Context: an optimization exercise on an open-source flow, tuned for small area and a short achievable clock period. The choices shown serve that exercise and are no tape-out recipe.
At most, simulation tests tie the RTL to the original design; equivalence was not proved.
Not every run is shown, and edits may drop behaviour that the tests do not exercise.
The RTL of runs 4 to 9 was laid out without a check of its function.

==> run_1/final_routing.png <==
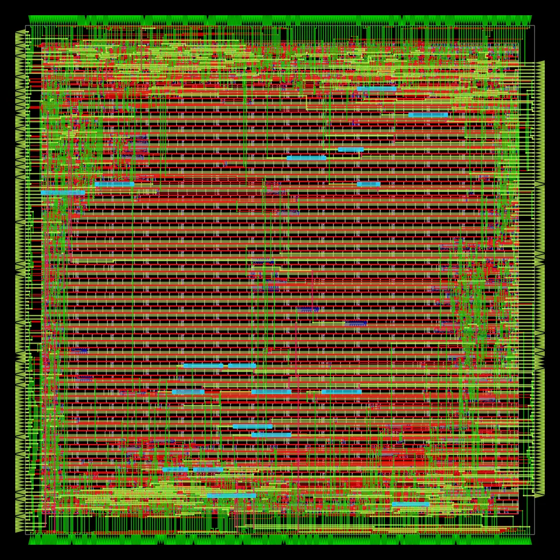
==> run_1/pdn.png <==
The bar under the picture is 50 um long. Pins as bars on the die edge.
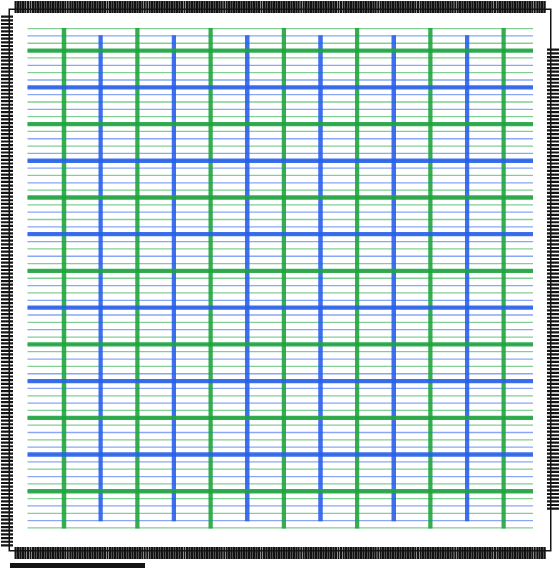
==> run_1/final_clocks.png <==
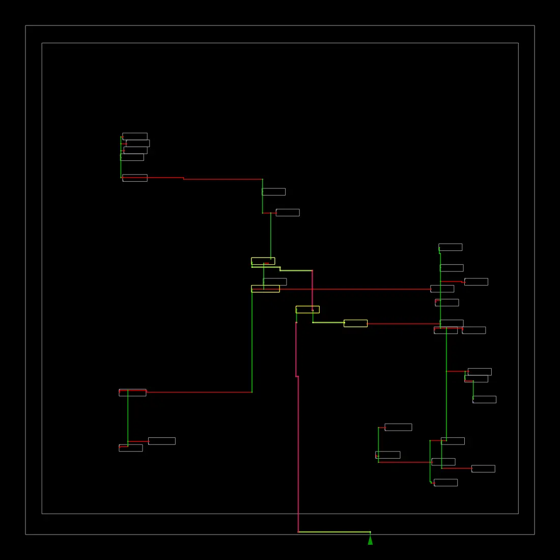
===== flow/constraint.sdc =====
create_clock -name core_clock -period 4.0 [get_ports {HCLK}]
set_input_delay 0.8000 -clock core_clock [delete_from_list [all_inputs] [get_ports {HCLK}]]
set_output_delay 0.8000 -clock core_clock [all_outputs]
set_load 0.01 [all_outputs]

===== flow/design.v =====
module ahb_bus_matrix
(
  input HBUSREQx0,
  input HBUSREQx1,
  input HBUSREQx2,
  input HBUSREQx3,
  input HLOCKx0,
  input HLOCKx1,
  input HLOCKx2,
  input HLOCKx3,
  input [1:0] HTRANSx0,
  input [1:0] HTRANSx1,
  input [1:0] HTRANSx2,
  input [1:0] HTRANSx3,
  input [31:0] HADDRx0,
  input [31:0] HADDRx1,
  input [31:0] HADDRx2,
  input [31:0] HADDRx3,
  input HWRITEx0,
  input HWRITEx1,
  input HWRITEx2,
  input HWRITEx3,
  input [2:0] HSIZEx0,
  input [2:0] HSIZEx1,
  input [2:0] HSIZEx2,
  input [2:0] HSIZEx3,
  input [2:0] HBURSTx0,
  input [2:0] HBURSTx1,
  input [2:0] HBURSTx2,
  input [2:0] HBURSTx3,
  input [31:0] HWDATAx0,
  input [31:0] HWDATAx1,
  input [31:0] HWDATAx2,
  input [31:0] HWDATAx3,
  input HREADYx0,
  input HREADYx1,
  input HREADYx2,
  input HREADYx3,
  input HREADYx4,
  input HREADYx5,
  input HREADYx6,
  input [1:0] HRESPx0,
  input [1:0] HRESPx1,
  input [1:0] HRESPx2,
  input [1:0] HRESPx3,
  input [1:0] HRESPx4,
  input [1:0] HRESPx5,
  input [1:0] HRESPx6,
  input [31:0] HRDATAx0,
  input [31:0] HRDATAx1,
  input [31:0] HRDATAx2,
  input [31:0] HRDATAx3,
  input [31:0] HRDATAx4,
  input [31:0] HRDATAx5,
  input [31:0] HRDATAx6, 
  input [3:0] HSPLITx0,
  input [3:0] HSPLITx1,
  input [3:0] HSPLITx2,
  input [3:0] HSPLITx3,
  input [3:0] HSPLITx4,
  input [3:0] HSPLITx5,
  input [3:0] HSPLITx6,
  output HGRANTx0,
  output HGRANTx1,
  output HGRANTx2,
  output HGRANTx3,
  output HSELx0,
  output HSELx1,
  output HSELx2,
  output HSELx3,
  output HSELx4,
  output HSELx5,
  output HSELx6,
  input HRESETn,
  input HCLK,
  output [1:0] HTRANS,
  output [31:0] HADDR,
  output HWRITE,
  output [2:0] HSIZE,
  output [2:0] HBURST,
  output [31:0] HWDATA,
  output HREADY,
  output [1:0] HRESP,
  output [31:0] HRDATA,
  output [3:0] HMASTER,
  output HMASTLOCK
);
reg [1:0] grant_x;     
reg [3:0] hm_x;        
reg [1:0] hmd;         
reg       fixlen;      
reg       split_q;     
reg       retry_q;     
reg [5:0] count;       
reg [3:0] mask_n;      
wire [1:0] grant    = grant_x ^ 2'b01;
wire [3:0] hm_oh    = hm_x ^ 4'b0010;
wire [3:0] req_mask = ~mask_n;
wire a0 = hm_oh[0];
wire a1 = hm_oh[1];
wire a2 = hm_oh[2];
wire a3 = hm_oh[3];
assign HADDR  = ({32{a0}} & HADDRx0)  | ({32{a1}} & HADDRx1)  |
                ({32{a2}} & HADDRx2)  | ({32{a3}} & HADDRx3);
assign HWRITE = (a0 & HWRITEx0) | (a1 & HWRITEx1) |
                (a2 & HWRITEx2) | (a3 & HWRITEx3);
assign HTRANS = ({2{a0}} & HTRANSx0) | ({2{a1}} & HTRANSx1) |
                ({2{a2}} & HTRANSx2) | ({2{a3}} & HTRANSx3);
assign HSIZE  = ({3{a0}} & HSIZEx0)  | ({3{a1}} & HSIZEx1)  |
                ({3{a2}} & HSIZEx2)  | ({3{a3}} & HSIZEx3);
assign HBURST = ({3{a0}} & HBURSTx0) | ({3{a1}} & HBURSTx1) |
                ({3{a2}} & HBURSTx2) | ({3{a3}} & HBURSTx3);
wire [1:0] hm = {a2 | a3, a1 | a3};
wire d0 = (hmd == 2'd0);
wire d1 = (hmd == 2'd1);
wire d2 = (hmd == 2'd2);
wire d3 = (hmd == 2'd3);
assign HWDATA = ({32{d0}} & HWDATAx0) | ({32{d1}} & HWDATAx1) |
                ({32{d2}} & HWDATAx2) | ({32{d3}} & HWDATAx3);
function [6:0] dec;
  input [3:0] a;
  begin
    dec[0] = a[3] | (a[2:0] == 3'd0) | (a[2:0] == 3'd7);
    dec[1] = (a == 4'h1);
    dec[2] = (a == 4'h2);
    dec[3] = (a == 4'h3);
    dec[4] = (a == 4'h4);
    dec[5] = (a == 4'h5);
    dec[6] = (a == 4'h6);
  end
endfunction
wire [6:0] dm0 = dec(HADDRx0[31:28]);
wire [6:0] dm1 = dec(HADDRx1[31:28]);
wire [6:0] dm2 = dec(HADDRx2[31:28]);
wire [6:0] dm3 = dec(HADDRx3[31:28]);
wire [6:0] hsel = ({7{a0}} & dm0) | ({7{a1}} & dm1) |
                  ({7{a2}} & dm2) | ({7{a3}} & dm3);
assign {HSELx6, HSELx5, HSELx4, HSELx3, HSELx2, HSELx1, HSELx0} = hsel;
reg [6:0] ss_x;
wire [6:0] ss_oh = ss_x ^ 7'b0000001;
always @(posedge HCLK or negedge HRESETn) begin
  if (!HRESETn)     ss_x <= 7'd0;
  else if (HREADY)  ss_x <= hsel ^ 7'b0000001;
end
wire s0 = ss_oh[0];
wire s1 = ss_oh[1];
wire s2 = ss_oh[2];
wire s3 = ss_oh[3];
wire s4 = ss_oh[4];
wire s5 = ss_oh[5];
wire s6 = ss_oh[6];
assign HRDATA = ({32{s0}} & HRDATAx0) | ({32{s1}} & HRDATAx1) |
                ({32{s2}} & HRDATAx2) | ({32{s3}} & HRDATAx3) |
                ({32{s4}} & HRDATAx4) | ({32{s5}} & HRDATAx5) |
                ({32{s6}} & HRDATAx6);
assign HRESP  = ({2{s0}} & HRESPx0) | ({2{s1}} & HRESPx1) |
                ({2{s2}} & HRESPx2) | ({2{s3}} & HRESPx3) |
                ({2{s4}} & HRESPx4) | ({2{s5}} & HRESPx5) |
                ({2{s6}} & HRESPx6);
assign HREADY = (s0 & HREADYx0) | (s1 & HREADYx1) |
                (s2 & HREADYx2) | (s3 & HREADYx3) |
                (s4 & HREADYx4) | (s5 & HREADYx5) |
                (s6 & HREADYx6);
wire g0 = (grant == 2'd0);
wire g1 = (grant == 2'd1);
wire g2 = (grant == 2'd2);
wire g3 = (grant == 2'd3);
assign HGRANTx0 = g0;
assign HGRANTx1 = g1;
assign HGRANTx2 = g2;
assign HGRANTx3 = g3;
wire locked = (g0 & HLOCKx0) | (g1 & HLOCKx1) | (g2 & HLOCKx2) | (g3 & HLOCKx3);
assign HMASTLOCK = locked;
assign HMASTER   = {2'b00, hm};
wire busreq = (g0 & HBUSREQx0) | (g1 & HBUSREQx1) | (g2 & HBUSREQx2) | (g3 & HBUSREQx3);
wire t_idle   = (HTRANS == 2'b00);
wire t_busy   = (HTRANS == 2'b01);
wire t_nonseq = (HTRANS == 2'b10);
wire t_seq    = (HTRANS == 2'b11);
reg [5:0] next_count;
always @(*) begin
  case (HTRANS)
    2'b10: begin
      case (HBURST)
        3'b000: next_count = HREADY ? 6'h0 : 6'h1;
        3'b001:   next_count = 6'h20;
        3'b010,
        3'b011:  next_count = HREADY ? 6'h3 : 6'h4;
        3'b100,
        3'b101:  next_count = HREADY ? 6'h7 : 6'h8;
        default:        next_count = HREADY ? 6'hf : 6'h10;
      endcase
    end
    2'b01: next_count = count;
    2'b00: next_count = 6'h0;
    default:      next_count = (HREADY && !count[5]) ? count - 6'd1 : count;
  endcase
end
always @(posedge HCLK or negedge HRESETn) begin
  if (!HRESETn) count <= 6'h0;
  else          count <= next_count;
end
wire cnt_le1 = t_nonseq ? (HBURST == 3'b000) :
               (t_seq && HREADY && !count[5]) ? (count[5:2] == 4'd0 && count[1:0] != 2'd0 && count[1:0] != 2'd3) :
               (count[5:1] == 5'd0);
wire degrant = !busreq | t_idle | (fixlen & !locked & cnt_le1) | split_q | retry_q;
wire resp_split = (HRESP == 2'b11);
wire to_dummy = (locked & resp_split) |
                (g1 & resp_split & !HBUSREQx2 & !HBUSREQx3) |
                (req_mask == 4'b0);
wire [1:0] next_grant = (HBUSREQx3 & req_mask[3]) ? 2'd3 :
                        (HBUSREQx2 & req_mask[2]) ? 2'd2 : 2'd1;
always @(posedge HCLK or negedge HRESETn) begin
  if (!HRESETn)      grant_x <= 2'd0;
  else if (to_dummy) grant_x <= 2'd0 ^ 2'b01;
  else if (degrant)  grant_x <= next_grant ^ 2'b01;
end
wire [3:0] grant_oh = {g3, g2, g1, g0};
always @(posedge HCLK or negedge HRESETn) begin
  if (!HRESETn) begin
    hm_x <= 4'd0;
    hmd  <= 2'd0;
  end else if (HREADY) begin
    hm_x <= grant_oh ^ 4'b0010;
    hmd  <= hm;
  end
end
always @(posedge HCLK or negedge HRESETn) begin
  if (!HRESETn) begin
    fixlen  <= 1'b0;
    split_q <= 1'b0;
    retry_q <= 1'b0;
  end else begin
    fixlen  <= (HBURST != 3'b001);
    split_q <= resp_split;
    retry_q <= (HRESP == 2'b10);
  end
end
wire [3:0] hsplit = HSPLITx0 | HSPLITx1 | HSPLITx2 | HSPLITx3 |
                    HSPLITx4 | HSPLITx5 | HSPLITx6;
always @(posedge HCLK or negedge HRESETn) begin
  if (!HRESETn) mask_n <= 4'b0000;
  else          mask_n <= ~((req_mask | hsplit) & ~({4{split_q}} & hm_oh));
end
endmodule

===== flow/standard.sh =====
#!/bin/bash
# synth_recipe.tcl (not shown) runs the flow's synth.tcl, then flattens the netlist and writes it again
# the make line also repeats each setting of config.mk as NAME=value (left out here)
make -C /OpenROAD-flow-scripts/flow DESIGN_CONFIG=/design/flow/config.mk WORK_HOME=/design/flow/orfs CLKGATE_MAP_FILE= SYNTH_SCRIPT=/design/flow/synth_recipe.tcl "${@:-finish}"

===== flow/flow/run.sh =====
#!/bin/bash
# Standard ORFS layout, with the port buffers made from the smallest buffer cell.
set -euo pipefail
export BUFFER_PORTS_ARGS="-buffer_cell sky130_fd_sc_hd__buf_1"
bash standard.sh > flow_make.log 2>&1

===== flow/config.mk =====
export PLATFORM = sky130hd
export DESIGN_NAME = ahb_bus_matrix
export DESIGN_NICKNAME = ahb_bus_matrix
export VERILOG_FILES = /design/flow/design.v
export SDC_FILE = /design/flow/constraint.sdc
export NUM_CORES = 4
export LEC_CHECK = 0
export CAP_MARGIN = 20
export CORE_AREA = 6 6 194 194
export DIE_AREA = 0 0 200 200
export SETUP_SLACK_MARGIN = 1.0
export SLEW_MARGIN = 20

==> summary.txt, run 1 <==
Timing
  • Fin Hold WS: 0.5185 ns
  • Fin worst setup slack: 1.046 ns
  • Max-slew violation total from the final report: 0

Worst setup path
  • Reg2Reg Launch Point: hm_x[3]
  • End of the worst register-to-register path: grant_x[0]
  • Worst setup path end: HRDATA[18]
  • Longest individual stage delay on the worst path: 0.70 ns
  • Buffers and inverters on the worst path: 3
  • Critical Path End Type: output pin

Synthesis
  • Most common cell in the netlist: sky130_fd_sc_hd__a22oi_1
  • Post-synthesis instance total: 517
  • Primary FF master, synth: sky130_fd_sc_hd__dfrtp_1
  • Per-instance average area after synthesis: 9.000 um2

Finish
  • Proportion of cell area occupied by multi-input gates: 46.25%
  • Most frequent standard cell in the layout excluding fill and tap cells: sky130_fd_sc_hd__buf_1
  • Number of nets in the finished design: 1761
  • Registers with the highest flip-flop counts: ss_x (7), count (6)
  • Layout area overhead: 71.15%

Worst hold path
  • Worst hold-check path type: reg2reg
  • Source of the worst hold timing path: hmd[1]

Floorplanning
  • Floorplan die area: 40000 um2

Status
  • Result of the run: finished clean

CTS
  • H-tree depth reported by CTS: 1
  • Skew-Pair Late Insertion Delay: 0.28 ns
  • Number of sinks on the clock net: 28

Global route
  • Gr busiest metal: met2
  • Global routing met3 resource utilization: 11.37%

Placed design
  • Cell total after placement: 1634

Routing
  • Final wirelength: 42620 um

Job
  • Max-cap violation count: 0
About final_routing.png:
gr usage total: 18.90%
wire per inst: 25.83 um
routed via count: 8281

About pdn.png:
green -> VSS
blue -> VDD
met5 straps = 13
signal pins = 699
met4 straps = 13
met1 rails = 69
rows = 68
Chip Height: 200 um
die width: 200 um
core outline area: 34630 um2

About final_clocks.png:
clock buffer instance count of the final layout: 3
CTS Buf Count: 3
FF+latch count: 28

==> run 2: changes to the inputs <==
--- a/flow/config.mk
+++ b/flow/config.mk
@@ -9,4 +9,4 @@
 export CORE_AREA = 6 6 194 194
 export DIE_AREA = 0 0 200 200
-export SETUP_SLACK_MARGIN = 1.0
+export SETUP_SLACK_MARGIN = 0.3
 export SLEW_MARGIN = 20
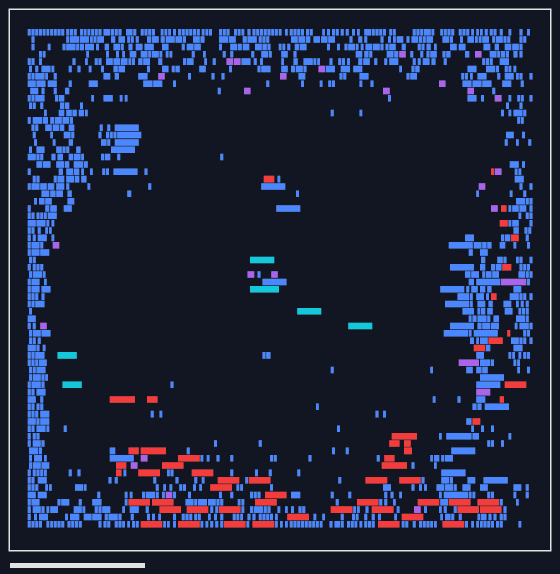
(run_2/drive_strength.png)
The bar under the picture is 50 um long.
cyan -> drive 6 and up  # cells 6
red -> drive 2  # cells 57
purple -> drive 3 to 4  # cells 26
blue -> drive 1 or less  # cells 1094
count of plain and timing-repair buffers in the layout: 721
Layout area overhead: 70.83%
final cell area excluding filler cells: 7949 um2
fin worst setup slack: 0.8616 ns

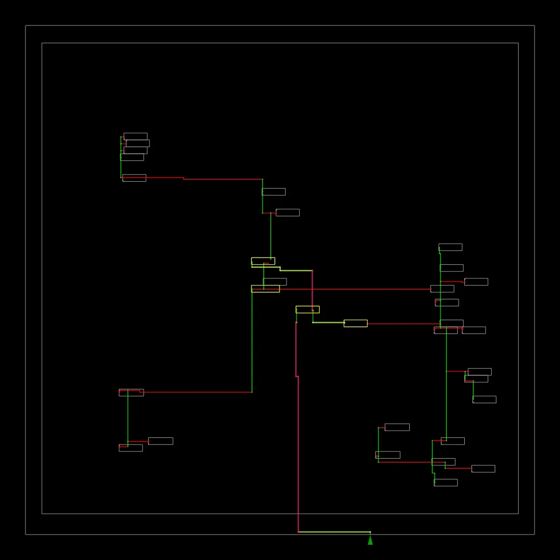
(run_2/final_clocks.png)
number of sinks on the clock net: 28

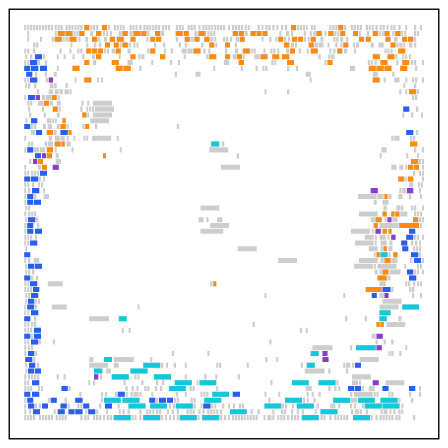
(run_2/gate_families.png)
orange -> inverting AOI/OAI gates  # cells 138, most used a22oi_1
cyan -> multiplexers  # cells 43, most used mux4_2, where a horizontal strip, bottom
blue -> AND-OR and OR-AND gates  # cells 86, most used a22o_1, where all over the die
purple -> AND and OR gates  # cells 17, most used and3_1
count of non-filler cells in the finished layout: 1648
proportion of cell area occupied by multi-input gates: 46.34%
most frequent standard cell in the layout excluding fill and tap cells: sky130_fd_sc_hd__buf_1

==> run 2 against run 1 <==
Compared with the run above: clock-buffer cell count did not move; wire length barely moved; clock skew rose by 0.0010 ns; critical path depth fell by 1; flip-flop and latch count did not move; setup slack got worse by 0.18 ns; maximum frequency fell by 5.9%; critical endpoint unchanged.
==> summary.txt, run 2 <==
Status
  • Result of the run: finished clean

Worst setup path
  • Longest individual stage delay on the worst path: 0.68 ns
  • Worst setup path end: HRDATA[18]
  • Reg2Reg Launch Point: ss_x[3]
  • Flop-to-flop setup slack: 1.32 ns
  • End of the worst register-to-register path: grant_x[0]
  • Depth of the worst register-to-register path: 6
  • Critical Path End Type: output pin

Synthesis
  • Primary FF master, synth: sky130_fd_sc_hd__dfrtp_1
  • Per-instance average area after synthesis: 9.000 um2
  • Post-synthesis instance total: 517
  • Most common cell in the netlist: sky130_fd_sc_hd__a22oi_1

Finish
  • Dominant class by area: multi-input gates
  • Clock buffer instance count of the final layout: 3
  • Number of nets in the finished design: 1761
  • FF+latch count: 28
  • Registers with the highest flip-flop counts: ss_x (7), count (6)

Job
  • Max-cap violation count: 0

Floorplanning
  • Chip Height: 200 um
  • Floorplan die area: 40000 um2
  • Core outline area: 34630 um2

Global route
  • Global routing met3 resource utilization: 11.37%
  • Gr busiest metal: met2
  • Gr usage total: 18.90%

Worst hold path
  • Source of the worst hold timing path: hmd[1]
  • Worst hold-check path type: reg2reg

Routing
  • Wire per inst: 25.87 um
  • Final wirelength: 42640 um

Placed design
  • Cell total after placement: 1634

CTS
  • H-tree depth reported by CTS: 1

Timing
  • Fin Hold WS: 0.5178 ns
==> run 3: changes to the inputs <==
==> flow/flow/run.sh (replaced) <==
#!/bin/bash
# Standard ORFS layout, with the port buffers made from the smallest buffer
# cell and I/O pins on met3 (left/right) and met2 or met4 (top/bottom).
set -euo pipefail
export BUFFER_PORTS_ARGS="-buffer_cell sky130_fd_sc_hd__buf_1"
export IO_PLACER_H="met3"
export IO_PLACER_V="met2 met4"
bash standard.sh > flow_make.log 2>&1
--- a/flow/config.mk
+++ b/flow/config.mk
@@ -7,6 +7,6 @@
 export LEC_CHECK = 0
 export CAP_MARGIN = 20
-export CORE_AREA = 6 6 194 194
-export DIE_AREA = 0 0 200 200
-export SETUP_SLACK_MARGIN = 0.3
+export CORE_AREA = 4 4 156 156
+export DIE_AREA = 0 0 160 160
+export SETUP_SLACK_MARGIN = 1.0
 export SLEW_MARGIN = 20
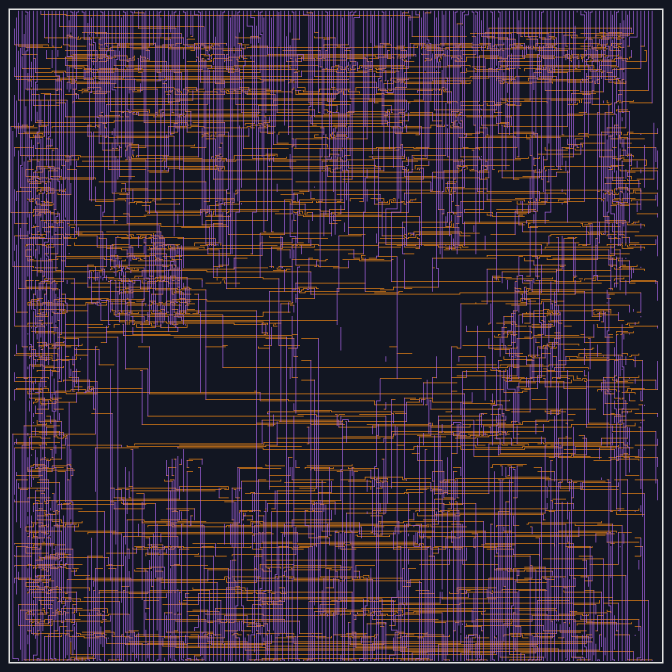
(run_3/metal_stack.png)
Two of the layers only.
purple -> met2  # wire length 20.5 mm
orange -> met1  # wire length 16500 um
gr usage total: 31.57%
wire per inst: 29.51 um
routed via count: 8318

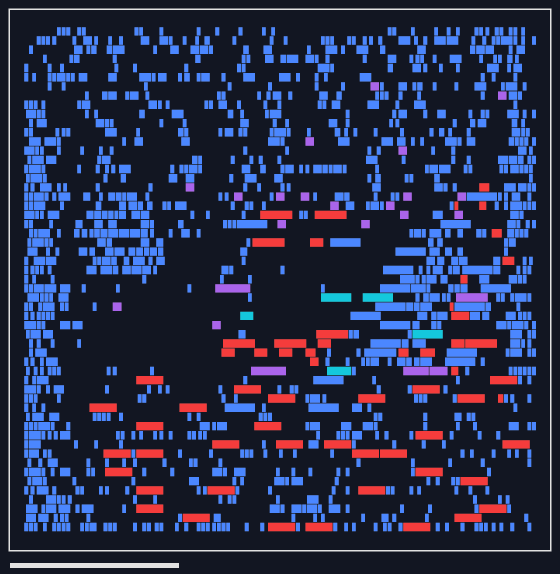
(run_3/drive_strength.png)
The bar under the picture is 50 um long.
purple -> drive 3 to 4  # cells 23
cyan -> drive 6 and up  # cells 5
blue -> drive 1 or less  # cells 1090
red -> drive 2  # cells 60
fin worst setup slack: 1.074 ns
count of plain and timing-repair buffers in the layout: 716
final cell area excluding filler cells: 7702 um2
Layout area overhead: 65.53%

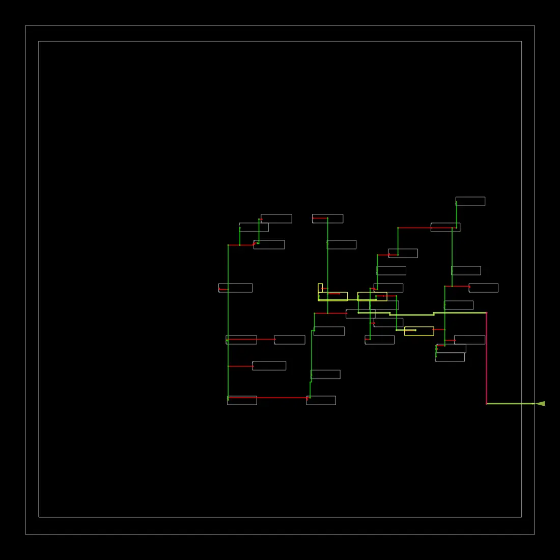
(run_3/final_clocks.png)
clock buffer instance count of the final layout: 4
Skew-Pair Late Insertion Delay: 0.27 ns
Worst Skew: 0.01202 ns

==> run 3 against run 2 <==
Compared with the run above: synthesized cell count did not move; largest cell class unchanged; final area shrank 3.1%; critical endpoint is now HRDATA[26]; clock skew increased by 0.0011 ns; first-iteration DRC count fell by 16%; via count is 0.13% higher; maximum frequency rose by 7.3%; non-clock buffer count shrank 5; final cell count fell by 10%.
==> summary.txt, run 3 <==
Worst setup path
  • End of the worst register-to-register path: grant_x[0]
  • Critical Path End Type: output pin
  • Buffers and inverters on the worst path: 2
  • Reg2Reg Launch Point: ss_x[2]
  • Flop-to-flop setup slack: 1.40 ns
  • Longest individual stage delay on the worst path: 0.77 ns

Finish
  • FF+latch count: 28
  • Dominant class by area: multi-input gates
  • Most frequent standard cell in the layout excluding fill and tap cells: sky130_fd_sc_hd__buf_1
  • Proportion of cell area occupied by multi-input gates: 47.82%
  • Number of nets in the finished design: 1756
  • Registers with the highest flip-flop counts: ss_x (7), count (6)

Status
  • Result of the run: finished clean

CTS
  • CTS Buf Count: 3

Floorplanning
  • Cell row count: 55
  • Die width: 160 um
  • Chip Height: 160 um
  • Core outline area: 22710 um2
  • Floorplan die area: 25600 um2

Placed design
  • Standard cell area after detailed placement: 7542 um2
  • Cell total after placement: 1457

Global route
  • Gr busiest metal: met2
  • Global routing met3 resource utilization: 7.071%

Synthesis
  • Distinct cells, synth: 61
  • Primary FF master, synth: sky130_fd_sc_hd__dfrtp_1
  • Most common cell in the netlist: sky130_fd_sc_hd__a22oi_1
  • Per-instance average area after synthesis: 9.000 um2

Timing
  • Fin Hold WS: 0.5407 ns
  • Max-slew violation total from the final report: 0

Routing
  • Final wirelength: 43800 um

Worst hold path
  • Source of the worst hold timing path: ss_x[0]

Job
  • Max-cap violation count: 0
==> run 4: changes to the inputs <==
--- a/flow/design.v
+++ b/flow/design.v
@@ -94,4 +94,5 @@
 reg [5:0] count;       
 reg [3:0] mask_n;      
+reg [2:0] ss;          
 wire [1:0] grant    = grant_x ^ 2'b01;
 wire [3:0] hm_oh    = hm_x ^ 4'b0010;
@@ -118,36 +119,24 @@
 assign HWDATA = ({32{d0}} & HWDATAx0) | ({32{d1}} & HWDATAx1) |
                 ({32{d2}} & HWDATAx2) | ({32{d3}} & HWDATAx3);
-function [6:0] dec;
-  input [3:0] a;
-  begin
-    dec[0] = a[3] | (a[2:0] == 3'd0) | (a[2:0] == 3'd7);
-    dec[1] = (a == 4'h1);
-    dec[2] = (a == 4'h2);
-    dec[3] = (a == 4'h3);
-    dec[4] = (a == 4'h4);
-    dec[5] = (a == 4'h5);
-    dec[6] = (a == 4'h6);
-  end
-endfunction
-wire [6:0] dm0 = dec(HADDRx0[31:28]);
-wire [6:0] dm1 = dec(HADDRx1[31:28]);
-wire [6:0] dm2 = dec(HADDRx2[31:28]);
-wire [6:0] dm3 = dec(HADDRx3[31:28]);
-wire [6:0] hsel = ({7{a0}} & dm0) | ({7{a1}} & dm1) |
-                  ({7{a2}} & dm2) | ({7{a3}} & dm3);
-assign {HSELx6, HSELx5, HSELx4, HSELx3, HSELx2, HSELx1, HSELx0} = hsel;
-reg [6:0] ss_x;
-wire [6:0] ss_oh = ss_x ^ 7'b0000001;
-always @(posedge HCLK or negedge HRESETn) begin
-  if (!HRESETn)     ss_x <= 7'd0;
-  else if (HREADY)  ss_x <= hsel ^ 7'b0000001;
-end
-wire s0 = ss_oh[0];
-wire s1 = ss_oh[1];
-wire s2 = ss_oh[2];
-wire s3 = ss_oh[3];
-wire s4 = ss_oh[4];
-wire s5 = ss_oh[5];
-wire s6 = ss_oh[6];
+wire [3:0] ah = HADDR[31:28];
+assign HSELx1 = (ah == 4'h1);
+assign HSELx2 = (ah == 4'h2);
+assign HSELx3 = (ah == 4'h3);
+assign HSELx4 = (ah == 4'h4);
+assign HSELx5 = (ah == 4'h5);
+assign HSELx6 = (ah == 4'h6);
+assign HSELx0 = ah[3] | (ah[2:0] == 3'd0) | (ah[2:0] == 3'd7);
+wire [2:0] ss_dec = HSELx0 ? 3'd0 : ah[2:0];
+always @(posedge HCLK or negedge HRESETn) begin
+  if (!HRESETn)     ss <= 3'd0;
+  else if (HREADY)  ss <= ss_dec;
+end
+wire s0 = (ss == 3'd0);
+wire s1 = (ss == 3'd1);
+wire s2 = (ss == 3'd2);
+wire s3 = (ss == 3'd3);
+wire s4 = (ss == 3'd4);
+wire s5 = (ss == 3'd5);
+wire s6 = (ss == 3'd6);
 assign HRDATA = ({32{s0}} & HRDATAx0) | ({32{s1}} & HRDATAx1) |
                 ({32{s2}} & HRDATAx2) | ({32{s3}} & HRDATAx3) |
==> flow/flow/run.sh (replaced) <==
#!/bin/bash
# Standard ORFS layout, with the port buffers made from the smallest buffer cell.
set -euo pipefail
export BUFFER_PORTS_ARGS="-buffer_cell sky130_fd_sc_hd__buf_1"
bash standard.sh > flow_make.log 2>&1
--- a/flow/config.mk
+++ b/flow/config.mk
@@ -7,6 +7,6 @@
 export LEC_CHECK = 0
 export CAP_MARGIN = 20
-export CORE_AREA = 4 4 156 156
-export DIE_AREA = 0 0 160 160
+export CORE_AREA = 6 6 194 194
+export DIE_AREA = 0 0 200 200
 export SETUP_SLACK_MARGIN = 1.0
 export SLEW_MARGIN = 20
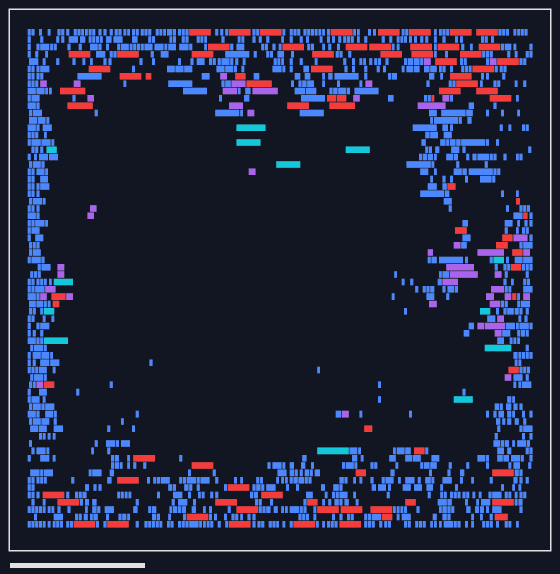
(run_4/drive_strength.png)
The bar under the picture is 50 um long.
blue -> drive 1 or less  # cells 1111
red -> drive 2  # cells 83
purple -> drive 3 to 4  # cells 45
cyan -> drive 6 and up  # cells 13
final cell area excluding filler cells: 8566 um2
fin worst setup slack: 1.035 ns
Layout area overhead: 68.62%
count of plain and timing-repair buffers in the layout: 732

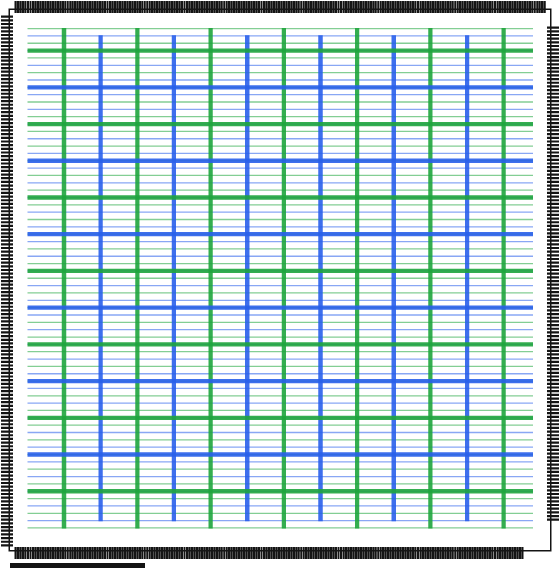
(run_4/pdn.png)
The bar under the picture is 50 um long. Pins as bars on the die edge.
blue -> VDD
green -> VSS
rows = 68
signal pins = 699

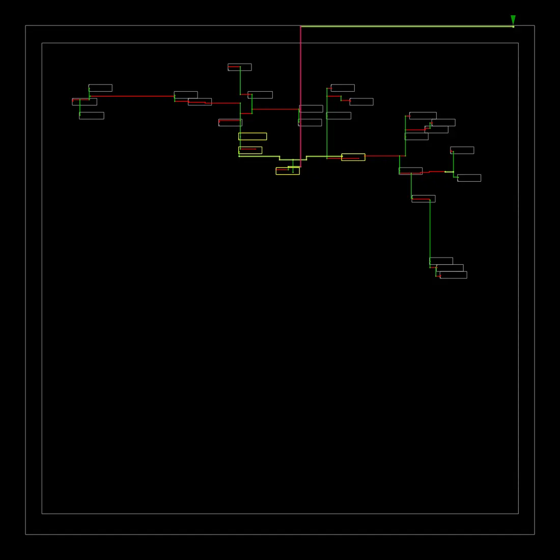
(run_4/final_clocks.png)
FF+latch count: 24
number of sinks on the clock net: 24
Worst Skew: 0.003132 ns

==> run 4 against run 3 <==
Compared with the run above: final area increased by 11%; utilization decreased by 9.2 points; critical path depth increased by 3; global-route usage decreased by 13 points; maximum frequency decreased by 1.3%; final cell count increased by 16%; non-clock buffer count increased by 16; setup slack got worse by 0.039 ns.
==> summary.txt, run 4 <==
Status
  • Result of the run: finished clean

Synthesis
  • Most common cell in the netlist: sky130_fd_sc_hd__nor2_1
  • Post-synthesis instance total: 577
  • Per-instance average area after synthesis: 8.804 um2
  • Primary FF master, synth: sky130_fd_sc_hd__dfrtp_1
  • Distinct cells, synth: 61

Finish
  • Clock buffer instance count of the final layout: 3
  • Most frequent standard cell in the layout excluding fill and tap cells: sky130_fd_sc_hd__buf_1
  • Count of non-filler cells in the finished layout: 1723
  • Proportion of cell area occupied by multi-input gates: 48.79%

Worst setup path
  • Buffers and inverters on the worst path: 3
  • Reg2Reg Launch Point: hm_x[2]
  • Depth of the worst register-to-register path: 9
  • Worst setup path end: HSELx0
  • Flop-to-flop setup slack: 1.10 ns

CTS
  • CTS Buf Count: 3
  • Skew-Pair Late Insertion Delay: 0.27 ns
  • H-tree depth reported by CTS: 1

Routing
  • Final wirelength: 42200 um
  • Wire per inst: 24.49 um

Timing
  • Fin Hold WS: 0.5645 ns
  • Max-slew violation total from the final report: 0

Floorplanning
  • Chip Height: 200 um
  • Die width: 200 um
  • Core outline area: 34630 um2
  • Cell row count: 68

Global route
  • Gr usage total: 18.59%

Placed design
  • Cell total after placement: 1688

Worst hold path
  • Worst hold-check path type: in2async
==> run 5: changes to the inputs <==
--- a/flow/config.mk
+++ b/flow/config.mk
@@ -9,4 +9,4 @@
 export CORE_AREA = 6 6 194 194
 export DIE_AREA = 0 0 200 200
-export SETUP_SLACK_MARGIN = 1.0
+export SETUP_SLACK_MARGIN = 1.5
 export SLEW_MARGIN = 20
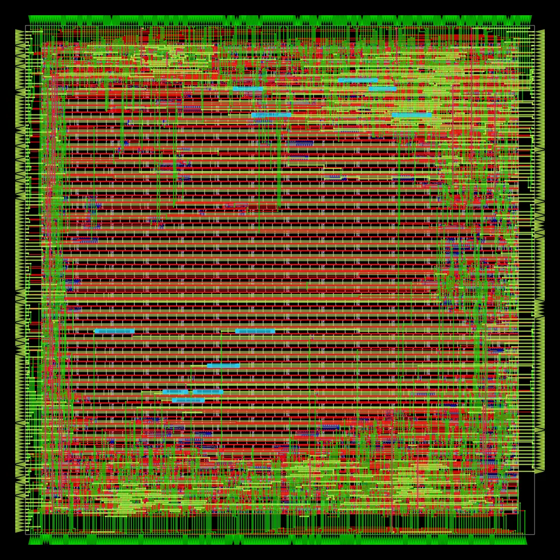
(run_5/final_routing.png)
met2 layer wire length in the routed design: 20830 um
wire per inst: 27.00 um
highest routed metal layer: met5

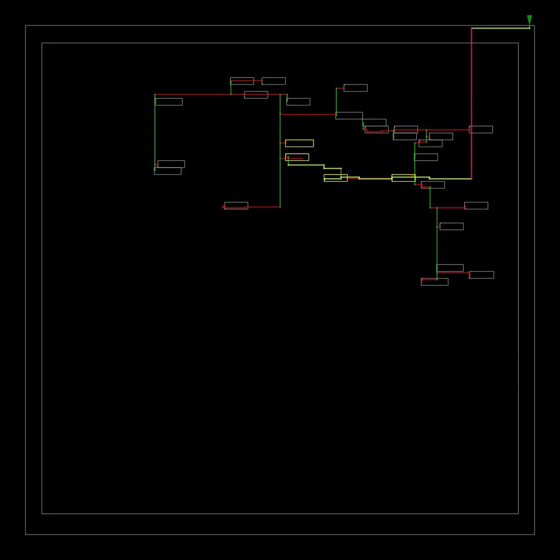
(run_5/final_clocks.png)
clock buffer instance count of the final layout: 3

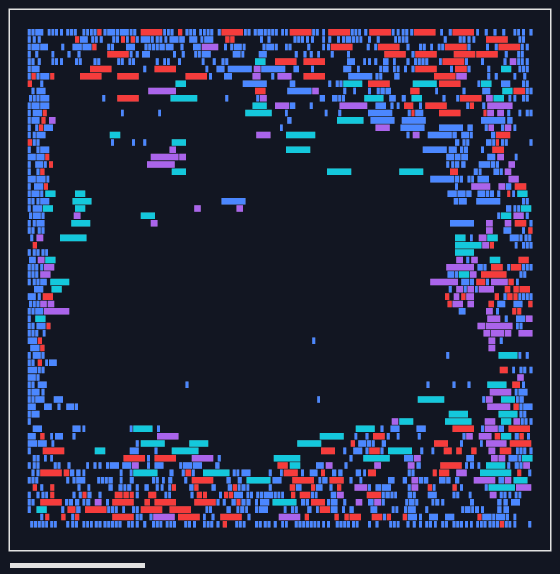
(run_5/drive_strength.png)
The bar under the picture is 50 um long.
purple -> drive 3 to 4  # cells 108
cyan -> drive 6 and up  # cells 74
blue -> drive 1 or less  # cells 970
red -> drive 2  # cells 181
final cell area excluding filler cells: 10310 um2
fin worst setup slack: 1.115 ns
count of plain and timing-repair buffers in the layout: 813
Layout area overhead: 102.9%

==> run 5 against run 4 <==
Compared with the run above: critical endpoint is now HRDATA[27]; critical path type unchanged; flip-flop and latch count did not move; via count rose by 6.3%; register-to-register slack improved by 0.31 ns; sequential share of layout area fell by 1.1 points; synthesized area did not move; final cell count rose by 4.7%; critical path depth rose by 2; largest cell class unchanged; highest routed layer unchanged; maximum frequency rose by 2.8%; wire length rose by 15%.
==> summary.txt, run 5 <==
Floorplanning
  • Core outline area: 34630 um2
  • Die width: 200 um
  • Floorplan die area: 40000 um2
  • Chip Height: 200 um
  • Cell row count: 68

Synthesis
  • Ranking of synthesized cells by area: sky130_fd_sc_hd__mux4_2 24%, sky130_fd_sc_hd__dfrtp_1 12%, sky130_fd_sc_hd__mux2i_1 7.1%
  • Primary FF master, synth: sky130_fd_sc_hd__dfrtp_1
  • Distinct cells, synth: 61
  • Area leader, netlist: sky130_fd_sc_hd__mux4_2
  • Post-synthesis instance total: 577
  • Per-instance average area after synthesis: 8.804 um2
  • Dominant combinational cell family by area after synthesis: multiplexers
  • Most common cell in the netlist: sky130_fd_sc_hd__nor2_1

Finish
  • Count of non-filler cells in the finished layout: 1804
  • Ant diodes: 16
  • Most frequent standard cell in the layout excluding fill and tap cells: sky130_fd_sc_hd__buf_1
  • Proportion of cell area occupied by multi-input gates: 43.97%
  • Most flop-heavy register: count
  • FF+latch count: 24
  • Number of nets in the finished design: 1911

Placed design
  • DPL Wire Length: 38470 um
  • Standard cell area after detailed placement: 8142 um2
  • Cell total after placement: 1683

Worst hold path
  • Worst hold-check path type: in2async

Routing
  • Routed via count: 8944
  • Final wirelength: 48710 um
  • Routed via count divided by cell count: 4.958

Timing
  • Worst Skew: 0.007454 ns
  • Fin Hold WS: 0.5394 ns

Worst setup path
  • Worst setup path end: HRDATA[27]
  • Critical Path End Type: output pin
  • Buffers and inverters on the worst path: 3
  • End of the worst register-to-register path: grant_x[0]
  • Longest individual stage delay on the worst path: 0.52 ns
  • Reg2Reg Launch Point: hm_x[2]
  • Flop-to-flop setup slack: 1.41 ns
  • Path length in cells of the critical path: 9
  • Depth of the worst register-to-register path: 11

Global route
  • Gr busiest metal: met2
  • First-pass GRT wire length: 60830 um
  • Global routing met3 resource utilization: 11.60%
  • Gr usage total: 20.89%

Status
  • Result of the run: finished clean

CTS
  • Skew-Pair Late Insertion Delay: 0.27 ns
  • H-tree depth reported by CTS: 1
  • Number of sinks on the clock net: 24

Job
  • Max-cap violation count: 0
==> run 6: changes to the inputs <==
--- a/flow/config.mk
+++ b/flow/config.mk
@@ -9,4 +9,4 @@
 export CORE_AREA = 6 6 194 194
 export DIE_AREA = 0 0 200 200
-export SETUP_SLACK_MARGIN = 1.5
+export SETUP_SLACK_MARGIN = 2.0
 export SLEW_MARGIN = 20
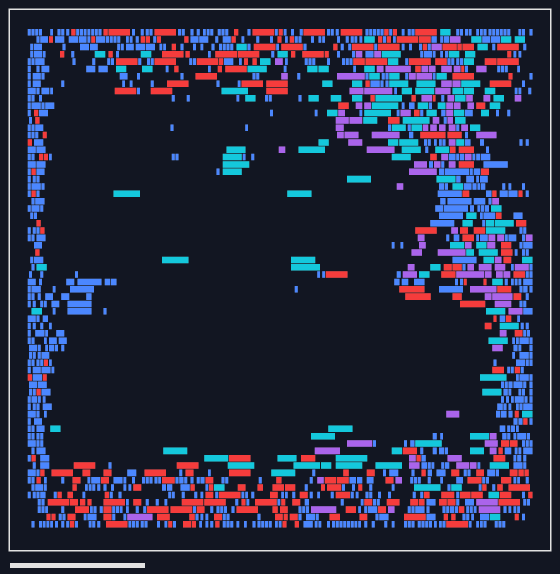
(run_6/drive_strength.png)
The bar under the picture is 50 um long.
blue -> drive 1 or less  # cells 863
cyan -> drive 6 and up  # cells 124
purple -> drive 3 to 4  # cells 106
red -> drive 2  # cells 256
count of plain and timing-repair buffers in the layout: 828
fin worst setup slack: 1.107 ns
Layout area overhead: 118.6%

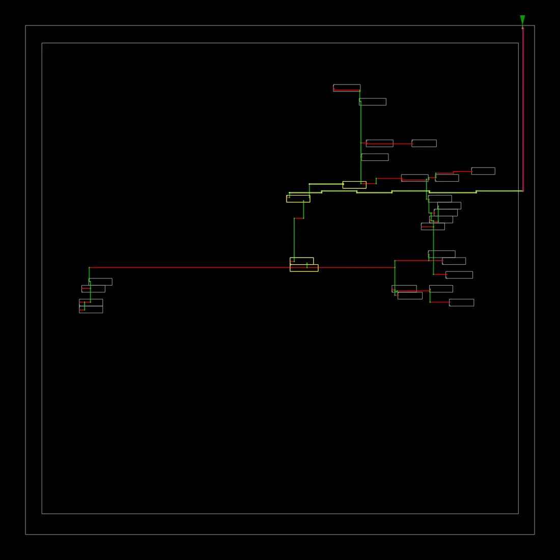
(run_6/final_clocks.png)
Worst Skew: 0.002327 ns

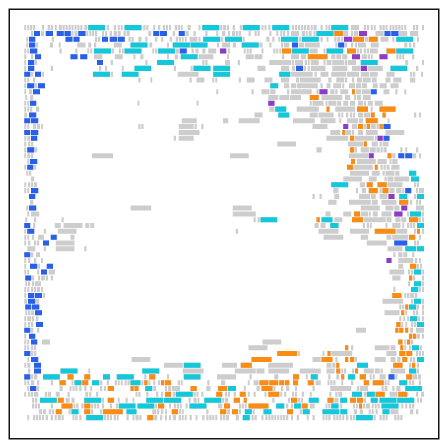
(run_6/gate_families.png)
purple -> AND and OR gates  # cells 15, most used and3_4
blue -> AND-OR and OR-AND gates  # cells 79, most used a22o_1, where all over the die
orange -> inverting AOI/OAI gates  # cells 123, most used a21oi_1, where all over the die
cyan -> multiplexers  # cells 106, most used mux4_2, where all over the die
count of non-filler cells in the finished layout: 1827
proportion of cell area occupied by multi-input gates: 43.32%

==> run 6 against run 5 <==
Compared with the run above: first-iteration DRC count grew 4.3%; clock skew down 0.0051 ns; highest routed layer unchanged; utilization increased by 2.3 points; worst hold slack gained 0.042 ns; via count rose by 3.7%; global-route usage increased by 2.1 points; setup slack worse by 0.0083 ns; register-to-register slack improved by 0.06 ns; largest cell class is now buffers; clock-buffer cell count unchanged; final cell count rose by 1.3%.
==> summary.txt, run 6 <==
Finish
  • Final cell area excluding filler cells: 11100 um2
  • Number of nets in the finished design: 1927
  • Clock buffer instance count of the final layout: 3
  • Dominant class by area: buffers
  • Ant diodes: 23
  • Most frequent standard cell in the layout excluding fill and tap cells: sky130_fd_sc_hd__buf_1

CTS
  • Skew-Pair Late Insertion Delay: 0.27 ns
  • Number of sinks on the clock net: 24
  • CTS Buf Count: 3

Routing
  • Highest routed metal layer: met5
  • Wire per inst: 28.62 um
  • Routed via count divided by cell count: 5.078
  • Met2 layer wire length in the routed design: 22200 um

Placed design
  • Cell total after placement: 1677
  • Standard cell area after detailed placement: 8388 um2
  • DPL Wire Length: 39080 um

Synthesis
  • Dominant combinational cell family by area after synthesis: multiplexers
  • Distinct cells, synth: 61
  • Ranking of synthesized cells by area: sky130_fd_sc_hd__mux4_2 24%, sky130_fd_sc_hd__dfrtp_1 12%, sky130_fd_sc_hd__mux2i_1 7.1%
  • Area leader, netlist: sky130_fd_sc_hd__mux4_2

Floorplanning
  • Cell row count: 68
  • Die width: 200 um
  • Chip Height: 200 um
  • Floorplan die area: 40000 um2
  • Core outline area: 34630 um2

Worst setup path
  • Worst setup path end: HSELx3
  • Path length in cells of the critical path: 7
  • Critical Path End Type: output pin
  • Buffers and inverters on the worst path: 3
  • Reg2Reg Launch Point: hm_x[2]
  • End of the worst register-to-register path: grant_x[1]
  • Flop-to-flop setup slack: 1.47 ns

Status
  • Result of the run: finished clean

Global route
  • Global routing met3 resource utilization: 12.02%
  • First-pass GRT wire length: 65850 um

Worst hold path
  • Worst hold-check path type: in2async

Timing
  • Max-slew violation total from the final report: 0

Job
  • Max-cap violation count: 0
==> run 7: changes to the inputs <==
--- a/flow/config.mk
+++ b/flow/config.mk
@@ -7,6 +7,6 @@
 export LEC_CHECK = 0
 export CAP_MARGIN = 20
-export CORE_AREA = 6 6 194 194
-export DIE_AREA = 0 0 200 200
-export SETUP_SLACK_MARGIN = 2.0
+export CORE_AREA = 6 6 274 274
+export DIE_AREA = 0 0 280 280
+export SETUP_SLACK_MARGIN = 1.0
 export SLEW_MARGIN = 20
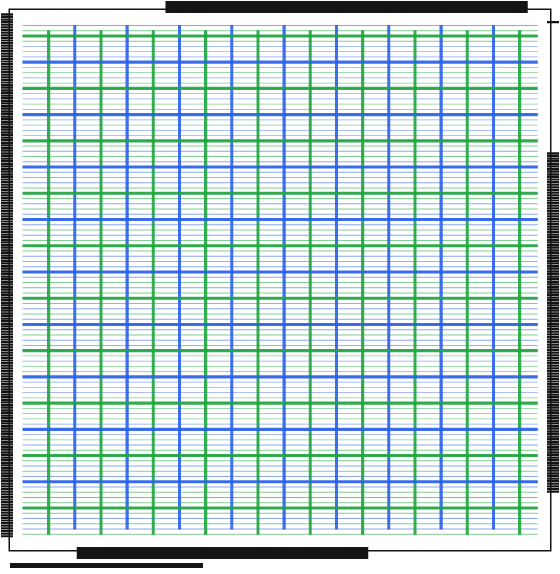
(run_7/pdn.png)
The bar under the picture is 100 um long. Pins as bars on the die edge.
green -> VSS
blue -> VDD
met5 straps = 19
met4 straps = 19
signal pins = 699
met1 rails = 98
rows = 97
Chip Height: 280 um
core outline area: 70510 um2
die width: 280 um

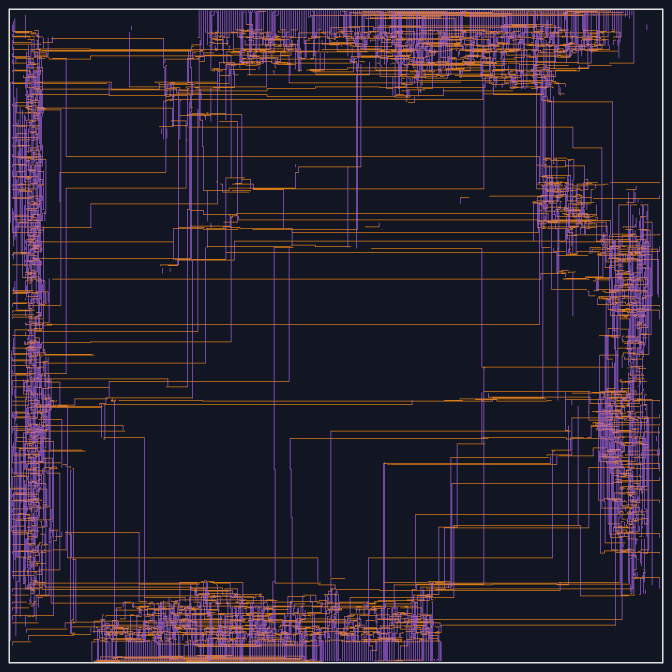
(run_7/metal_stack.png)
Two of the layers only.
purple -> met2  # wire length 21.8 mm
orange -> met1  # wire length 19700 um
wire per inst: 21.63 um
gr usage total: 10.85%
final wirelength: 48180 um

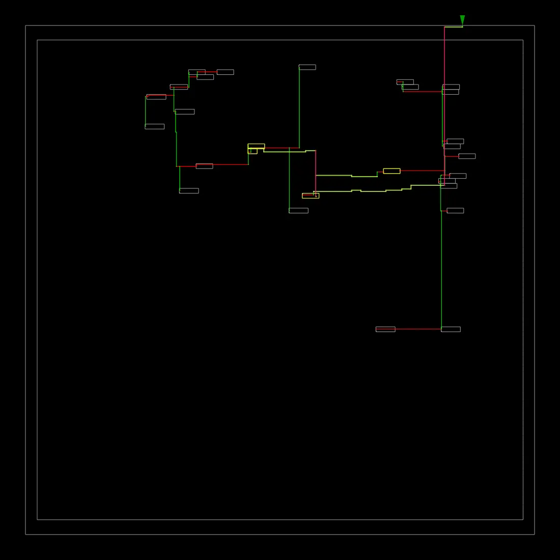
(run_7/final_clocks.png)
Worst Skew: 0.004856 ns
clock buffer instance count of the final layout: 4
Skew-Pair Late Insertion Delay: 0.28 ns

==> run 7 against run 6 <==
Compared with the run above: register-to-register slack worse by 0.15 ns; wire length is 7.8% lower; utilization is 19 points lower; still clean on timing, DRC and antenna; clock skew is 0.0025 ns higher; final area is 15% lower; maximum frequency is 2.8% lower; first-iteration DRC count is 22% lower; clock-buffer cell count is 1 higher; flip-flop and latch count stayed put; critical path depth is 1 higher; die area is 96% higher; critical endpoint is now HRDATA[12].
==> summary.txt, run 7 <==
Status
  • Result of the run: finished clean

Routing
  • Highest routed metal layer: met5
  • Met2 layer wire length in the routed design: 21840 um
  • Routed via count: 8432
  • Routed via count divided by cell count: 3.785

Placed design
  • Cell total after placement: 2186
  • DPL Wire Length: 39920 um
  • Standard cell area after detailed placement: 8871 um2
  • Final weighted congestion of routability-driven global placement: 0.9957

Synthesis
  • Most common cell in the netlist: sky130_fd_sc_hd__nor2_1
  • Per-instance average area after synthesis: 8.804 um2
  • Area leader, netlist: sky130_fd_sc_hd__mux4_2
  • Ranking of synthesized cells by area: sky130_fd_sc_hd__mux4_2 24%, sky130_fd_sc_hd__dfrtp_1 12%, sky130_fd_sc_hd__mux2i_1 7.1%
  • Primary FF master, synth: sky130_fd_sc_hd__dfrtp_1
  • Post-synthesis instance total: 577
  • Distinct cells, synth: 61

Worst setup path
  • Depth of the worst register-to-register path: 9
  • End of the worst register-to-register path: grant_x[0]
  • Flop-to-flop setup slack: 1.32 ns
  • Cell with the biggest individual delay on the critical path: sky130_fd_sc_hd__dfrtp_4
  • Worst setup path end: HRDATA[12]
  • Buffers and inverters on the worst path: 3
  • Longest individual stage delay on the worst path: 0.56 ns
  • Path length in cells of the critical path: 8
  • Critical Path End Type: output pin
  • Reg2Reg Launch Point: hm_x[2]

Finish
  • Number of nets in the finished design: 1859
  • Count of non-filler cells in the finished layout: 2228
  • Count of plain and timing-repair buffers in the layout: 761
  • Most frequent standard cell in the layout excluding fill and tap cells: sky130_fd_sc_hd__buf_1
  • Dominant class by area: multi-input gates
  • FF+latch count: 24
  • Registers with the highest flip-flop counts: count (6), hm_x (4), mask_n (4)
  • Ant diodes: 7
  • Proportion of cell area occupied by multi-input gates: 44.29%
  • Sequential cell area share: 6.656%
  • Final cell area excluding filler cells: 9437 um2
  • Most flop-heavy register: count
  • Share of the core filled with cells: 13.38%
  • Layout area overhead: 85.76%

Global route
  • First-pass GRT wire length: 62010 um
  • Gr busiest metal: met2
  • Global routing met3 resource utilization: 4.066%

Worst hold path
  • Source of the worst hold timing path: count[5]
  • Worst hold-check path type: reg2reg

CTS
  • Number of sinks on the clock net: 24
  • Maximum clock insertion buffer count: 2
  • CTS Buf Count: 3
  • H-tree depth reported by CTS: 1

Timing
  • Max-slew violation total from the final report: 0
  • Fin Hold WS: 0.6140 ns
  • Fin worst setup slack: 1.024 ns

Job
  • Max-cap violation count: 0

Floorplanning
  • Cell row count: 97
  • Floorplan die area: 78400 um2
==> run 8: changes to the inputs <==
--- a/flow/design.v
+++ b/flow/design.v
@@ -86,6 +86,6 @@
   output HMASTLOCK
 );
-reg [1:0] grant_x;     
-reg [3:0] hm_x;        
+reg [1:0] grant;       
+reg [1:0] hm;          
 reg [1:0] hmd;         
 reg       fixlen;      
@@ -93,13 +93,10 @@
 reg       retry_q;     
 reg [5:0] count;       
-reg [3:0] mask_n;      
+reg [3:0] req_mask;    
 reg [2:0] ss;          
-wire [1:0] grant    = grant_x ^ 2'b01;
-wire [3:0] hm_oh    = hm_x ^ 4'b0010;
-wire [3:0] req_mask = ~mask_n;
-wire a0 = hm_oh[0];
-wire a1 = hm_oh[1];
-wire a2 = hm_oh[2];
-wire a3 = hm_oh[3];
+wire a0 = (hm == 2'd0);
+wire a1 = (hm == 2'd1);
+wire a2 = (hm == 2'd2);
+wire a3 = (hm == 2'd3);
 assign HADDR  = ({32{a0}} & HADDRx0)  | ({32{a1}} & HADDRx1)  |
                 ({32{a2}} & HADDRx2)  | ({32{a3}} & HADDRx3);
@@ -112,5 +109,4 @@
 assign HBURST = ({3{a0}} & HBURSTx0) | ({3{a1}} & HBURSTx1) |
                 ({3{a2}} & HBURSTx2) | ({3{a3}} & HBURSTx3);
-wire [1:0] hm = {a2 | a3, a1 | a3};
 wire d0 = (hmd == 2'd0);
 wire d1 = (hmd == 2'd1);
@@ -201,16 +197,15 @@
                         (HBUSREQx2 & req_mask[2]) ? 2'd2 : 2'd1;
 always @(posedge HCLK or negedge HRESETn) begin
-  if (!HRESETn)      grant_x <= 2'd0;
-  else if (to_dummy) grant_x <= 2'd0 ^ 2'b01;
-  else if (degrant)  grant_x <= next_grant ^ 2'b01;
-end
-wire [3:0] grant_oh = {g3, g2, g1, g0};
+  if (!HRESETn)      grant <= 2'd1;
+  else if (to_dummy) grant <= 2'd0;
+  else if (degrant)  grant <= next_grant;
+end
 always @(posedge HCLK or negedge HRESETn) begin
   if (!HRESETn) begin
-    hm_x <= 4'd0;
-    hmd  <= 2'd0;
+    hm  <= 2'd1;
+    hmd <= 2'd0;
   end else if (HREADY) begin
-    hm_x <= grant_oh ^ 4'b0010;
-    hmd  <= hm;
+    hm  <= grant;
+    hmd <= hm;
   end
 end
@@ -228,7 +223,8 @@
 wire [3:0] hsplit = HSPLITx0 | HSPLITx1 | HSPLITx2 | HSPLITx3 |
                     HSPLITx4 | HSPLITx5 | HSPLITx6;
-always @(posedge HCLK or negedge HRESETn) begin
-  if (!HRESETn) mask_n <= 4'b0000;
-  else          mask_n <= ~((req_mask | hsplit) & ~({4{split_q}} & hm_oh));
+wire [3:0] hm_oh  = {a3, a2, a1, a0};
+always @(posedge HCLK or negedge HRESETn) begin
+  if (!HRESETn) req_mask <= 4'b1111;
+  else          req_mask <= (req_mask | hsplit) & ~({4{split_q}} & hm_oh);
 end
 endmodule
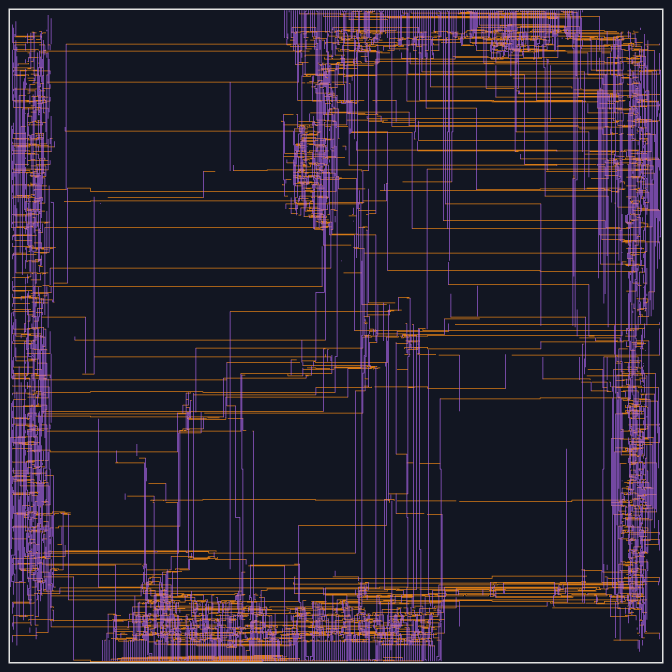
(run_8/metal_stack.png)
Two of the layers only.
purple -> met2  # wire length 25.6 mm
orange -> met1  # wire length 19700 um
routed via count: 8222
gr usage total: 12.18%
wire per inst: 24.26 um
final wirelength: 53140 um

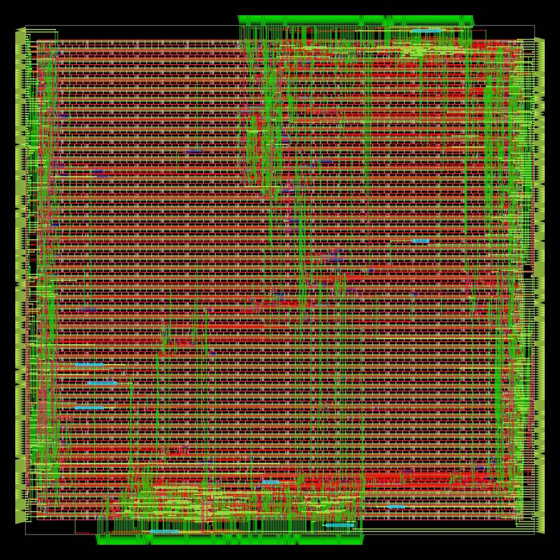
(run_8/final_routing.png)
met1 routed wirelength after detailed routing: 19740 um
met2 layer wire length in the routed design: 25570 um
Routed met3 length: 5497 um

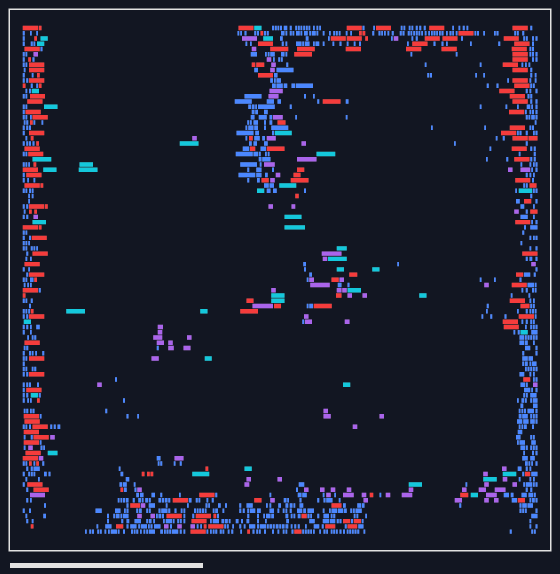
(run_8/drive_strength.png)
The bar under the picture is 100 um long.
blue -> drive 1 or less  # cells 940
cyan -> drive 6 and up  # cells 41
red -> drive 2  # cells 163
purple -> drive 3 to 4  # cells 93
fin worst setup slack: 0.8647 ns
Layout area overhead: 102.9%
final cell area excluding filler cells: 10010 um2

==> run 8 against run 7 <==
Compared with the run above: maximum frequency is 5.1% lower; clock skew is 0.00075 ns lower; global-route usage is 1.3 points higher; worst hold slack worse by 0.11 ns; flip-flop and latch count is 2 lower; sequential share of layout area is 0.89 points lower; setup slack worse by 0.16 ns; wire length is 10% higher; register-to-register slack worse by 0.30 ns; final cell count is 1.7% lower; critical path type unchanged.
==> summary.txt, run 8 <==
Timing
  • Max-slew violation total from the final report: 0
  • Worst Skew: 0.004102 ns
  • Total count of hold-check failures in the final report: 0

Placed design
  • DPL Wire Length: 45760 um
  • Cell total after placement: 2113
  • Standard cell area after detailed placement: 8757 um2

Worst setup path
  • Reg2Reg Launch Point: hm[0]
  • Critical Path End Type: output pin
  • Path length in cells of the critical path: 4
  • Longest individual stage delay on the worst path: 0.70 ns
  • Buffers and inverters on the worst path: 1
  • Flop-to-flop setup slack: 1.02 ns

Finish
  • Number of nets in the finished design: 1815
  • Area taken by multi-input logic gates: 4364 um2
  • Sequential cell area share: 5.761%
  • Share of the core filled with cells: 14.20%
  • Dominant class by area: multi-input gates
  • Most frequent standard cell in the layout excluding fill and tap cells: sky130_fd_sc_hd__buf_1
  • Proportion of cell area occupied by multi-input gates: 43.59%
  • Most flop-heavy register: count
  • Clock buffer instance count of the final layout: 3
  • FF+latch count: 22
  • Count of non-filler cells in the finished layout: 2191
  • Ant diodes: 14
  • Registers with the highest flip-flop counts: count (6), req_mask (4), ss (3)

Status
  • Result of the run: finished clean

Routing
  • Highest routed metal layer: met5
  • Routed via count divided by cell count: 3.753

Global route
  • Global routing met3 resource utilization: 3.625%
  • Gr busiest metal: met2
  • First-pass GRT wire length: 67890 um
  • Overflow after GRT: 0

Synthesis
  • Per-instance average area after synthesis: 9.889 um2
  • Most common cell in the netlist: sky130_fd_sc_hd__mux4_2
  • Ranking of synthesized cells by area: sky130_fd_sc_hd__mux4_2 39%, sky130_fd_sc_hd__dfrtp_1 8.1%, sky130_fd_sc_hd__mux2i_1 6.7%
  • Dominant combinational cell family by area after synthesis: multiplexers
  • Distinct cells, synth: 56
  • Post-synthesis instance total: 499
  • Area leader, netlist: sky130_fd_sc_hd__mux4_2

Worst hold path
  • Worst hold-check path type: in2async

Floorplanning
  • Die width: 280 um
  • Core outline area: 70510 um2
  • Floorplan die area: 78400 um2
  • Cell row count: 97

CTS
  • Number of sinks on the clock net: 22
  • CTS Buf Count: 3

Job
  • Max-cap violation count: 0
==> run 9: changes to the inputs <==
==> flow/run.sh (new file) <==
#!/bin/bash
# synth_recipe.tcl (not shown) runs the flow's synth.tcl, then flattens the netlist and writes it again
# the make line also repeats each setting of config.mk as NAME=value (left out here)
make -C /OpenROAD-flow-scripts/flow DESIGN_CONFIG=/design/flow/config.mk WORK_HOME=/design/flow/orfs CLKGATE_MAP_FILE= SYNTH_SCRIPT=/design/flow/synth_recipe.tcl finish
removed: flow/flow/run.sh
removed: flow/standard.sh
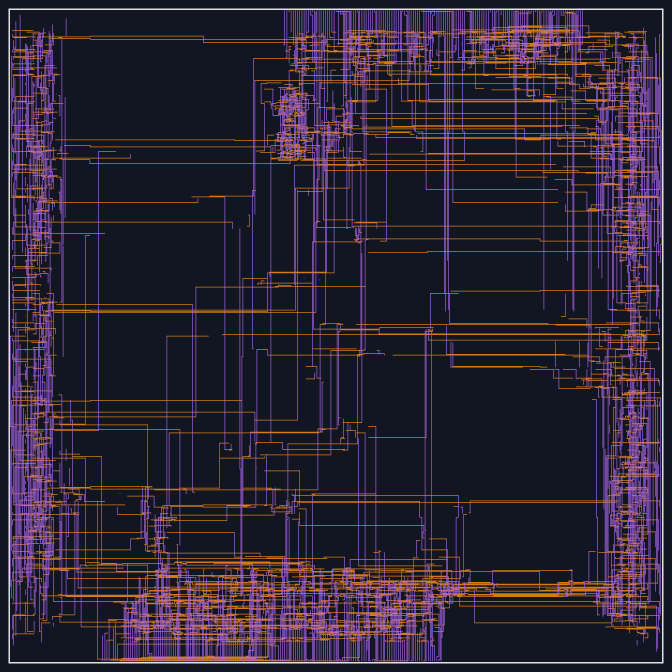
(run_9/metal_stack.png)
Two of the layers only.
orange -> met1  # wire length 21.1 mm
purple -> met2  # wire length 28.3 mm
final wirelength: 55430 um
routed via count: 8195
gr usage total: 12.67%
wire per inst: 25.04 um

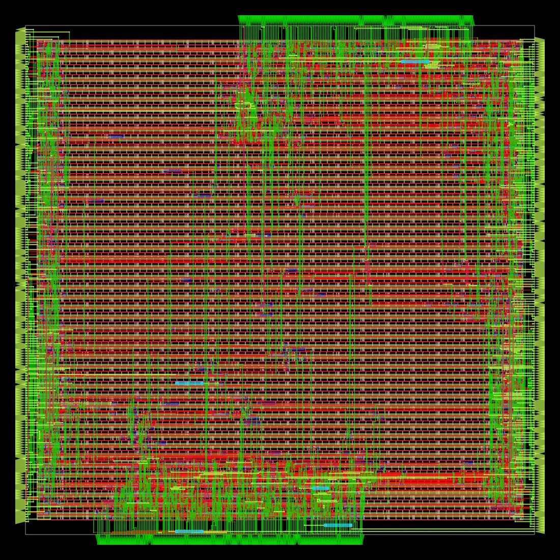
(run_9/final_routing.png)
Routed met3 length: 4906 um
met1 routed wirelength after detailed routing: 21090 um
met2 layer wire length in the routed design: 28250 um

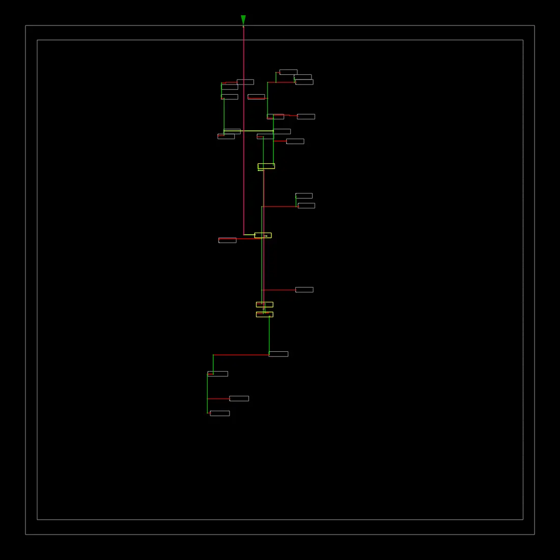
(run_9/final_clocks.png)
Worst Skew: 0.01296 ns
FF+latch count: 22

==> run 9 against run 8 <==
Compared with the run above: die area unchanged; global-route usage grew 0.49 points; highest routed layer unchanged; critical endpoint unchanged; non-clock buffer count is 29 higher.
==> summary.txt, run 9 <==
Timing
  • Total count of hold-check failures in the final report: 0
  • Fin worst setup slack: 0.7542 ns
  • Max-slew violation total from the final report: 0

CTS
  • CTS Buf Count: 3
  • Number of sinks on the clock net: 22

Finish
  • Share of the core filled with cells: 20.44%
  • Final cell area excluding filler cells: 14410 um2
  • Proportion of cell area occupied by multi-input gates: 30.63%
  • Most flop-heavy register: count
  • Most frequent standard cell in the layout excluding fill and tap cells: sky130_fd_sc_hd__clkdlybuf4s50_1
  • Count of non-filler cells in the finished layout: 2214
  • Layout area overhead: 192.1%
  • Count of plain and timing-repair buffers in the layout: 812
  • Dominant class by area: buffers
  • Area taken by multi-input logic gates: 4415 um2

Floorplanning
  • Cell row count: 97
  • Core outline area: 70510 um2
  • Chip Height: 280 um
  • Floorplan die area: 78400 um2

Status
  • Result of the run: finished clean

Worst setup path
  • Flop-to-flop setup slack: 0.96 ns
  • Depth of the worst register-to-register path: 9
  • End of the worst register-to-register path: grant[1]
  • Cell with the biggest individual delay on the critical path: sky130_fd_sc_hd__mux4_2
  • Buffers and inverters on the worst path: 3
  • Critical Path End Type: output pin
  • Reg2Reg Launch Point: hm[0]

Routing
  • Highest routed metal layer: met5
  • Routed via count divided by cell count: 3.701

Synthesis
  • Primary FF master, synth: sky130_fd_sc_hd__dfrtp_1
  • Per-instance average area after synthesis: 9.889 um2
  • Dominant combinational cell family by area after synthesis: multiplexers
  • Ranking of synthesized cells by area: sky130_fd_sc_hd__mux4_2 39%, sky130_fd_sc_hd__dfrtp_1 8.1%, sky130_fd_sc_hd__mux2i_1 6.7%
  • Area leader, netlist: sky130_fd_sc_hd__mux4_2
  • Most common cell in the netlist: sky130_fd_sc_hd__mux4_2

Worst hold path
  • Worst hold-check path type: reg2reg
  • Source of the worst hold timing path: count[3]

Global route
  • Global routing met3 resource utilization: 3.151%
  • First-pass GRT wire length: 70790 um

Placed design
  • DPL Wire Length: 46930 um
  • Final weighted congestion of routability-driven global placement: 1.054
  • Standard cell area after detailed placement: 13190 um2
==> run 10: a larger rewrite; changed files in full <==
removed: flow/run.sh
==> flow/design.v <==
module ahb_bus_matrix
(
  input HBUSREQx0,
  input HBUSREQx1,
  input HBUSREQx2,
  input HBUSREQx3,
  input HLOCKx0,
  input HLOCKx1,
  input HLOCKx2,
  input HLOCKx3,
  input [1:0] HTRANSx0,
  input [1:0] HTRANSx1,
  input [1:0] HTRANSx2,
  input [1:0] HTRANSx3,
  input [31:0] HADDRx0,
  input [31:0] HADDRx1,
  input [31:0] HADDRx2,
  input [31:0] HADDRx3,
  input HWRITEx0,
  input HWRITEx1,
  input HWRITEx2,
  input HWRITEx3,
  input [2:0] HSIZEx0,
  input [2:0] HSIZEx1,
  input [2:0] HSIZEx2,
  input [2:0] HSIZEx3,
  input [2:0] HBURSTx0,
  input [2:0] HBURSTx1,
  input [2:0] HBURSTx2,
  input [2:0] HBURSTx3,
  input [31:0] HWDATAx0,
  input [31:0] HWDATAx1,
  input [31:0] HWDATAx2,
  input [31:0] HWDATAx3,
  input HREADYx0,
  input HREADYx1,
  input HREADYx2,
  input HREADYx3,
  input HREADYx4,
  input HREADYx5,
  input HREADYx6,
  input [1:0] HRESPx0,
  input [1:0] HRESPx1,
  input [1:0] HRESPx2,
  input [1:0] HRESPx3,
  input [1:0] HRESPx4,
  input [1:0] HRESPx5,
  input [1:0] HRESPx6,
  input [31:0] HRDATAx0,
  input [31:0] HRDATAx1,
  input [31:0] HRDATAx2,
  input [31:0] HRDATAx3,
  input [31:0] HRDATAx4,
  input [31:0] HRDATAx5,
  input [31:0] HRDATAx6, 
  input [3:0] HSPLITx0,
  input [3:0] HSPLITx1,
  input [3:0] HSPLITx2,
  input [3:0] HSPLITx3,
  input [3:0] HSPLITx4,
  input [3:0] HSPLITx5,
  input [3:0] HSPLITx6,
  output HGRANTx0,
  output HGRANTx1,
  output HGRANTx2,
  output HGRANTx3,
  output HSELx0,
  output HSELx1,
  output HSELx2,
  output HSELx3,
  output HSELx4,
  output HSELx5,
  output HSELx6,
  input HRESETn,
  input HCLK,
  output [1:0] HTRANS,
  output [31:0] HADDR,
  output HWRITE,
  output [2:0] HSIZE,
  output [2:0] HBURST,
  output [31:0] HWDATA,
  output HREADY,
  output [1:0] HRESP,
  output [31:0] HRDATA,
  output [3:0] HMASTER,
  output HMASTLOCK
);
reg [1:0] grant_x;     
reg [3:0] hm_x;        
reg [1:0] hmd;         
reg       fixlen;      
reg       split_q;     
reg       retry_q;     
reg [5:0] count;       
reg [3:0] mask_n;      
wire [1:0] grant    = grant_x ^ 2'b01;
wire [3:0] hm_oh    = hm_x ^ 4'b0010;
wire [3:0] req_mask = ~mask_n;
wire a0 = hm_oh[0];
wire a1 = hm_oh[1];
wire a2 = hm_oh[2];
wire a3 = hm_oh[3];
assign HADDR  = ({32{a0}} & HADDRx0)  | ({32{a1}} & HADDRx1)  |
                ({32{a2}} & HADDRx2)  | ({32{a3}} & HADDRx3);
assign HWRITE = (a0 & HWRITEx0) | (a1 & HWRITEx1) |
                (a2 & HWRITEx2) | (a3 & HWRITEx3);
assign HTRANS = ({2{a0}} & HTRANSx0) | ({2{a1}} & HTRANSx1) |
                ({2{a2}} & HTRANSx2) | ({2{a3}} & HTRANSx3);
assign HSIZE  = ({3{a0}} & HSIZEx0)  | ({3{a1}} & HSIZEx1)  |
                ({3{a2}} & HSIZEx2)  | ({3{a3}} & HSIZEx3);
assign HBURST = ({3{a0}} & HBURSTx0) | ({3{a1}} & HBURSTx1) |
                ({3{a2}} & HBURSTx2) | ({3{a3}} & HBURSTx3);
wire [1:0] hm = {a2 | a3, a1 | a3};
wire d0 = (hmd == 2'd0);
wire d1 = (hmd == 2'd1);
wire d2 = (hmd == 2'd2);
wire d3 = (hmd == 2'd3);
assign HWDATA = ({32{d0}} & HWDATAx0) | ({32{d1}} & HWDATAx1) |
                ({32{d2}} & HWDATAx2) | ({32{d3}} & HWDATAx3);
function [6:0] dec;
  input [3:0] a;
  begin
    dec[0] = a[3] | (a[2:0] == 3'd0) | (a[2:0] == 3'd7);
    dec[1] = (a == 4'h1);
    dec[2] = (a == 4'h2);
    dec[3] = (a == 4'h3);
    dec[4] = (a == 4'h4);
    dec[5] = (a == 4'h5);
    dec[6] = (a == 4'h6);
  end
endfunction
wire [6:0] dm0 = dec(HADDRx0[31:28]);
wire [6:0] dm1 = dec(HADDRx1[31:28]);
wire [6:0] dm2 = dec(HADDRx2[31:28]);
wire [6:0] dm3 = dec(HADDRx3[31:28]);
wire [6:0] hsel = ({7{a0}} & dm0) | ({7{a1}} & dm1) |
                  ({7{a2}} & dm2) | ({7{a3}} & dm3);
assign {HSELx6, HSELx5, HSELx4, HSELx3, HSELx2, HSELx1, HSELx0} = hsel;
reg [6:0] ss_x;
wire [6:0] ss_oh = ss_x ^ 7'b0000001;
always @(posedge HCLK or negedge HRESETn) begin
  if (!HRESETn)     ss_x <= 7'd0;
  else if (HREADY)  ss_x <= hsel ^ 7'b0000001;
end
wire s0 = ss_oh[0];
wire s1 = ss_oh[1];
wire s2 = ss_oh[2];
wire s3 = ss_oh[3];
wire s4 = ss_oh[4];
wire s5 = ss_oh[5];
wire s6 = ss_oh[6];
assign HRDATA = ({32{s0}} & HRDATAx0) | ({32{s1}} & HRDATAx1) |
                ({32{s2}} & HRDATAx2) | ({32{s3}} & HRDATAx3) |
                ({32{s4}} & HRDATAx4) | ({32{s5}} & HRDATAx5) |
                ({32{s6}} & HRDATAx6);
assign HRESP  = ({2{s0}} & HRESPx0) | ({2{s1}} & HRESPx1) |
                ({2{s2}} & HRESPx2) | ({2{s3}} & HRESPx3) |
                ({2{s4}} & HRESPx4) | ({2{s5}} & HRESPx5) |
                ({2{s6}} & HRESPx6);
assign HREADY = (s0 & HREADYx0) | (s1 & HREADYx1) |
                (s2 & HREADYx2) | (s3 & HREADYx3) |
                (s4 & HREADYx4) | (s5 & HREADYx5) |
                (s6 & HREADYx6);
wire g0 = (grant == 2'd0);
wire g1 = (grant == 2'd1);
wire g2 = (grant == 2'd2);
wire g3 = (grant == 2'd3);
assign HGRANTx0 = g0;
assign HGRANTx1 = g1;
assign HGRANTx2 = g2;
assign HGRANTx3 = g3;
wire locked = (g0 & HLOCKx0) | (g1 & HLOCKx1) | (g2 & HLOCKx2) | (g3 & HLOCKx3);
assign HMASTLOCK = locked;
assign HMASTER   = {2'b00, hm};
wire busreq = (g0 & HBUSREQx0) | (g1 & HBUSREQx1) | (g2 & HBUSREQx2) | (g3 & HBUSREQx3);
wire t_idle   = (HTRANS == 2'b00);
wire t_busy   = (HTRANS == 2'b01);
wire t_nonseq = (HTRANS == 2'b10);
wire t_seq    = (HTRANS == 2'b11);
reg [5:0] next_count;
always @(*) begin
  case (HTRANS)
    2'b10: begin
      case (HBURST)
        3'b000: next_count = HREADY ? 6'h0 : 6'h1;
        3'b001:   next_count = 6'h20;
        3'b010,
        3'b011:  next_count = HREADY ? 6'h3 : 6'h4;
        3'b100,
        3'b101:  next_count = HREADY ? 6'h7 : 6'h8;
        default:        next_count = HREADY ? 6'hf : 6'h10;
      endcase
    end
    2'b01: next_count = count;
    2'b00: next_count = 6'h0;
    default:      next_count = (HREADY && !count[5]) ? count - 6'd1 : count;
  endcase
end
always @(posedge HCLK or negedge HRESETn) begin
  if (!HRESETn) count <= 6'h0;
  else          count <= next_count;
end
wire cnt_le1 = t_nonseq ? (HBURST == 3'b000) :
               (t_seq && HREADY && !count[5]) ? (count[5:2] == 4'd0 && count[1:0] != 2'd0 && count[1:0] != 2'd3) :
               (count[5:1] == 5'd0);
wire degrant = !busreq | t_idle | (fixlen & !locked & cnt_le1) | split_q | retry_q;
wire resp_split = (HRESP == 2'b11);
wire to_dummy = (locked & resp_split) |
                (g1 & resp_split & !HBUSREQx2 & !HBUSREQx3) |
                (req_mask == 4'b0);
wire [1:0] next_grant = (HBUSREQx3 & req_mask[3]) ? 2'd3 :
                        (HBUSREQx2 & req_mask[2]) ? 2'd2 : 2'd1;
always @(posedge HCLK or negedge HRESETn) begin
  if (!HRESETn)      grant_x <= 2'd0;
  else if (to_dummy) grant_x <= 2'd0 ^ 2'b01;
  else if (degrant)  grant_x <= next_grant ^ 2'b01;
end
wire [3:0] grant_oh = {g3, g2, g1, g0};
always @(posedge HCLK or negedge HRESETn) begin
  if (!HRESETn) begin
    hm_x <= 4'd0;
    hmd  <= 2'd0;
  end else if (HREADY) begin
    hm_x <= grant_oh ^ 4'b0010;
    hmd  <= hm;
  end
end
always @(posedge HCLK or negedge HRESETn) begin
  if (!HRESETn) begin
    fixlen  <= 1'b0;
    split_q <= 1'b0;
    retry_q <= 1'b0;
  end else begin
    fixlen  <= (HBURST != 3'b001);
    split_q <= resp_split;
    retry_q <= (HRESP == 2'b10);
  end
end
wire [3:0] hsplit = HSPLITx0 | HSPLITx1 | HSPLITx2 | HSPLITx3 |
                    HSPLITx4 | HSPLITx5 | HSPLITx6;
always @(posedge HCLK or negedge HRESETn) begin
  if (!HRESETn) mask_n <= 4'b0000;
  else          mask_n <= ~((req_mask | hsplit) & ~({4{split_q}} & hm_oh));
end
endmodule
==> flow/flow/run.sh <==
#!/bin/bash
# Standard ORFS layout, with:
# - the port buffers made from the smallest buffer cell,
# - I/O pins on met3 (left/right) and met2 or met4 (top/bottom),
# - the pins of each multiplexed output bit kept together.
set -euo pipefail
export BUFFER_PORTS_ARGS="-buffer_cell sky130_fd_sc_hd__buf_1"
export IO_PLACER_H="met3"
export IO_PLACER_V="met2 met4"
export PLACE_PINS_ARGS="$(cat flow/pin_groups.txt)"
bash standard.sh > flow_make.log 2>&1
==> flow/flow/pin_groups.txt <==
-group_pins {HRDATAx0[0] HRDATAx1[0] HRDATAx2[0] HRDATAx3[0] HRDATAx4[0] HRDATAx5[0] HRDATAx6[0] HRDATA[0]} -group_pins {HADDRx0[0] HADDRx1[0] HADDRx2[0] HADDRx3[0] HADDR[0]} -group_pins {HWDATAx0[0] HWDATAx1[0] HWDATAx2[0] HWDATAx3[0] HWDATA[0]} -group_pins {HRDATAx0[1] HRDATAx1[1] HRDATAx2[1] HRDATAx3[1] HRDATAx4[1] HRDATAx5[1] HRDATAx6[1] HRDATA[1]} -group_pins {HADDRx0[1] HADDRx1[1] HADDRx2[1] HADDRx3[1] HADDR[1]} -group_pins {HWDATAx0[1] HWDATAx1[1] HWDATAx2[1] HWDATAx3[1] HWDATA[1]} -group_pins {HRDATAx0[2] HRDATAx1[2] HRDATAx2[2] HRDATAx3[2] HRDATAx4[2] HRDATAx5[2] HRDATAx6[2] HRDATA[2]} -group_pins {HADDRx0[2] HADDRx1[2] HADDRx2[2] HADDRx3[2] HADDR[2]} -group_pins {HWDATAx0[2] HWDATAx1[2] HWDATAx2[2] HWDATAx3[2] HWDATA[2]} -group_pins {HRDATAx0[3] HRDATAx1[3] HRDATAx2[3] HRDATAx3[3] HRDATAx4[3] HRDATAx5[3] HRDATAx6[3] HRDATA[3]} -group_pins {HADDRx0[3] HADDRx1[3] HADDRx2[3] HADDRx3[3] HADDR[3]} -group_pins {HWDATAx0[3] HWDATAx1[3] HWDATAx2[3] HWDATAx3[3] HWDATA[3]} -group_pins {HRDATAx0[4] HRDATAx1[4] HRDATAx2[4] HRDATAx3[4] HRDATAx4[4] HRDATAx5[4] HRDATAx6[4] HRDATA[4]} -group_pins {HADDRx0[4] HADDRx1[4] HADDRx2[4] HADDRx3[4] HADDR[4]} -group_pins {HWDATAx0[4] HWDATAx1[4] HWDATAx2[4] HWDATAx3[4] HWDATA[4]} -group_pins {HRDATAx0[5] HRDATAx1[5] HRDATAx2[5] HRDATAx3[5] HRDATAx4[5] HRDATAx5[5] HRDATAx6[5] HRDATA[5]} -group_pins {HADDRx0[5] HADDRx1[5] HADDRx2[5] HADDRx3[5] HADDR[5]} -group_pins {HWDATAx0[5] HWDATAx1[5] HWDATAx2[5] HWDATAx3[5] HWDATA[5]} -group_pins {HRDATAx0[6] HRDATAx1[6] HRDATAx2[6] HRDATAx3[6] HRDATAx4[6] HRDATAx5[6] HRDATAx6[6] HRDATA[6]} -group_pins {HADDRx0[6] HADDRx1[6] HADDRx2[6] HADDRx3[6] HADDR[6]} -group_pins {HWDATAx0[6] HWDATAx1[6] HWDATAx2[6] HWDATAx3[6] HWDATA[6]} -group_pins {HRDATAx0[7] HRDATAx1[7] HRDATAx2[7] HRDATAx3[7] HRDATAx4[7] HRDATAx5[7] HRDATAx6[7] HRDATA[7]} -group_pins {HADDRx0[7] HADDRx1[7] HADDRx2[7] HADDRx3[7] HADDR[7]} -group_pins {HWDATAx0[7] HWDATAx1[7] HWDATAx2[7] HWDATAx3[7] HWDATA[7]} -group_pins {HRDATAx0[8] HRDATAx1[8] HRDATAx2[8] HRDATAx3[8] HRDATAx4[8] HRDATAx5[8] HRDATAx6[8] HRDATA[8]} -group_pins {HADDRx0[8] HADDRx1[8] HADDRx2[8] HADDRx3[8] HADDR[8]} -group_pins {HWDATAx0[8] HWDATAx1[8] HWDATAx2[8] HWDATAx3[8] HWDATA[8]} -group_pins {HRDATAx0[9] HRDATAx1[9] HRDATAx2[9] HRDATAx3[9] HRDATAx4[9] HRDATAx5[9] HRDATAx6[9] HRDATA[9]} -group_pins {HADDRx0[9] HADDRx1[9] HADDRx2[9] HADDRx3[9] HADDR[9]} -group_pins {HWDATAx0[9] HWDATAx1[9] HWDATAx2[9] HWDATAx3[9] HWDATA[9]} -group_pins {HRDATAx0[10] HRDATAx1[10] HRDATAx2[10] HRDATAx3[10] HRDATAx4[10] HRDATAx5[10] HRDATAx6[10] HRDATA[10]} -group_pins {HADDRx0[10] HADDRx1[10] HADDRx2[10] HADDRx3[10] HADDR[10]} -group_pins {HWDATAx0[10] HWDATAx1[10] HWDATAx2[10] HWDATAx3[10] HWDATA[10]} -group_pins {HRDATAx0[11] HRDATAx1[11] HRDATAx2[11] HRDATAx3[11] HRDATAx4[11] HRDATAx5[11] HRDATAx6[11] HRDATA[11]} -group_pins {HADDRx0[11] HADDRx1[11] HADDRx2[11] HADDRx3[11] HADDR[11]} -group_pins {HWDATAx0[11] HWDATAx1[11] HWDATAx2[11] HWDATAx3[11] HWDATA[11]} -group_pins {HRDATAx0[12] HRDATAx1[12] HRDATAx2[12] HRDATAx3[12] HRDATAx4[12] HRDATAx5[12] HRDATAx6[12] HRDATA[12]} -group_pins {HADDRx0[12] HADDRx1[12] HADDRx2[12] HADDRx3[12] HADDR[12]} -group_pins {HWDATAx0[12] HWDATAx1[12] HWDATAx2[12] HWDATAx3[12] HWDATA[12]} -group_pins {HRDATAx0[13] HRDATAx1[13] HRDATAx2[13] HRDATAx3[13] HRDATAx4[13] HRDATAx5[13] HRDATAx6[13] HRDATA[13]} -group_pins {HADDRx0[13] HADDRx1[13] HADDRx2[13] HADDRx3[13] HADDR[13]} -group_pins {HWDATAx0[13] HWDATAx1[13] HWDATAx2[13] HWDATAx3[13] HWDATA[13]} -group_pins {HRDATAx0[14] HRDATAx1[14] HRDATAx2[14] HRDATAx3[14] HRDATAx4[14] HRDATAx5[14] HRDATAx6[14] HRDATA[14]} -group_pins {HADDRx0[14] HADDRx1[14] HADDRx2[14] HADDRx3[14] HADDR[14]} -group_pins {HWDATAx0[14] HWDATAx1[14] HWDATAx2[14] HWDATAx3[14] HWDATA[14]} -group_pins {HRDATAx0[15] HRDATAx1[15] HRDATAx2[15] HRDATAx3[15] HRDATAx4[15] HRDATAx5[15] HRDATAx6[15] HRDATA[15]} -group_pins {HADDRx0[15] HADDRx1[15] HADDRx2[15] HADDRx3[15] HADDR[15]} -group_pins {HWDATAx0[15] HWDATAx1[15] HWDATAx2[15] HWDATAx3[15] HWDATA[15]} -group_pins {HRDATAx0[16] HRDATAx1[16] HRDATAx2[16] HRDATAx3[16] HRDATAx4[16] HRDATAx5[16] HRDATAx6[16] HRDATA[16]} -group_pins {HADDRx0[16] HADDRx1[16] HADDRx2[16] HADDRx3[16] HADDR[16]} -group_pins {HWDATAx0[16] HWDATAx1[16] HWDATAx2[16] HWDATAx3[16] HWDATA[16]} -group_pins {HRDATAx0[17] HRDATAx1[17] HRDATAx2[17] HRDATAx3[17] HRDATAx4[17] HRDATAx5[17] HRDATAx6[17] HRDATA[17]} -group_pins {HADDRx0[17] HADDRx1[17] HADDRx2[17] HADDRx3[17] HADDR[17]} -group_pins {HWDATAx0[17] HWDATAx1[17] HWDATAx2[17] HWDATAx3[17] HWDATA[17]} -group_pins {HRDATAx0[18] HRDATAx1[18] HRDATAx2[18] HRDATAx3[18] HRDATAx4[18] HRDATAx5[18] HRDATAx6[18] HRDATA[18]} -group_pins {HADDRx0[18] HADDRx1[18] HADDRx2[18] HADDRx3[18] HADDR[18]} -group_pins {HWDATAx0[18] HWDATAx1[18] HWDATAx2[18] HWDATAx3[18] HWDATA[18]} -group_pins {HRDATAx0[19] HRDATAx1[19] HRDATAx2[19] HRDATAx3[19] HRDATAx4[19] HRDATAx5[19] HRDATAx6[19] HRDATA[19]} -group_pins {HADDRx0[19] HADDRx1[19] HADDRx2[19] HADDRx3[19] HADDR[19]} -group_pins {HWDATAx0[19] HWDATAx1[19] HWDATAx2[19] HWDATAx3[19] HWDATA[19]} -group_pins {HRDATAx0[20] HRDATAx1[20] HRDATAx2[20] HRDATAx3[20] HRDATAx4[20] HRDATAx5[20] HRDATAx6[20] HRDATA[20]} -group_pins {HADDRx0[20] HADDRx1[20] HADDRx2[20] HADDRx3[20] HADDR[20]} -group_pins {HWDATAx0[20] HWDATAx1[20] HWDATAx2[20] HWDATAx3[20] HWDATA[20]} -group_pins {HRDATAx0[21] HRDATAx1[21] HRDATAx2[21] HRDATAx3[21] HRDATAx4[21] HRDATAx5[21] HRDATAx6[21] HRDATA[21]} -group_pins {HADDRx0[21] HADDRx1[21] HADDRx2[21] HADDRx3[21] HADDR[21]} -group_pins {HWDATAx0[21] HWDATAx1[21] HWDATAx2[21] HWDATAx3[21] HWDATA[21]} -group_pins {HRDATAx0[22] HRDATAx1[22] HRDATAx2[22] HRDATAx3[22] HRDATAx4[22] HRDATAx5[22] HRDATAx6[22] HRDATA[22]} -group_pins {HADDRx0[22] HADDRx1[22] HADDRx2[22] HADDRx3[22] HADDR[22]} -group_pins {HWDATAx0[22] HWDATAx1[22] HWDATAx2[22] HWDATAx3[22] HWDATA[22]} -group_pins {HRDATAx0[23] HRDATAx1[23] HRDATAx2[23] HRDATAx3[23] HRDATAx4[23] HRDATAx5[23] HRDATAx6[23] HRDATA[23]} -group_pins {HADDRx0[23] HADDRx1[23] HADDRx2[23] HADDRx3[23] HADDR[23]} -group_pins {HWDATAx0[23] HWDATAx1[23] HWDATAx2[23] HWDATAx3[23] HWDATA[23]} -group_pins {HRDATAx0[24] HRDATAx1[24] HRDATAx2[24] HRDATAx3[24] HRDATAx4[24] HRDATAx5[24] HRDATAx6[24] HRDATA[24]} -group_pins {HADDRx0[24] HADDRx1[24] HADDRx2[24] HADDRx3[24] HADDR[24]} -group_pins {HWDATAx0[24] HWDATAx1[24] HWDATAx2[24] HWDATAx3[24] HWDATA[24]} -group_pins {HRDATAx0[25] HRDATAx1[25] HRDATAx2[25] HRDATAx3[25] HRDATAx4[25] HRDATAx5[25] HRDATAx6[25] HRDATA[25]} -group_pins {HADDRx0[25] HADDRx1[25] HADDRx2[25] HADDRx3[25] HADDR[25]} -group_pins {HWDATAx0[25] HWDATAx1[25] HWDATAx2[25] HWDATAx3[25] HWDATA[25]} -group_pins {HRDATAx0[26] HRDATAx1[26] HRDATAx2[26] HRDATAx3[26] HRDATAx4[26] HRDATAx5[26] HRDATAx6[26] HRDATA[26]} -group_pins {HADDRx0[26] HADDRx1[26] HADDRx2[26] HADDRx3[26] HADDR[26]} -group_pins {HWDATAx0[26] HWDATAx1[26] HWDATAx2[26] HWDATAx3[26] HWDATA[26]} -group_pins {HRDATAx0[27] HRDATAx1[27] HRDATAx2[27] HRDATAx3[27] HRDATAx4[27] HRDATAx5[27] HRDATAx6[27] HRDATA[27]} -group_pins {HADDRx0[27] HADDRx1[27] HADDRx2[27] HADDRx3[27] HADDR[27]} -group_pins {HWDATAx0[27] HWDATAx1[27] HWDATAx2[27] HWDATAx3[27] HWDATA[27]} -group_pins {HRDATAx0[28] HRDATAx1[28] HRDATAx2[28] HRDATAx3[28] HRDATAx4[28] HRDATAx5[28] HRDATAx6[28] HRDATA[28]} -group_pins {HADDRx0[28] HADDRx1[28] HADDRx2[28] HADDRx3[28] HADDR[28]} -group_pins {HWDATAx0[28] HWDATAx1[28] HWDATAx2[28] HWDATAx3[28] HWDATA[28]} -group_pins {HRDATAx0[29] HRDATAx1[29] HRDATAx2[29] HRDATAx3[29] HRDATAx4[29] HRDATAx5[29] HRDATAx6[29] HRDATA[29]} -group_pins {HADDRx0[29] HADDRx1[29] HADDRx2[29] HADDRx3[29] HADDR[29]} -group_pins {HWDATAx0[29] HWDATAx1[29] HWDATAx2[29] HWDATAx3[29] HWDATA[29]} -group_pins {HRDATAx0[30] HRDATAx1[30] HRDATAx2[30] HRDATAx3[30] HRDATAx4[30] HRDATAx5[30] HRDATAx6[30] HRDATA[30]} -group_pins {HADDRx0[30] HADDRx1[30] HADDRx2[30] HADDRx3[30] HADDR[30]} -group_pins {HWDATAx0[30] HWDATAx1[30] HWDATAx2[30] HWDATAx3[30] HWDATA[30]} -group_pins {HRDATAx0[31] HRDATAx1[31] HRDATAx2[31] HRDATAx3[31] HRDATAx4[31] HRDATAx5[31] HRDATAx6[31] HRDATA[31]} -group_pins {HADDRx0[31] HADDRx1[31] HADDRx2[31] HADDRx3[31] HADDR[31]} -group_pins {HWDATAx0[31] HWDATAx1[31] HWDATAx2[31] HWDATAx3[31] HWDATA[31]} -group_pins {HRESPx0[0] HRESPx1[0] HRESPx2[0] HRESPx3[0] HRESPx4[0] HRESPx5[0] HRESPx6[0] HRESP[0]} -group_pins {HTRANSx0[0] HTRANSx1[0] HTRANSx2[0] HTRANSx3[0] HTRANS[0]} -group_pins {HRESPx0[1] HRESPx1[1] HRESPx2[1] HRESPx3[1] HRESPx4[1] HRESPx5[1] HRESPx6[1] HRESP[1]} -group_pins {HTRANSx0[1] HTRANSx1[1] HTRANSx2[1] HTRANSx3[1] HTRANS[1]} -group_pins {HREADYx0 HREADYx1 HREADYx2 HREADYx3 HREADYx4 HREADYx5 HREADYx6 HREADY} -group_pins {HWRITEx0 HWRITEx1 HWRITEx2 HWRITEx3 HWRITE} -group_pins {HSIZEx0[0] HSIZEx1[0] HSIZEx2[0] HSIZEx3[0] HSIZE[0]} -group_pins {HBURSTx0[0] HBURSTx1[0] HBURSTx2[0] HBURSTx3[0] HBURST[0]} -group_pins {HSIZEx0[1] HSIZEx1[1] HSIZEx2[1] HSIZEx3[1] HSIZE[1]} -group_pins {HBURSTx0[1] HBURSTx1[1] HBURSTx2[1] HBURSTx3[1] HBURST[1]} -group_pins {HSIZEx0[2] HSIZEx1[2] HSIZEx2[2] HSIZEx3[2] HSIZE[2]} -group_pins {HBURSTx0[2] HBURSTx1[2] HBURSTx2[2] HBURSTx3[2] HBURST[2]}
==> flow/standard.sh <==
#!/bin/bash
# synth_recipe.tcl (not shown) runs the flow's synth.tcl, then flattens the netlist and writes it again
# the make line also repeats each setting of config.mk as NAME=value (left out here)
make -C /OpenROAD-flow-scripts/flow DESIGN_CONFIG=/design/flow/config.mk WORK_HOME=/design/flow/orfs CLKGATE_MAP_FILE= SYNTH_SCRIPT=/design/flow/synth_recipe.tcl "${@:-finish}"
==> flow/config.mk <==
export PLATFORM = sky130hd
export DESIGN_NAME = ahb_bus_matrix
export DESIGN_NICKNAME = ahb_bus_matrix
export VERILOG_FILES = /design/flow/design.v
export SDC_FILE = /design/flow/constraint.sdc
export NUM_CORES = 4
export LEC_CHECK = 0
export CAP_MARGIN = 20
export CORE_AREA = 4 4 156 156
export DIE_AREA = 0 0 160 160
export SETUP_SLACK_MARGIN = 1.0
export SLEW_MARGIN = 20
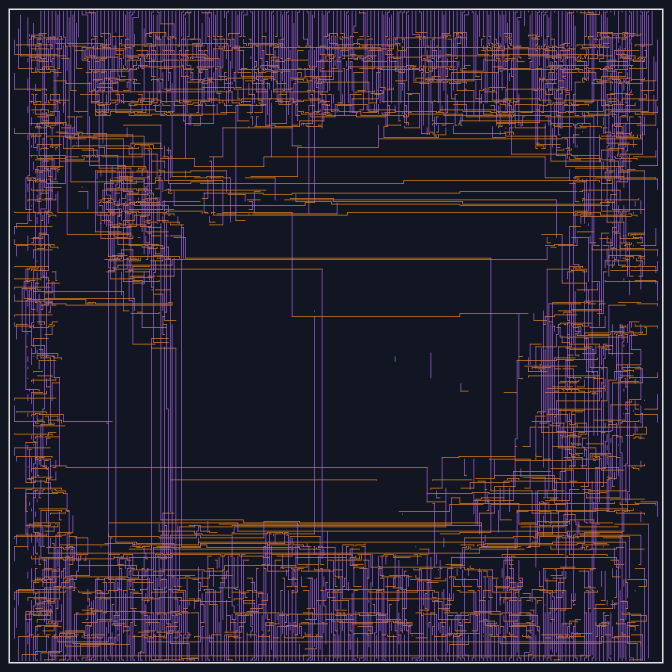
(run_10/metal_stack.png)
Two of the layers only.
purple -> met2  # wire length 14500 um
orange -> met1  # wire length 10300 um
routed via count: 7919
wire per inst: 19.80 um

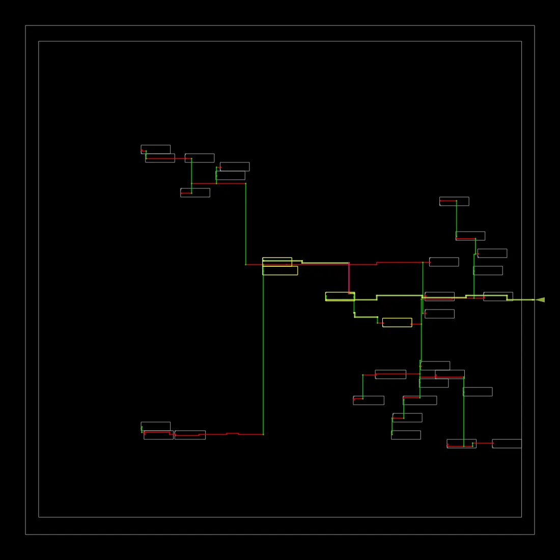
(run_10/final_clocks.png)
clock buffer instance count of the final layout: 3
FF+latch count: 28
Worst Skew: 0.004186 ns

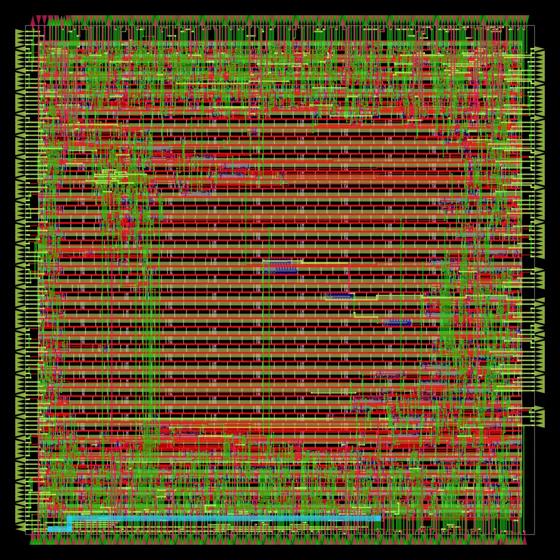
(run_10/final_routing.png)
Routed met3 length: 2291 um
gr usage total: 20.49%
met1 routed wirelength after detailed routing: 10320 um

==> run 10 against run 9 <==
Compared with the run above: still clean; final cell count down 34%; synthesized cell count up 3.6%; clock skew down 0.0088 ns; worst hold slack better by 0.047 ns; clock-buffer cell count down 1; setup slack better by 0.39 ns; utilization up 13 points; critical endpoint is now HSELx5; largest cell class is now multi-input gates.
==> summary.txt, run 10 <==
Status
  • Result of the run: finished clean

Global route
  • Overflow after GRT: 0
  • First-pass GRT wire length: 42770 um
  • Gr busiest metal: met2

Finish
  • Share of the core filled with cells: 33.82%
  • Ant diodes: 4
  • Number of nets in the finished design: 1757
  • Count of plain and timing-repair buffers in the layout: 716
  • Registers with the highest flip-flop counts: ss_x (7), count (6)
  • Final cell area excluding filler cells: 7680 um2
  • Layout area overhead: 65.04%
  • Most frequent standard cell in the layout excluding fill and tap cells: sky130_fd_sc_hd__buf_1
  • Sequential cell area share: 9.221%
  • Proportion of cell area occupied by multi-input gates: 48.04%
  • Area taken by multi-input logic gates: 3690 um2
  • Most flop-heavy register: ss_x
  • Count of non-filler cells in the finished layout: 1468
  • Dominant class by area: multi-input gates

Synthesis
  • Yosys reg bits: 28
  • Dominant combinational cell family by area after synthesis: compound AO/OA/AOI/OAI gates
  • Ranking of synthesized cells by area: sky130_fd_sc_hd__mux4_2 16%, sky130_fd_sc_hd__dfrtp_1 15%, sky130_fd_sc_hd__a22oi_1 12%
  • Primary FF master, synth: sky130_fd_sc_hd__dfrtp_1
  • Most common cell in the netlist: sky130_fd_sc_hd__a22oi_1
  • Distinct cells, synth: 61
  • Total of warnings raised by yosys: 1
  • Post-synthesis instance total: 517
  • Per-instance average area after synthesis: 9.000 um2

Floorplanning
  • Tapcells: 285
  • Chip Height: 160 um
  • Die width: 160 um
  • Cell row count: 55
  • Core outline area: 22710 um2
  • Floorplan die area: 25600 um2

Timing
  • Max-slew violation total from the final report: 0
  • Total count of hold-check failures in the final report: 0
  • Fin Hold WS: 0.6170 ns

Worst setup path
  • Flop-to-flop setup slack: 1.49 ns
  • Longest individual stage delay on the worst path: 0.50 ns
  • Critical Path End Type: output pin
  • Required time reported for the critical path endpoint: 3.20 ns
  • Cell with the biggest individual delay on the critical path: sky130_fd_sc_hd__inv_2
  • Depth of the worst register-to-register path: 7
  • Worst setup path end: HSELx5
  • Buffers and inverters on the worst path: 2
  • Reg2Reg Launch Point: ss_x[4]

Placed design
  • DPL Wire Length: 24580 um
  • Standard cell area after detailed placement: 7536 um2
  • Cell total after placement: 1458

CTS
  • Number of sinks on the clock net: 28
  • Skew-Pair Late Insertion Delay: 0.27 ns
  • H-tree depth reported by CTS: 1

Routing
  • Final wirelength: 29060 um
  • Routed via count divided by cell count: 5.394
  • Highest routed metal layer: met5
  • Met2 layer wire length in the routed design: 14450 um

Job
  • Max-cap violation count: 0

Worst hold path
  • Worst hold-check path type: in2async
==> run 11: changes to the inputs <==
--- a/flow/config.mk
+++ b/flow/config.mk
@@ -9,4 +9,4 @@
 export CORE_AREA = 4 4 156 156
 export DIE_AREA = 0 0 160 160
-export SETUP_SLACK_MARGIN = 1.0
+export SETUP_SLACK_MARGIN = 1.6
 export SLEW_MARGIN = 20
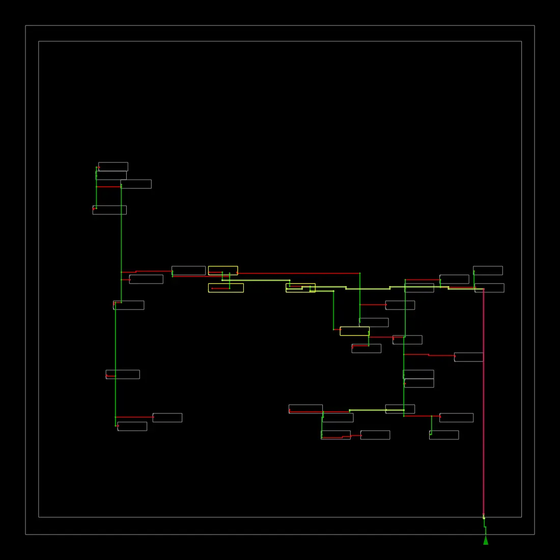
(run_11/final_clocks.png)
number of sinks on the clock net: 28

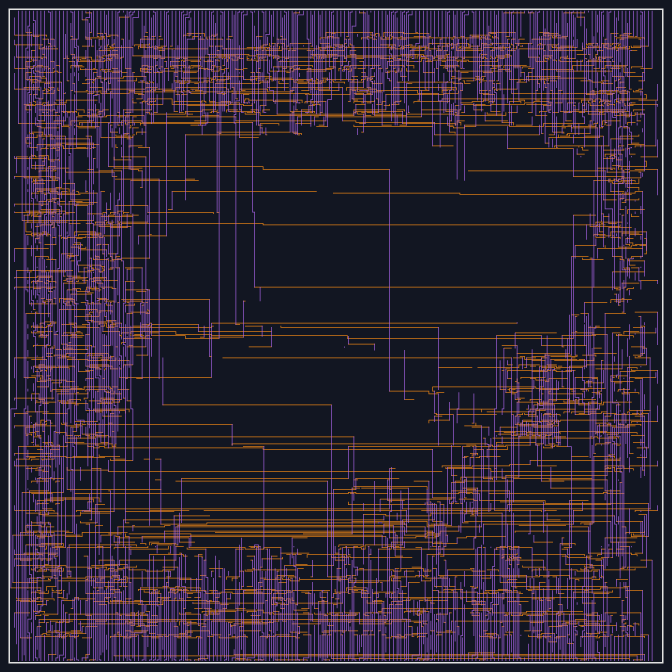
(run_11/metal_stack.png)
Two of the layers only.
orange -> met1  # wire length 11800 um
purple -> met2  # wire length 17100 um
gr usage total: 22.32%
wire per inst: 21.58 um
routed via count: 8525

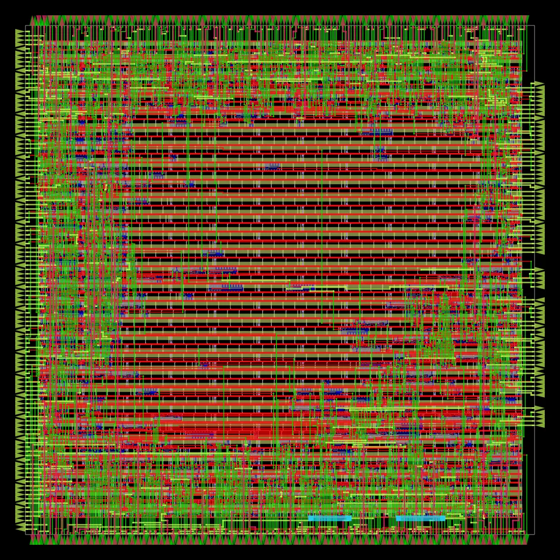
(run_11/final_routing.png)
Routed met3 length: 2386 um
final wirelength: 33470 um
met1 routed wirelength after detailed routing: 11820 um
met2 layer wire length in the routed design: 17080 um

==> run 11 against run 10 <==
Compared with the run above: final area rose by 23%; clock skew up 0.0021 ns; utilization rose by 7.6 points; worst hold slack lost 0.082 ns; maximum frequency is 13% higher; critical path type is now in2out; largest cell class is now buffers; highest routed layer unchanged.
==> summary.txt, run 11 <==
Status
  • Result of the run: finished clean

Worst setup path
  • Depth of the worst register-to-register path: 9
  • End of the worst register-to-register path: grant_x[0]
  • Cell with the biggest individual delay on the critical path: sky130_fd_sc_hd__nor3_2

Finish
  • Most frequent standard cell in the layout excluding fill and tap cells: sky130_fd_sc_hd__buf_1
  • Count of plain and timing-repair buffers in the layout: 804
  • Dominant class by area: buffers
  • Most flop-heavy register: ss_x
  • Sequential cell area share: 7.748%
  • Proportion of cell area occupied by multi-input gates: 41.95%
  • Registers with the highest flip-flop counts: ss_x (7), count (6)
  • Ant diodes: 0
  • Number of nets in the finished design: 1844
  • Final cell area excluding filler cells: 9415 um2
  • FF+latch count: 28
  • Clock buffer instance count of the final layout: 3

Timing
  • Worst Skew: 0.006290 ns
  • Total count of hold-check failures in the final report: 0
  • Max-slew violation total from the final report: 0

Global route
  • Gr busiest metal: met2
  • First-pass GRT wire length: 45470 um
  • Overflow after GRT: 0
  • Global routing met3 resource utilization: 4.671%

CTS
  • Skew-Pair Late Insertion Delay: 0.28 ns

Routing
  • Highest routed metal layer: met5

Synthesis
  • Area leader, netlist: sky130_fd_sc_hd__mux4_2
  • Dominant combinational cell family by area after synthesis: compound AO/OA/AOI/OAI gates
  • Total of warnings raised by yosys: 1
  • Ranking of synthesized cells by area: sky130_fd_sc_hd__mux4_2 16%, sky130_fd_sc_hd__dfrtp_1 15%, sky130_fd_sc_hd__a22oi_1 12%
  • Post-synthesis instance total: 517
  • Primary FF master, synth: sky130_fd_sc_hd__dfrtp_1

Floorplanning
  • Chip Height: 160 um
  • Floorplan die area: 25600 um2

Job
  • Max-cap violation count: 0

Worst hold path
  • Source of the worst hold timing path: hmd[1]
  • Worst hold-check path type: reg2reg
==> run 12: changes to the inputs <==
--- a/flow/config.mk
+++ b/flow/config.mk
@@ -9,4 +9,4 @@
 export CORE_AREA = 4 4 156 156
 export DIE_AREA = 0 0 160 160
-export SETUP_SLACK_MARGIN = 1.6
+export SETUP_SLACK_MARGIN = 1.5
 export SLEW_MARGIN = 20
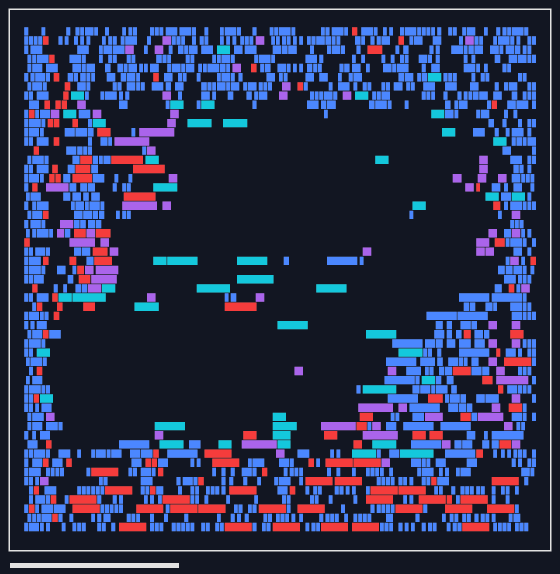
(run_12/drive_strength.png)
The bar under the picture is 50 um long.
red -> drive 2  # cells 126
purple -> drive 3 to 4  # cells 76
cyan -> drive 6 and up  # cells 46
blue -> drive 1 or less  # cells 1002
count of plain and timing-repair buffers in the layout: 787
final cell area excluding filler cells: 8796 um2
Layout area overhead: 89.03%
fin worst setup slack: 1.442 ns

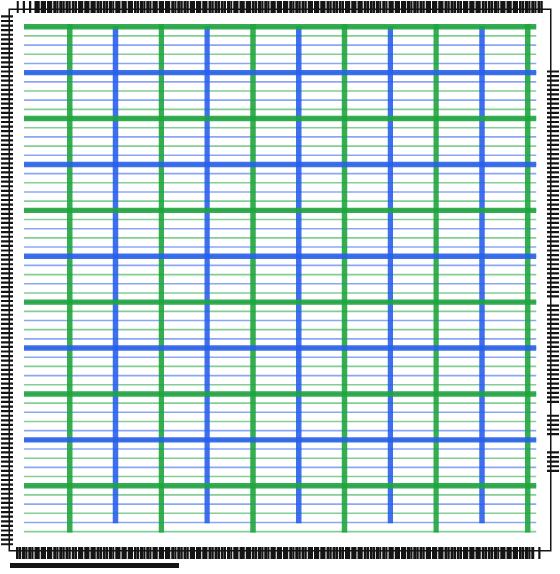
(run_12/pdn.png)
The bar under the picture is 50 um long. Pins as bars on the die edge.
blue -> VDD
green -> VSS
met4 straps = 11
met5 straps = 11
met1 rails = 56
rows = 55
signal pins = 699
core outline area: 22710 um2

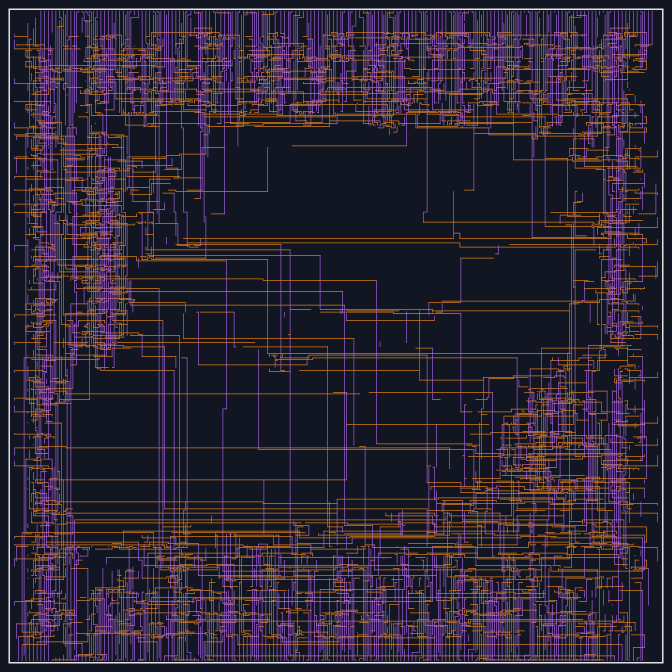
(run_12/metal_stack.png)
Two of the layers only.
orange -> met1  # wire length 12000 um
purple -> met2  # wire length 16000 um
gr usage total: 22.03%
routed via count: 8434
wire per inst: 21.19 um

==> run 12 against run 11 <==
Compared with the run above: sequential share of layout area rose by 0.57 points; first-iteration DRC count fell by 6.7%; flip-flop and latch count did not move; non-clock buffer count fell by 17; worst hold slack got worse by 0.020 ns; global-route usage fell by 0.30 points; final cell count fell by 0.84%; final area fell by 6.6%; largest cell class is now multi-input gates; highest routed layer unchanged.
==> summary.txt, run 12 <==
Status
  • Result of the run: finished clean

Timing
  • Max-slew violation total from the final report: 0
  • Fin Hold WS: 0.5148 ns
  • Worst Skew: 0.01090 ns
  • Total count of hold-check failures in the final report: 0

Worst setup path
  • Buffers and inverters on the worst path: 2
  • Worst setup path end: HSELx5
  • Longest individual stage delay on the worst path: 0.26 ns
  • End of the worst register-to-register path: grant_x[0]
  • Depth of the worst register-to-register path: 9
  • Reg2Reg Launch Point: ss_x[5]
  • Path length in cells of the critical path: 6
  • Critical Path End Type: output pin

Global route
  • Overflow after GRT: 0

Placed design
  • Cell total after placement: 1455
  • Final weighted congestion of routability-driven global placement: 0.8937
  • Standard cell area after detailed placement: 7518 um2

Synthesis
  • Area leader, netlist: sky130_fd_sc_hd__mux4_2
  • Most common cell in the netlist: sky130_fd_sc_hd__a22oi_1
  • Primary FF master, synth: sky130_fd_sc_hd__dfrtp_1
  • Distinct cells, synth: 61
  • Dominant combinational cell family by area after synthesis: compound AO/OA/AOI/OAI gates

CTS
  • Skew-Pair Late Insertion Delay: 0.28 ns
  • Maximum clock insertion buffer count: 2
  • CTS Buf Count: 3

Finish
  • Count of non-filler cells in the finished layout: 1538
  • Dominant class by area: multi-input gates
  • Registers with the highest flip-flop counts: ss_x (7), count (6)
  • Share of the core filled with cells: 38.73%
  • Number of nets in the finished design: 1828

Routing
  • Final wirelength: 32580 um
  • Met2 layer wire length in the routed design: 16040 um

Floorplanning
  • Tapcells: 285
  • Die width: 160 um
  • Floorplan die area: 25600 um2
==> run 13: changes to the inputs <==
--- a/flow/config.mk
+++ b/flow/config.mk
@@ -9,4 +9,4 @@
 export CORE_AREA = 4 4 156 156
 export DIE_AREA = 0 0 160 160
-export SETUP_SLACK_MARGIN = 1.5
+export SETUP_SLACK_MARGIN = 1.3
 export SLEW_MARGIN = 20
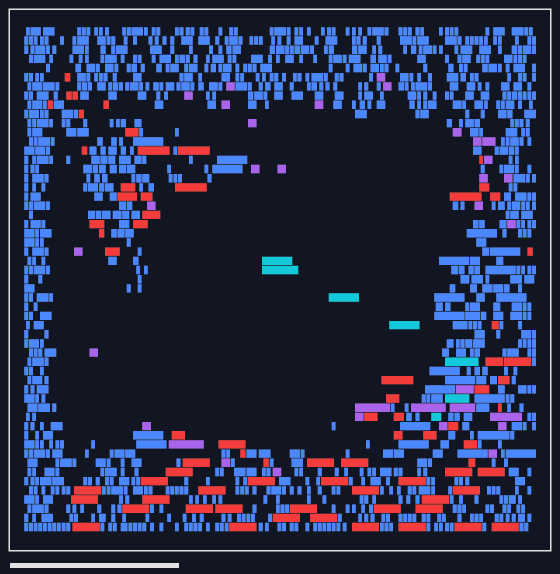
(run_13/drive_strength.png)
The bar under the picture is 50 um long.
purple -> drive 3 to 4  # cells 33
red -> drive 2  # cells 74
blue -> drive 1 or less  # cells 1071
cyan -> drive 6 and up  # cells 7
fin worst setup slack: 1.344 ns
count of plain and timing-repair buffers in the layout: 722
final cell area excluding filler cells: 7823 um2

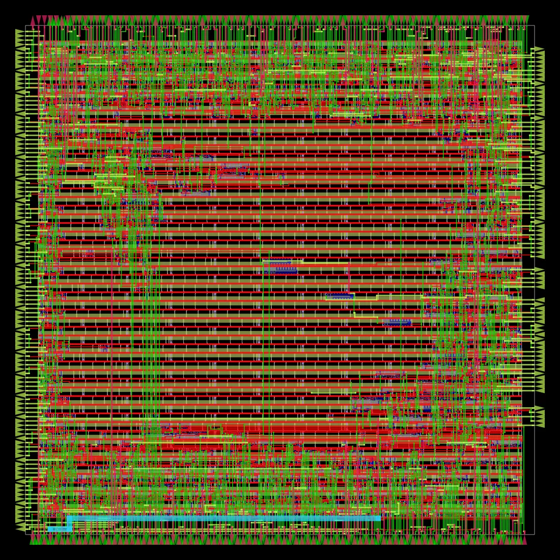
(run_13/final_routing.png)
Routed met3 length: 2290 um
routed via count: 7940
met1 routed wirelength after detailed routing: 10340 um
gr usage total: 20.57%
met2 layer wire length in the routed design: 14550 um

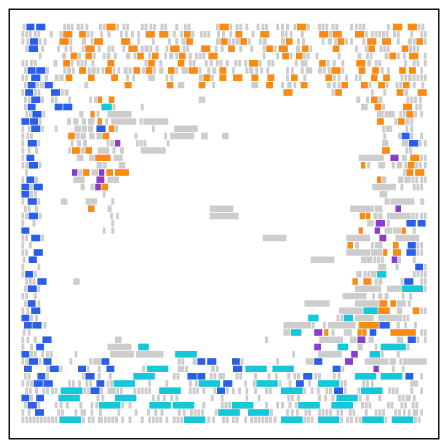
(run_13/gate_families.png)
cyan -> multiplexers  # cells 43, most used mux4_2, where a horizontal strip, bottom
blue -> AND-OR and OR-AND gates  # cells 86, most used a22o_1, where all over the die
orange -> inverting AOI/OAI gates  # cells 138, most used a22oi_1
purple -> AND and OR gates  # cells 17, most used and3_1
count of non-filler cells in the finished layout: 1474
proportion of cell area occupied by multi-input gates: 47.66%

==> run 13 against run 12 <==
Compared with the run above: synthesized area stayed put; utilization shrank 4.3 points; final area decreased by 11%; wire length decreased by 10%; maximum frequency decreased by 3.7%; flip-flop and latch count stayed put; clock-buffer cell count did not move; sequential share of layout area increased by 0.86 points; highest routed layer unchanged; final cell count down 4.2%.
==> summary.txt, run 13 <==
Finish
  • Area taken by multi-input logic gates: 3729 um2
  • Share of the core filled with cells: 34.45%
  • Layout area overhead: 68.11%
  • Ant diodes: 4
  • Registers with the highest flip-flop counts: ss_x (7), count (6)
  • Dominant class by area: multi-input gates
  • Sequential cell area share: 9.181%
  • Most frequent standard cell in the layout excluding fill and tap cells: sky130_fd_sc_hd__buf_1
  • Clock buffer instance count of the final layout: 3

CTS
  • Maximum clock insertion buffer count: 2
  • H-tree depth reported by CTS: 1

Floorplanning
  • Tapcells: 285
  • Floorplan die area: 25600 um2
  • Cell row count: 55

Worst setup path
  • Depth of the worst register-to-register path: 6
  • Path length in cells of the critical path: 5
  • Required time reported for the critical path endpoint: 3.20 ns
  • Flop-to-flop setup slack: 1.65 ns

Synthesis
  • Total of warnings raised by yosys: 1
  • Dominant combinational cell family by area after synthesis: compound AO/OA/AOI/OAI gates
  • Distinct cells, synth: 61
  • Per-instance average area after synthesis: 9.000 um2
  • Yosys reg bits: 28
  • Area leader, netlist: sky130_fd_sc_hd__mux4_2

Placed design
  • Cell total after placement: 1458
  • DPL Wire Length: 24580 um

Global route
  • Gr busiest metal: met2
  • Global routing met3 resource utilization: 5.445%
  • First-pass GRT wire length: 42940 um
  • Overflow after GRT: 0

Worst hold path
  • Source of the worst hold timing path: count[4]
  • Worst hold-check path type: reg2reg

Status
  • Result of the run: finished clean

==> screenshots <==
Routing view.
(a)
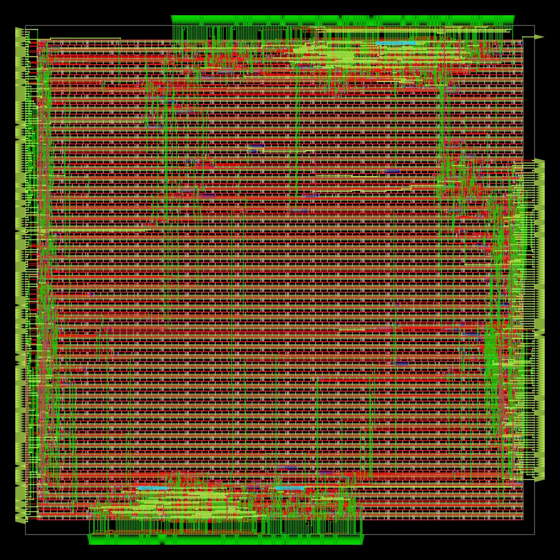
(b)
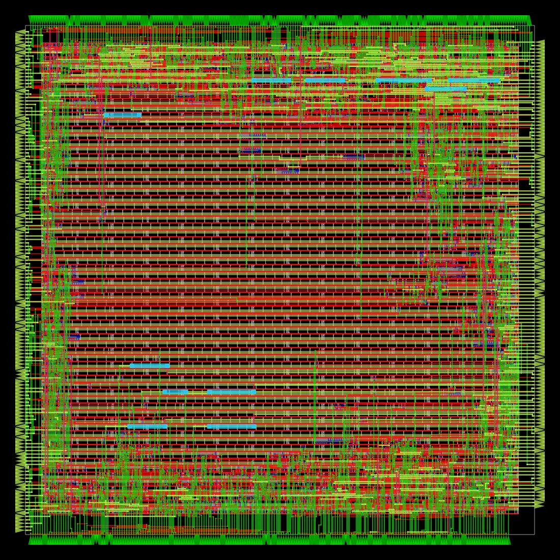
(c)
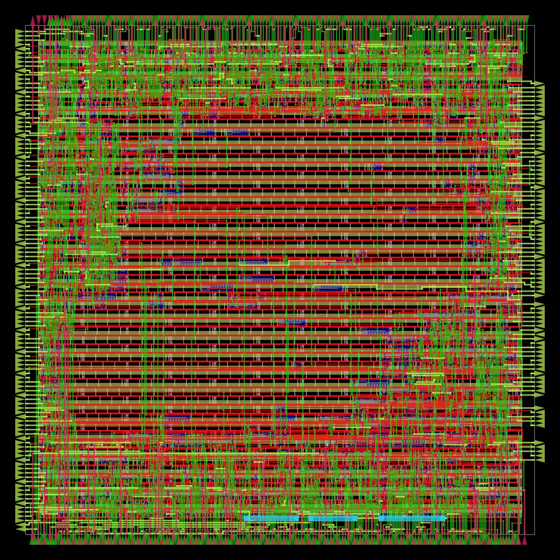
(d)
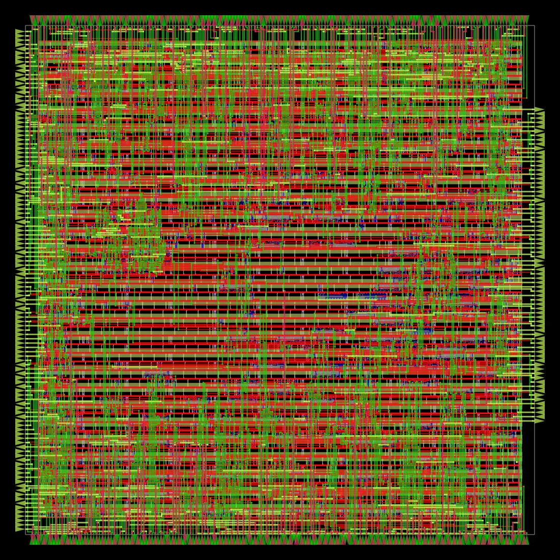
(e)
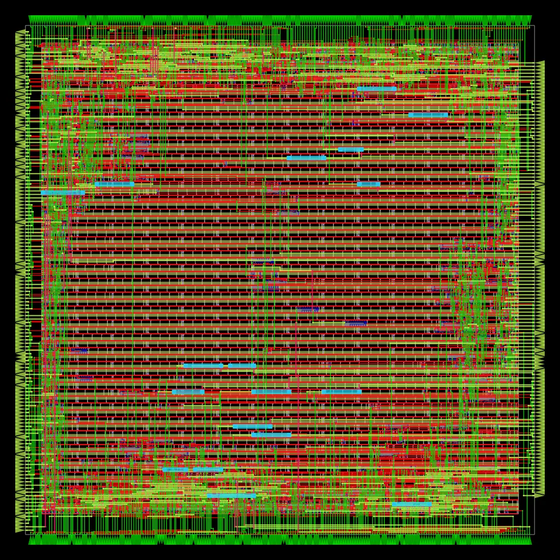
| picture | from |
|---|---|
| (e) | run 2 |
| (b) | run 4 |
| (a) | run 7 |
| (c) | run 12 |
| (d) | run 3 |
The one with the lowest track usage is (a).
The one with the highest track usage is (d).


==> notes/layouts.md <==
Pictures saved along the way, in no particular order.

Wiring by layer.
Two of the layers only.
image #1
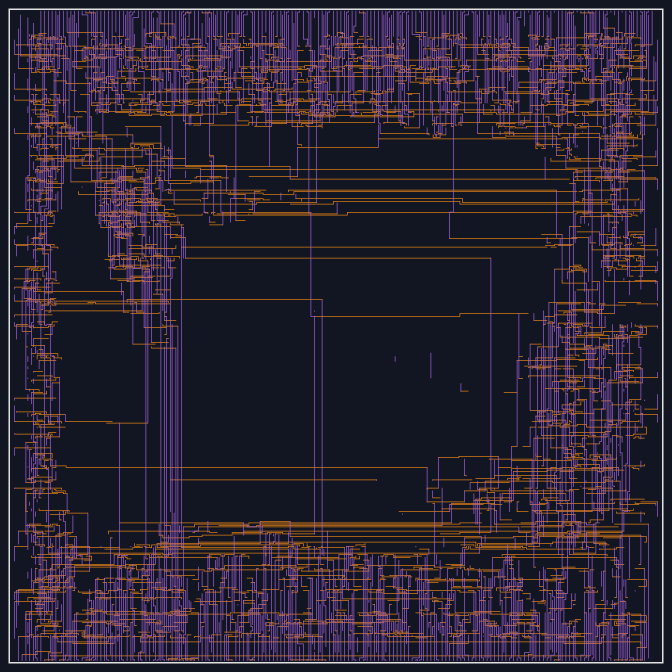
image #2
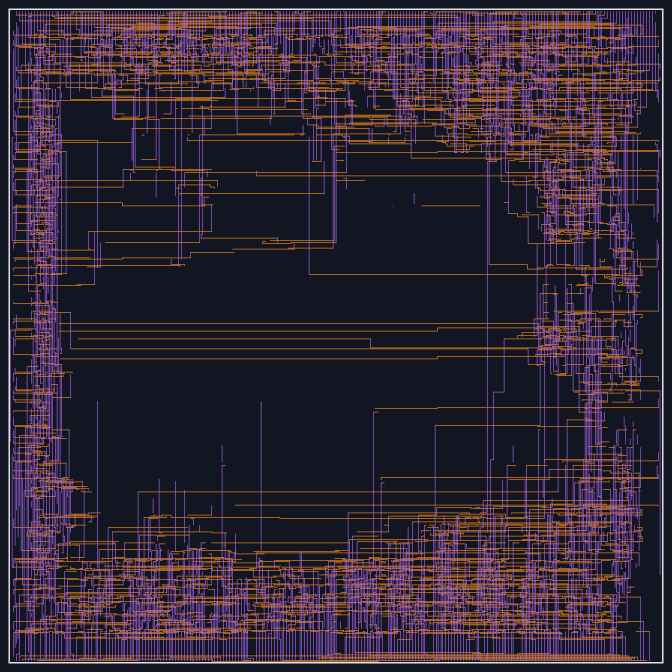
image #3
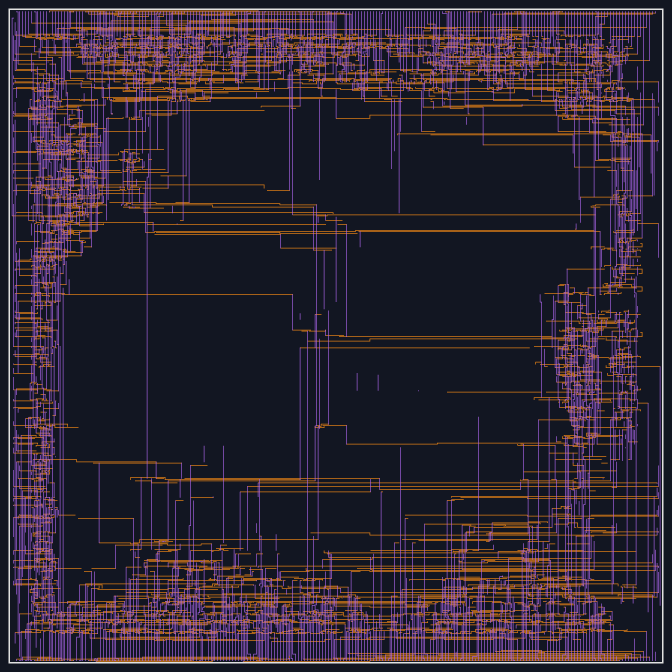
image #4
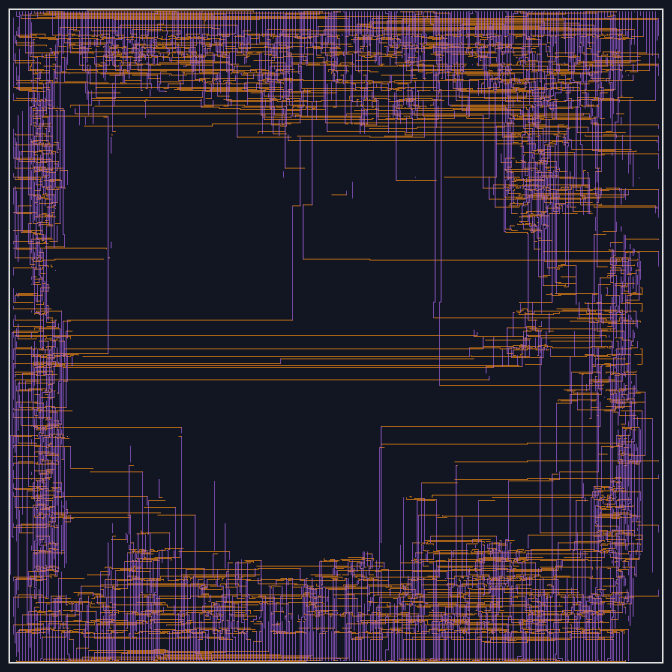
image #3: run 1
image #2: run 5
image #4: run 4
image #1: run 13
- least wire: image #1

Key to image #1:
purple -> met2  # wire length 14600 um
orange -> met1  # wire length 10300 um

## port drivers added, routing unchanged
The results above use ideal ports. As a check the final layouts listed here were re-extracted and re-timed, cells and wires unchanged. Step 1, drivers: a clkbuf_16 drives HCLK and a buf_2 each remaining input, both assumed. Step 2, shift: input delay + t, output delay - t, t = (earliest + latest rising clock arrival at the registers) / 2. This alone moves slack from input paths to output paths. a / b / c = ideal ports / drivers / drivers and shift; a / b = the first two.
| run | shift t [ns] | setup WS [ns] | worst slew at a driven data input, ns |
|---|---|---|---|
| run 1 | 0.320 | 1.046 / 1.004 / 1.212 | 0.17 |
| run 2 | 0.320 | 0.862 / 0.820 / 1.140 | 0.18 |
| run 3 | 0.300 | 1.074 / 1.008 / 1.008 | 0.14 |
| run 4 | 0.312 | 1.035 / 0.988 / 1.036 | 0.19 |
| run 5 | 0.312 | 1.115 / 1.069 / 1.109 | 0.21 |
| run 6 | 0.311 | 1.107 / 1.071 / 1.071 | 0.21 |
| run 7 | 0.334 | 1.024 / 0.971 / 1.150 | 0.18 |
| run 8 | 0.306 | 0.865 / 0.824 / 0.949 | 0.20 |
| run 9 | 0.322 | 0.754 / 0.717 / 0.663 | 0.17 |
| run 10 | 0.304 | 1.142 / 1.110 / 1.127 | 0.14 |
| run 11 | 0.322 | 1.473 / 1.423 / 1.312 | 0.14 |
| run 12 | 0.305 | 1.442 / 1.375 / 1.240 | 0.13 |
| run 13 | 0.304 | 1.344 / 1.295 / 1.295 | 0.15 |
After both steps setup and hold are still met in every run listed. For run 12, which loses most, drivers alone change the setup slack by -0.067 ns; drivers and shift together by -0.202 ns.
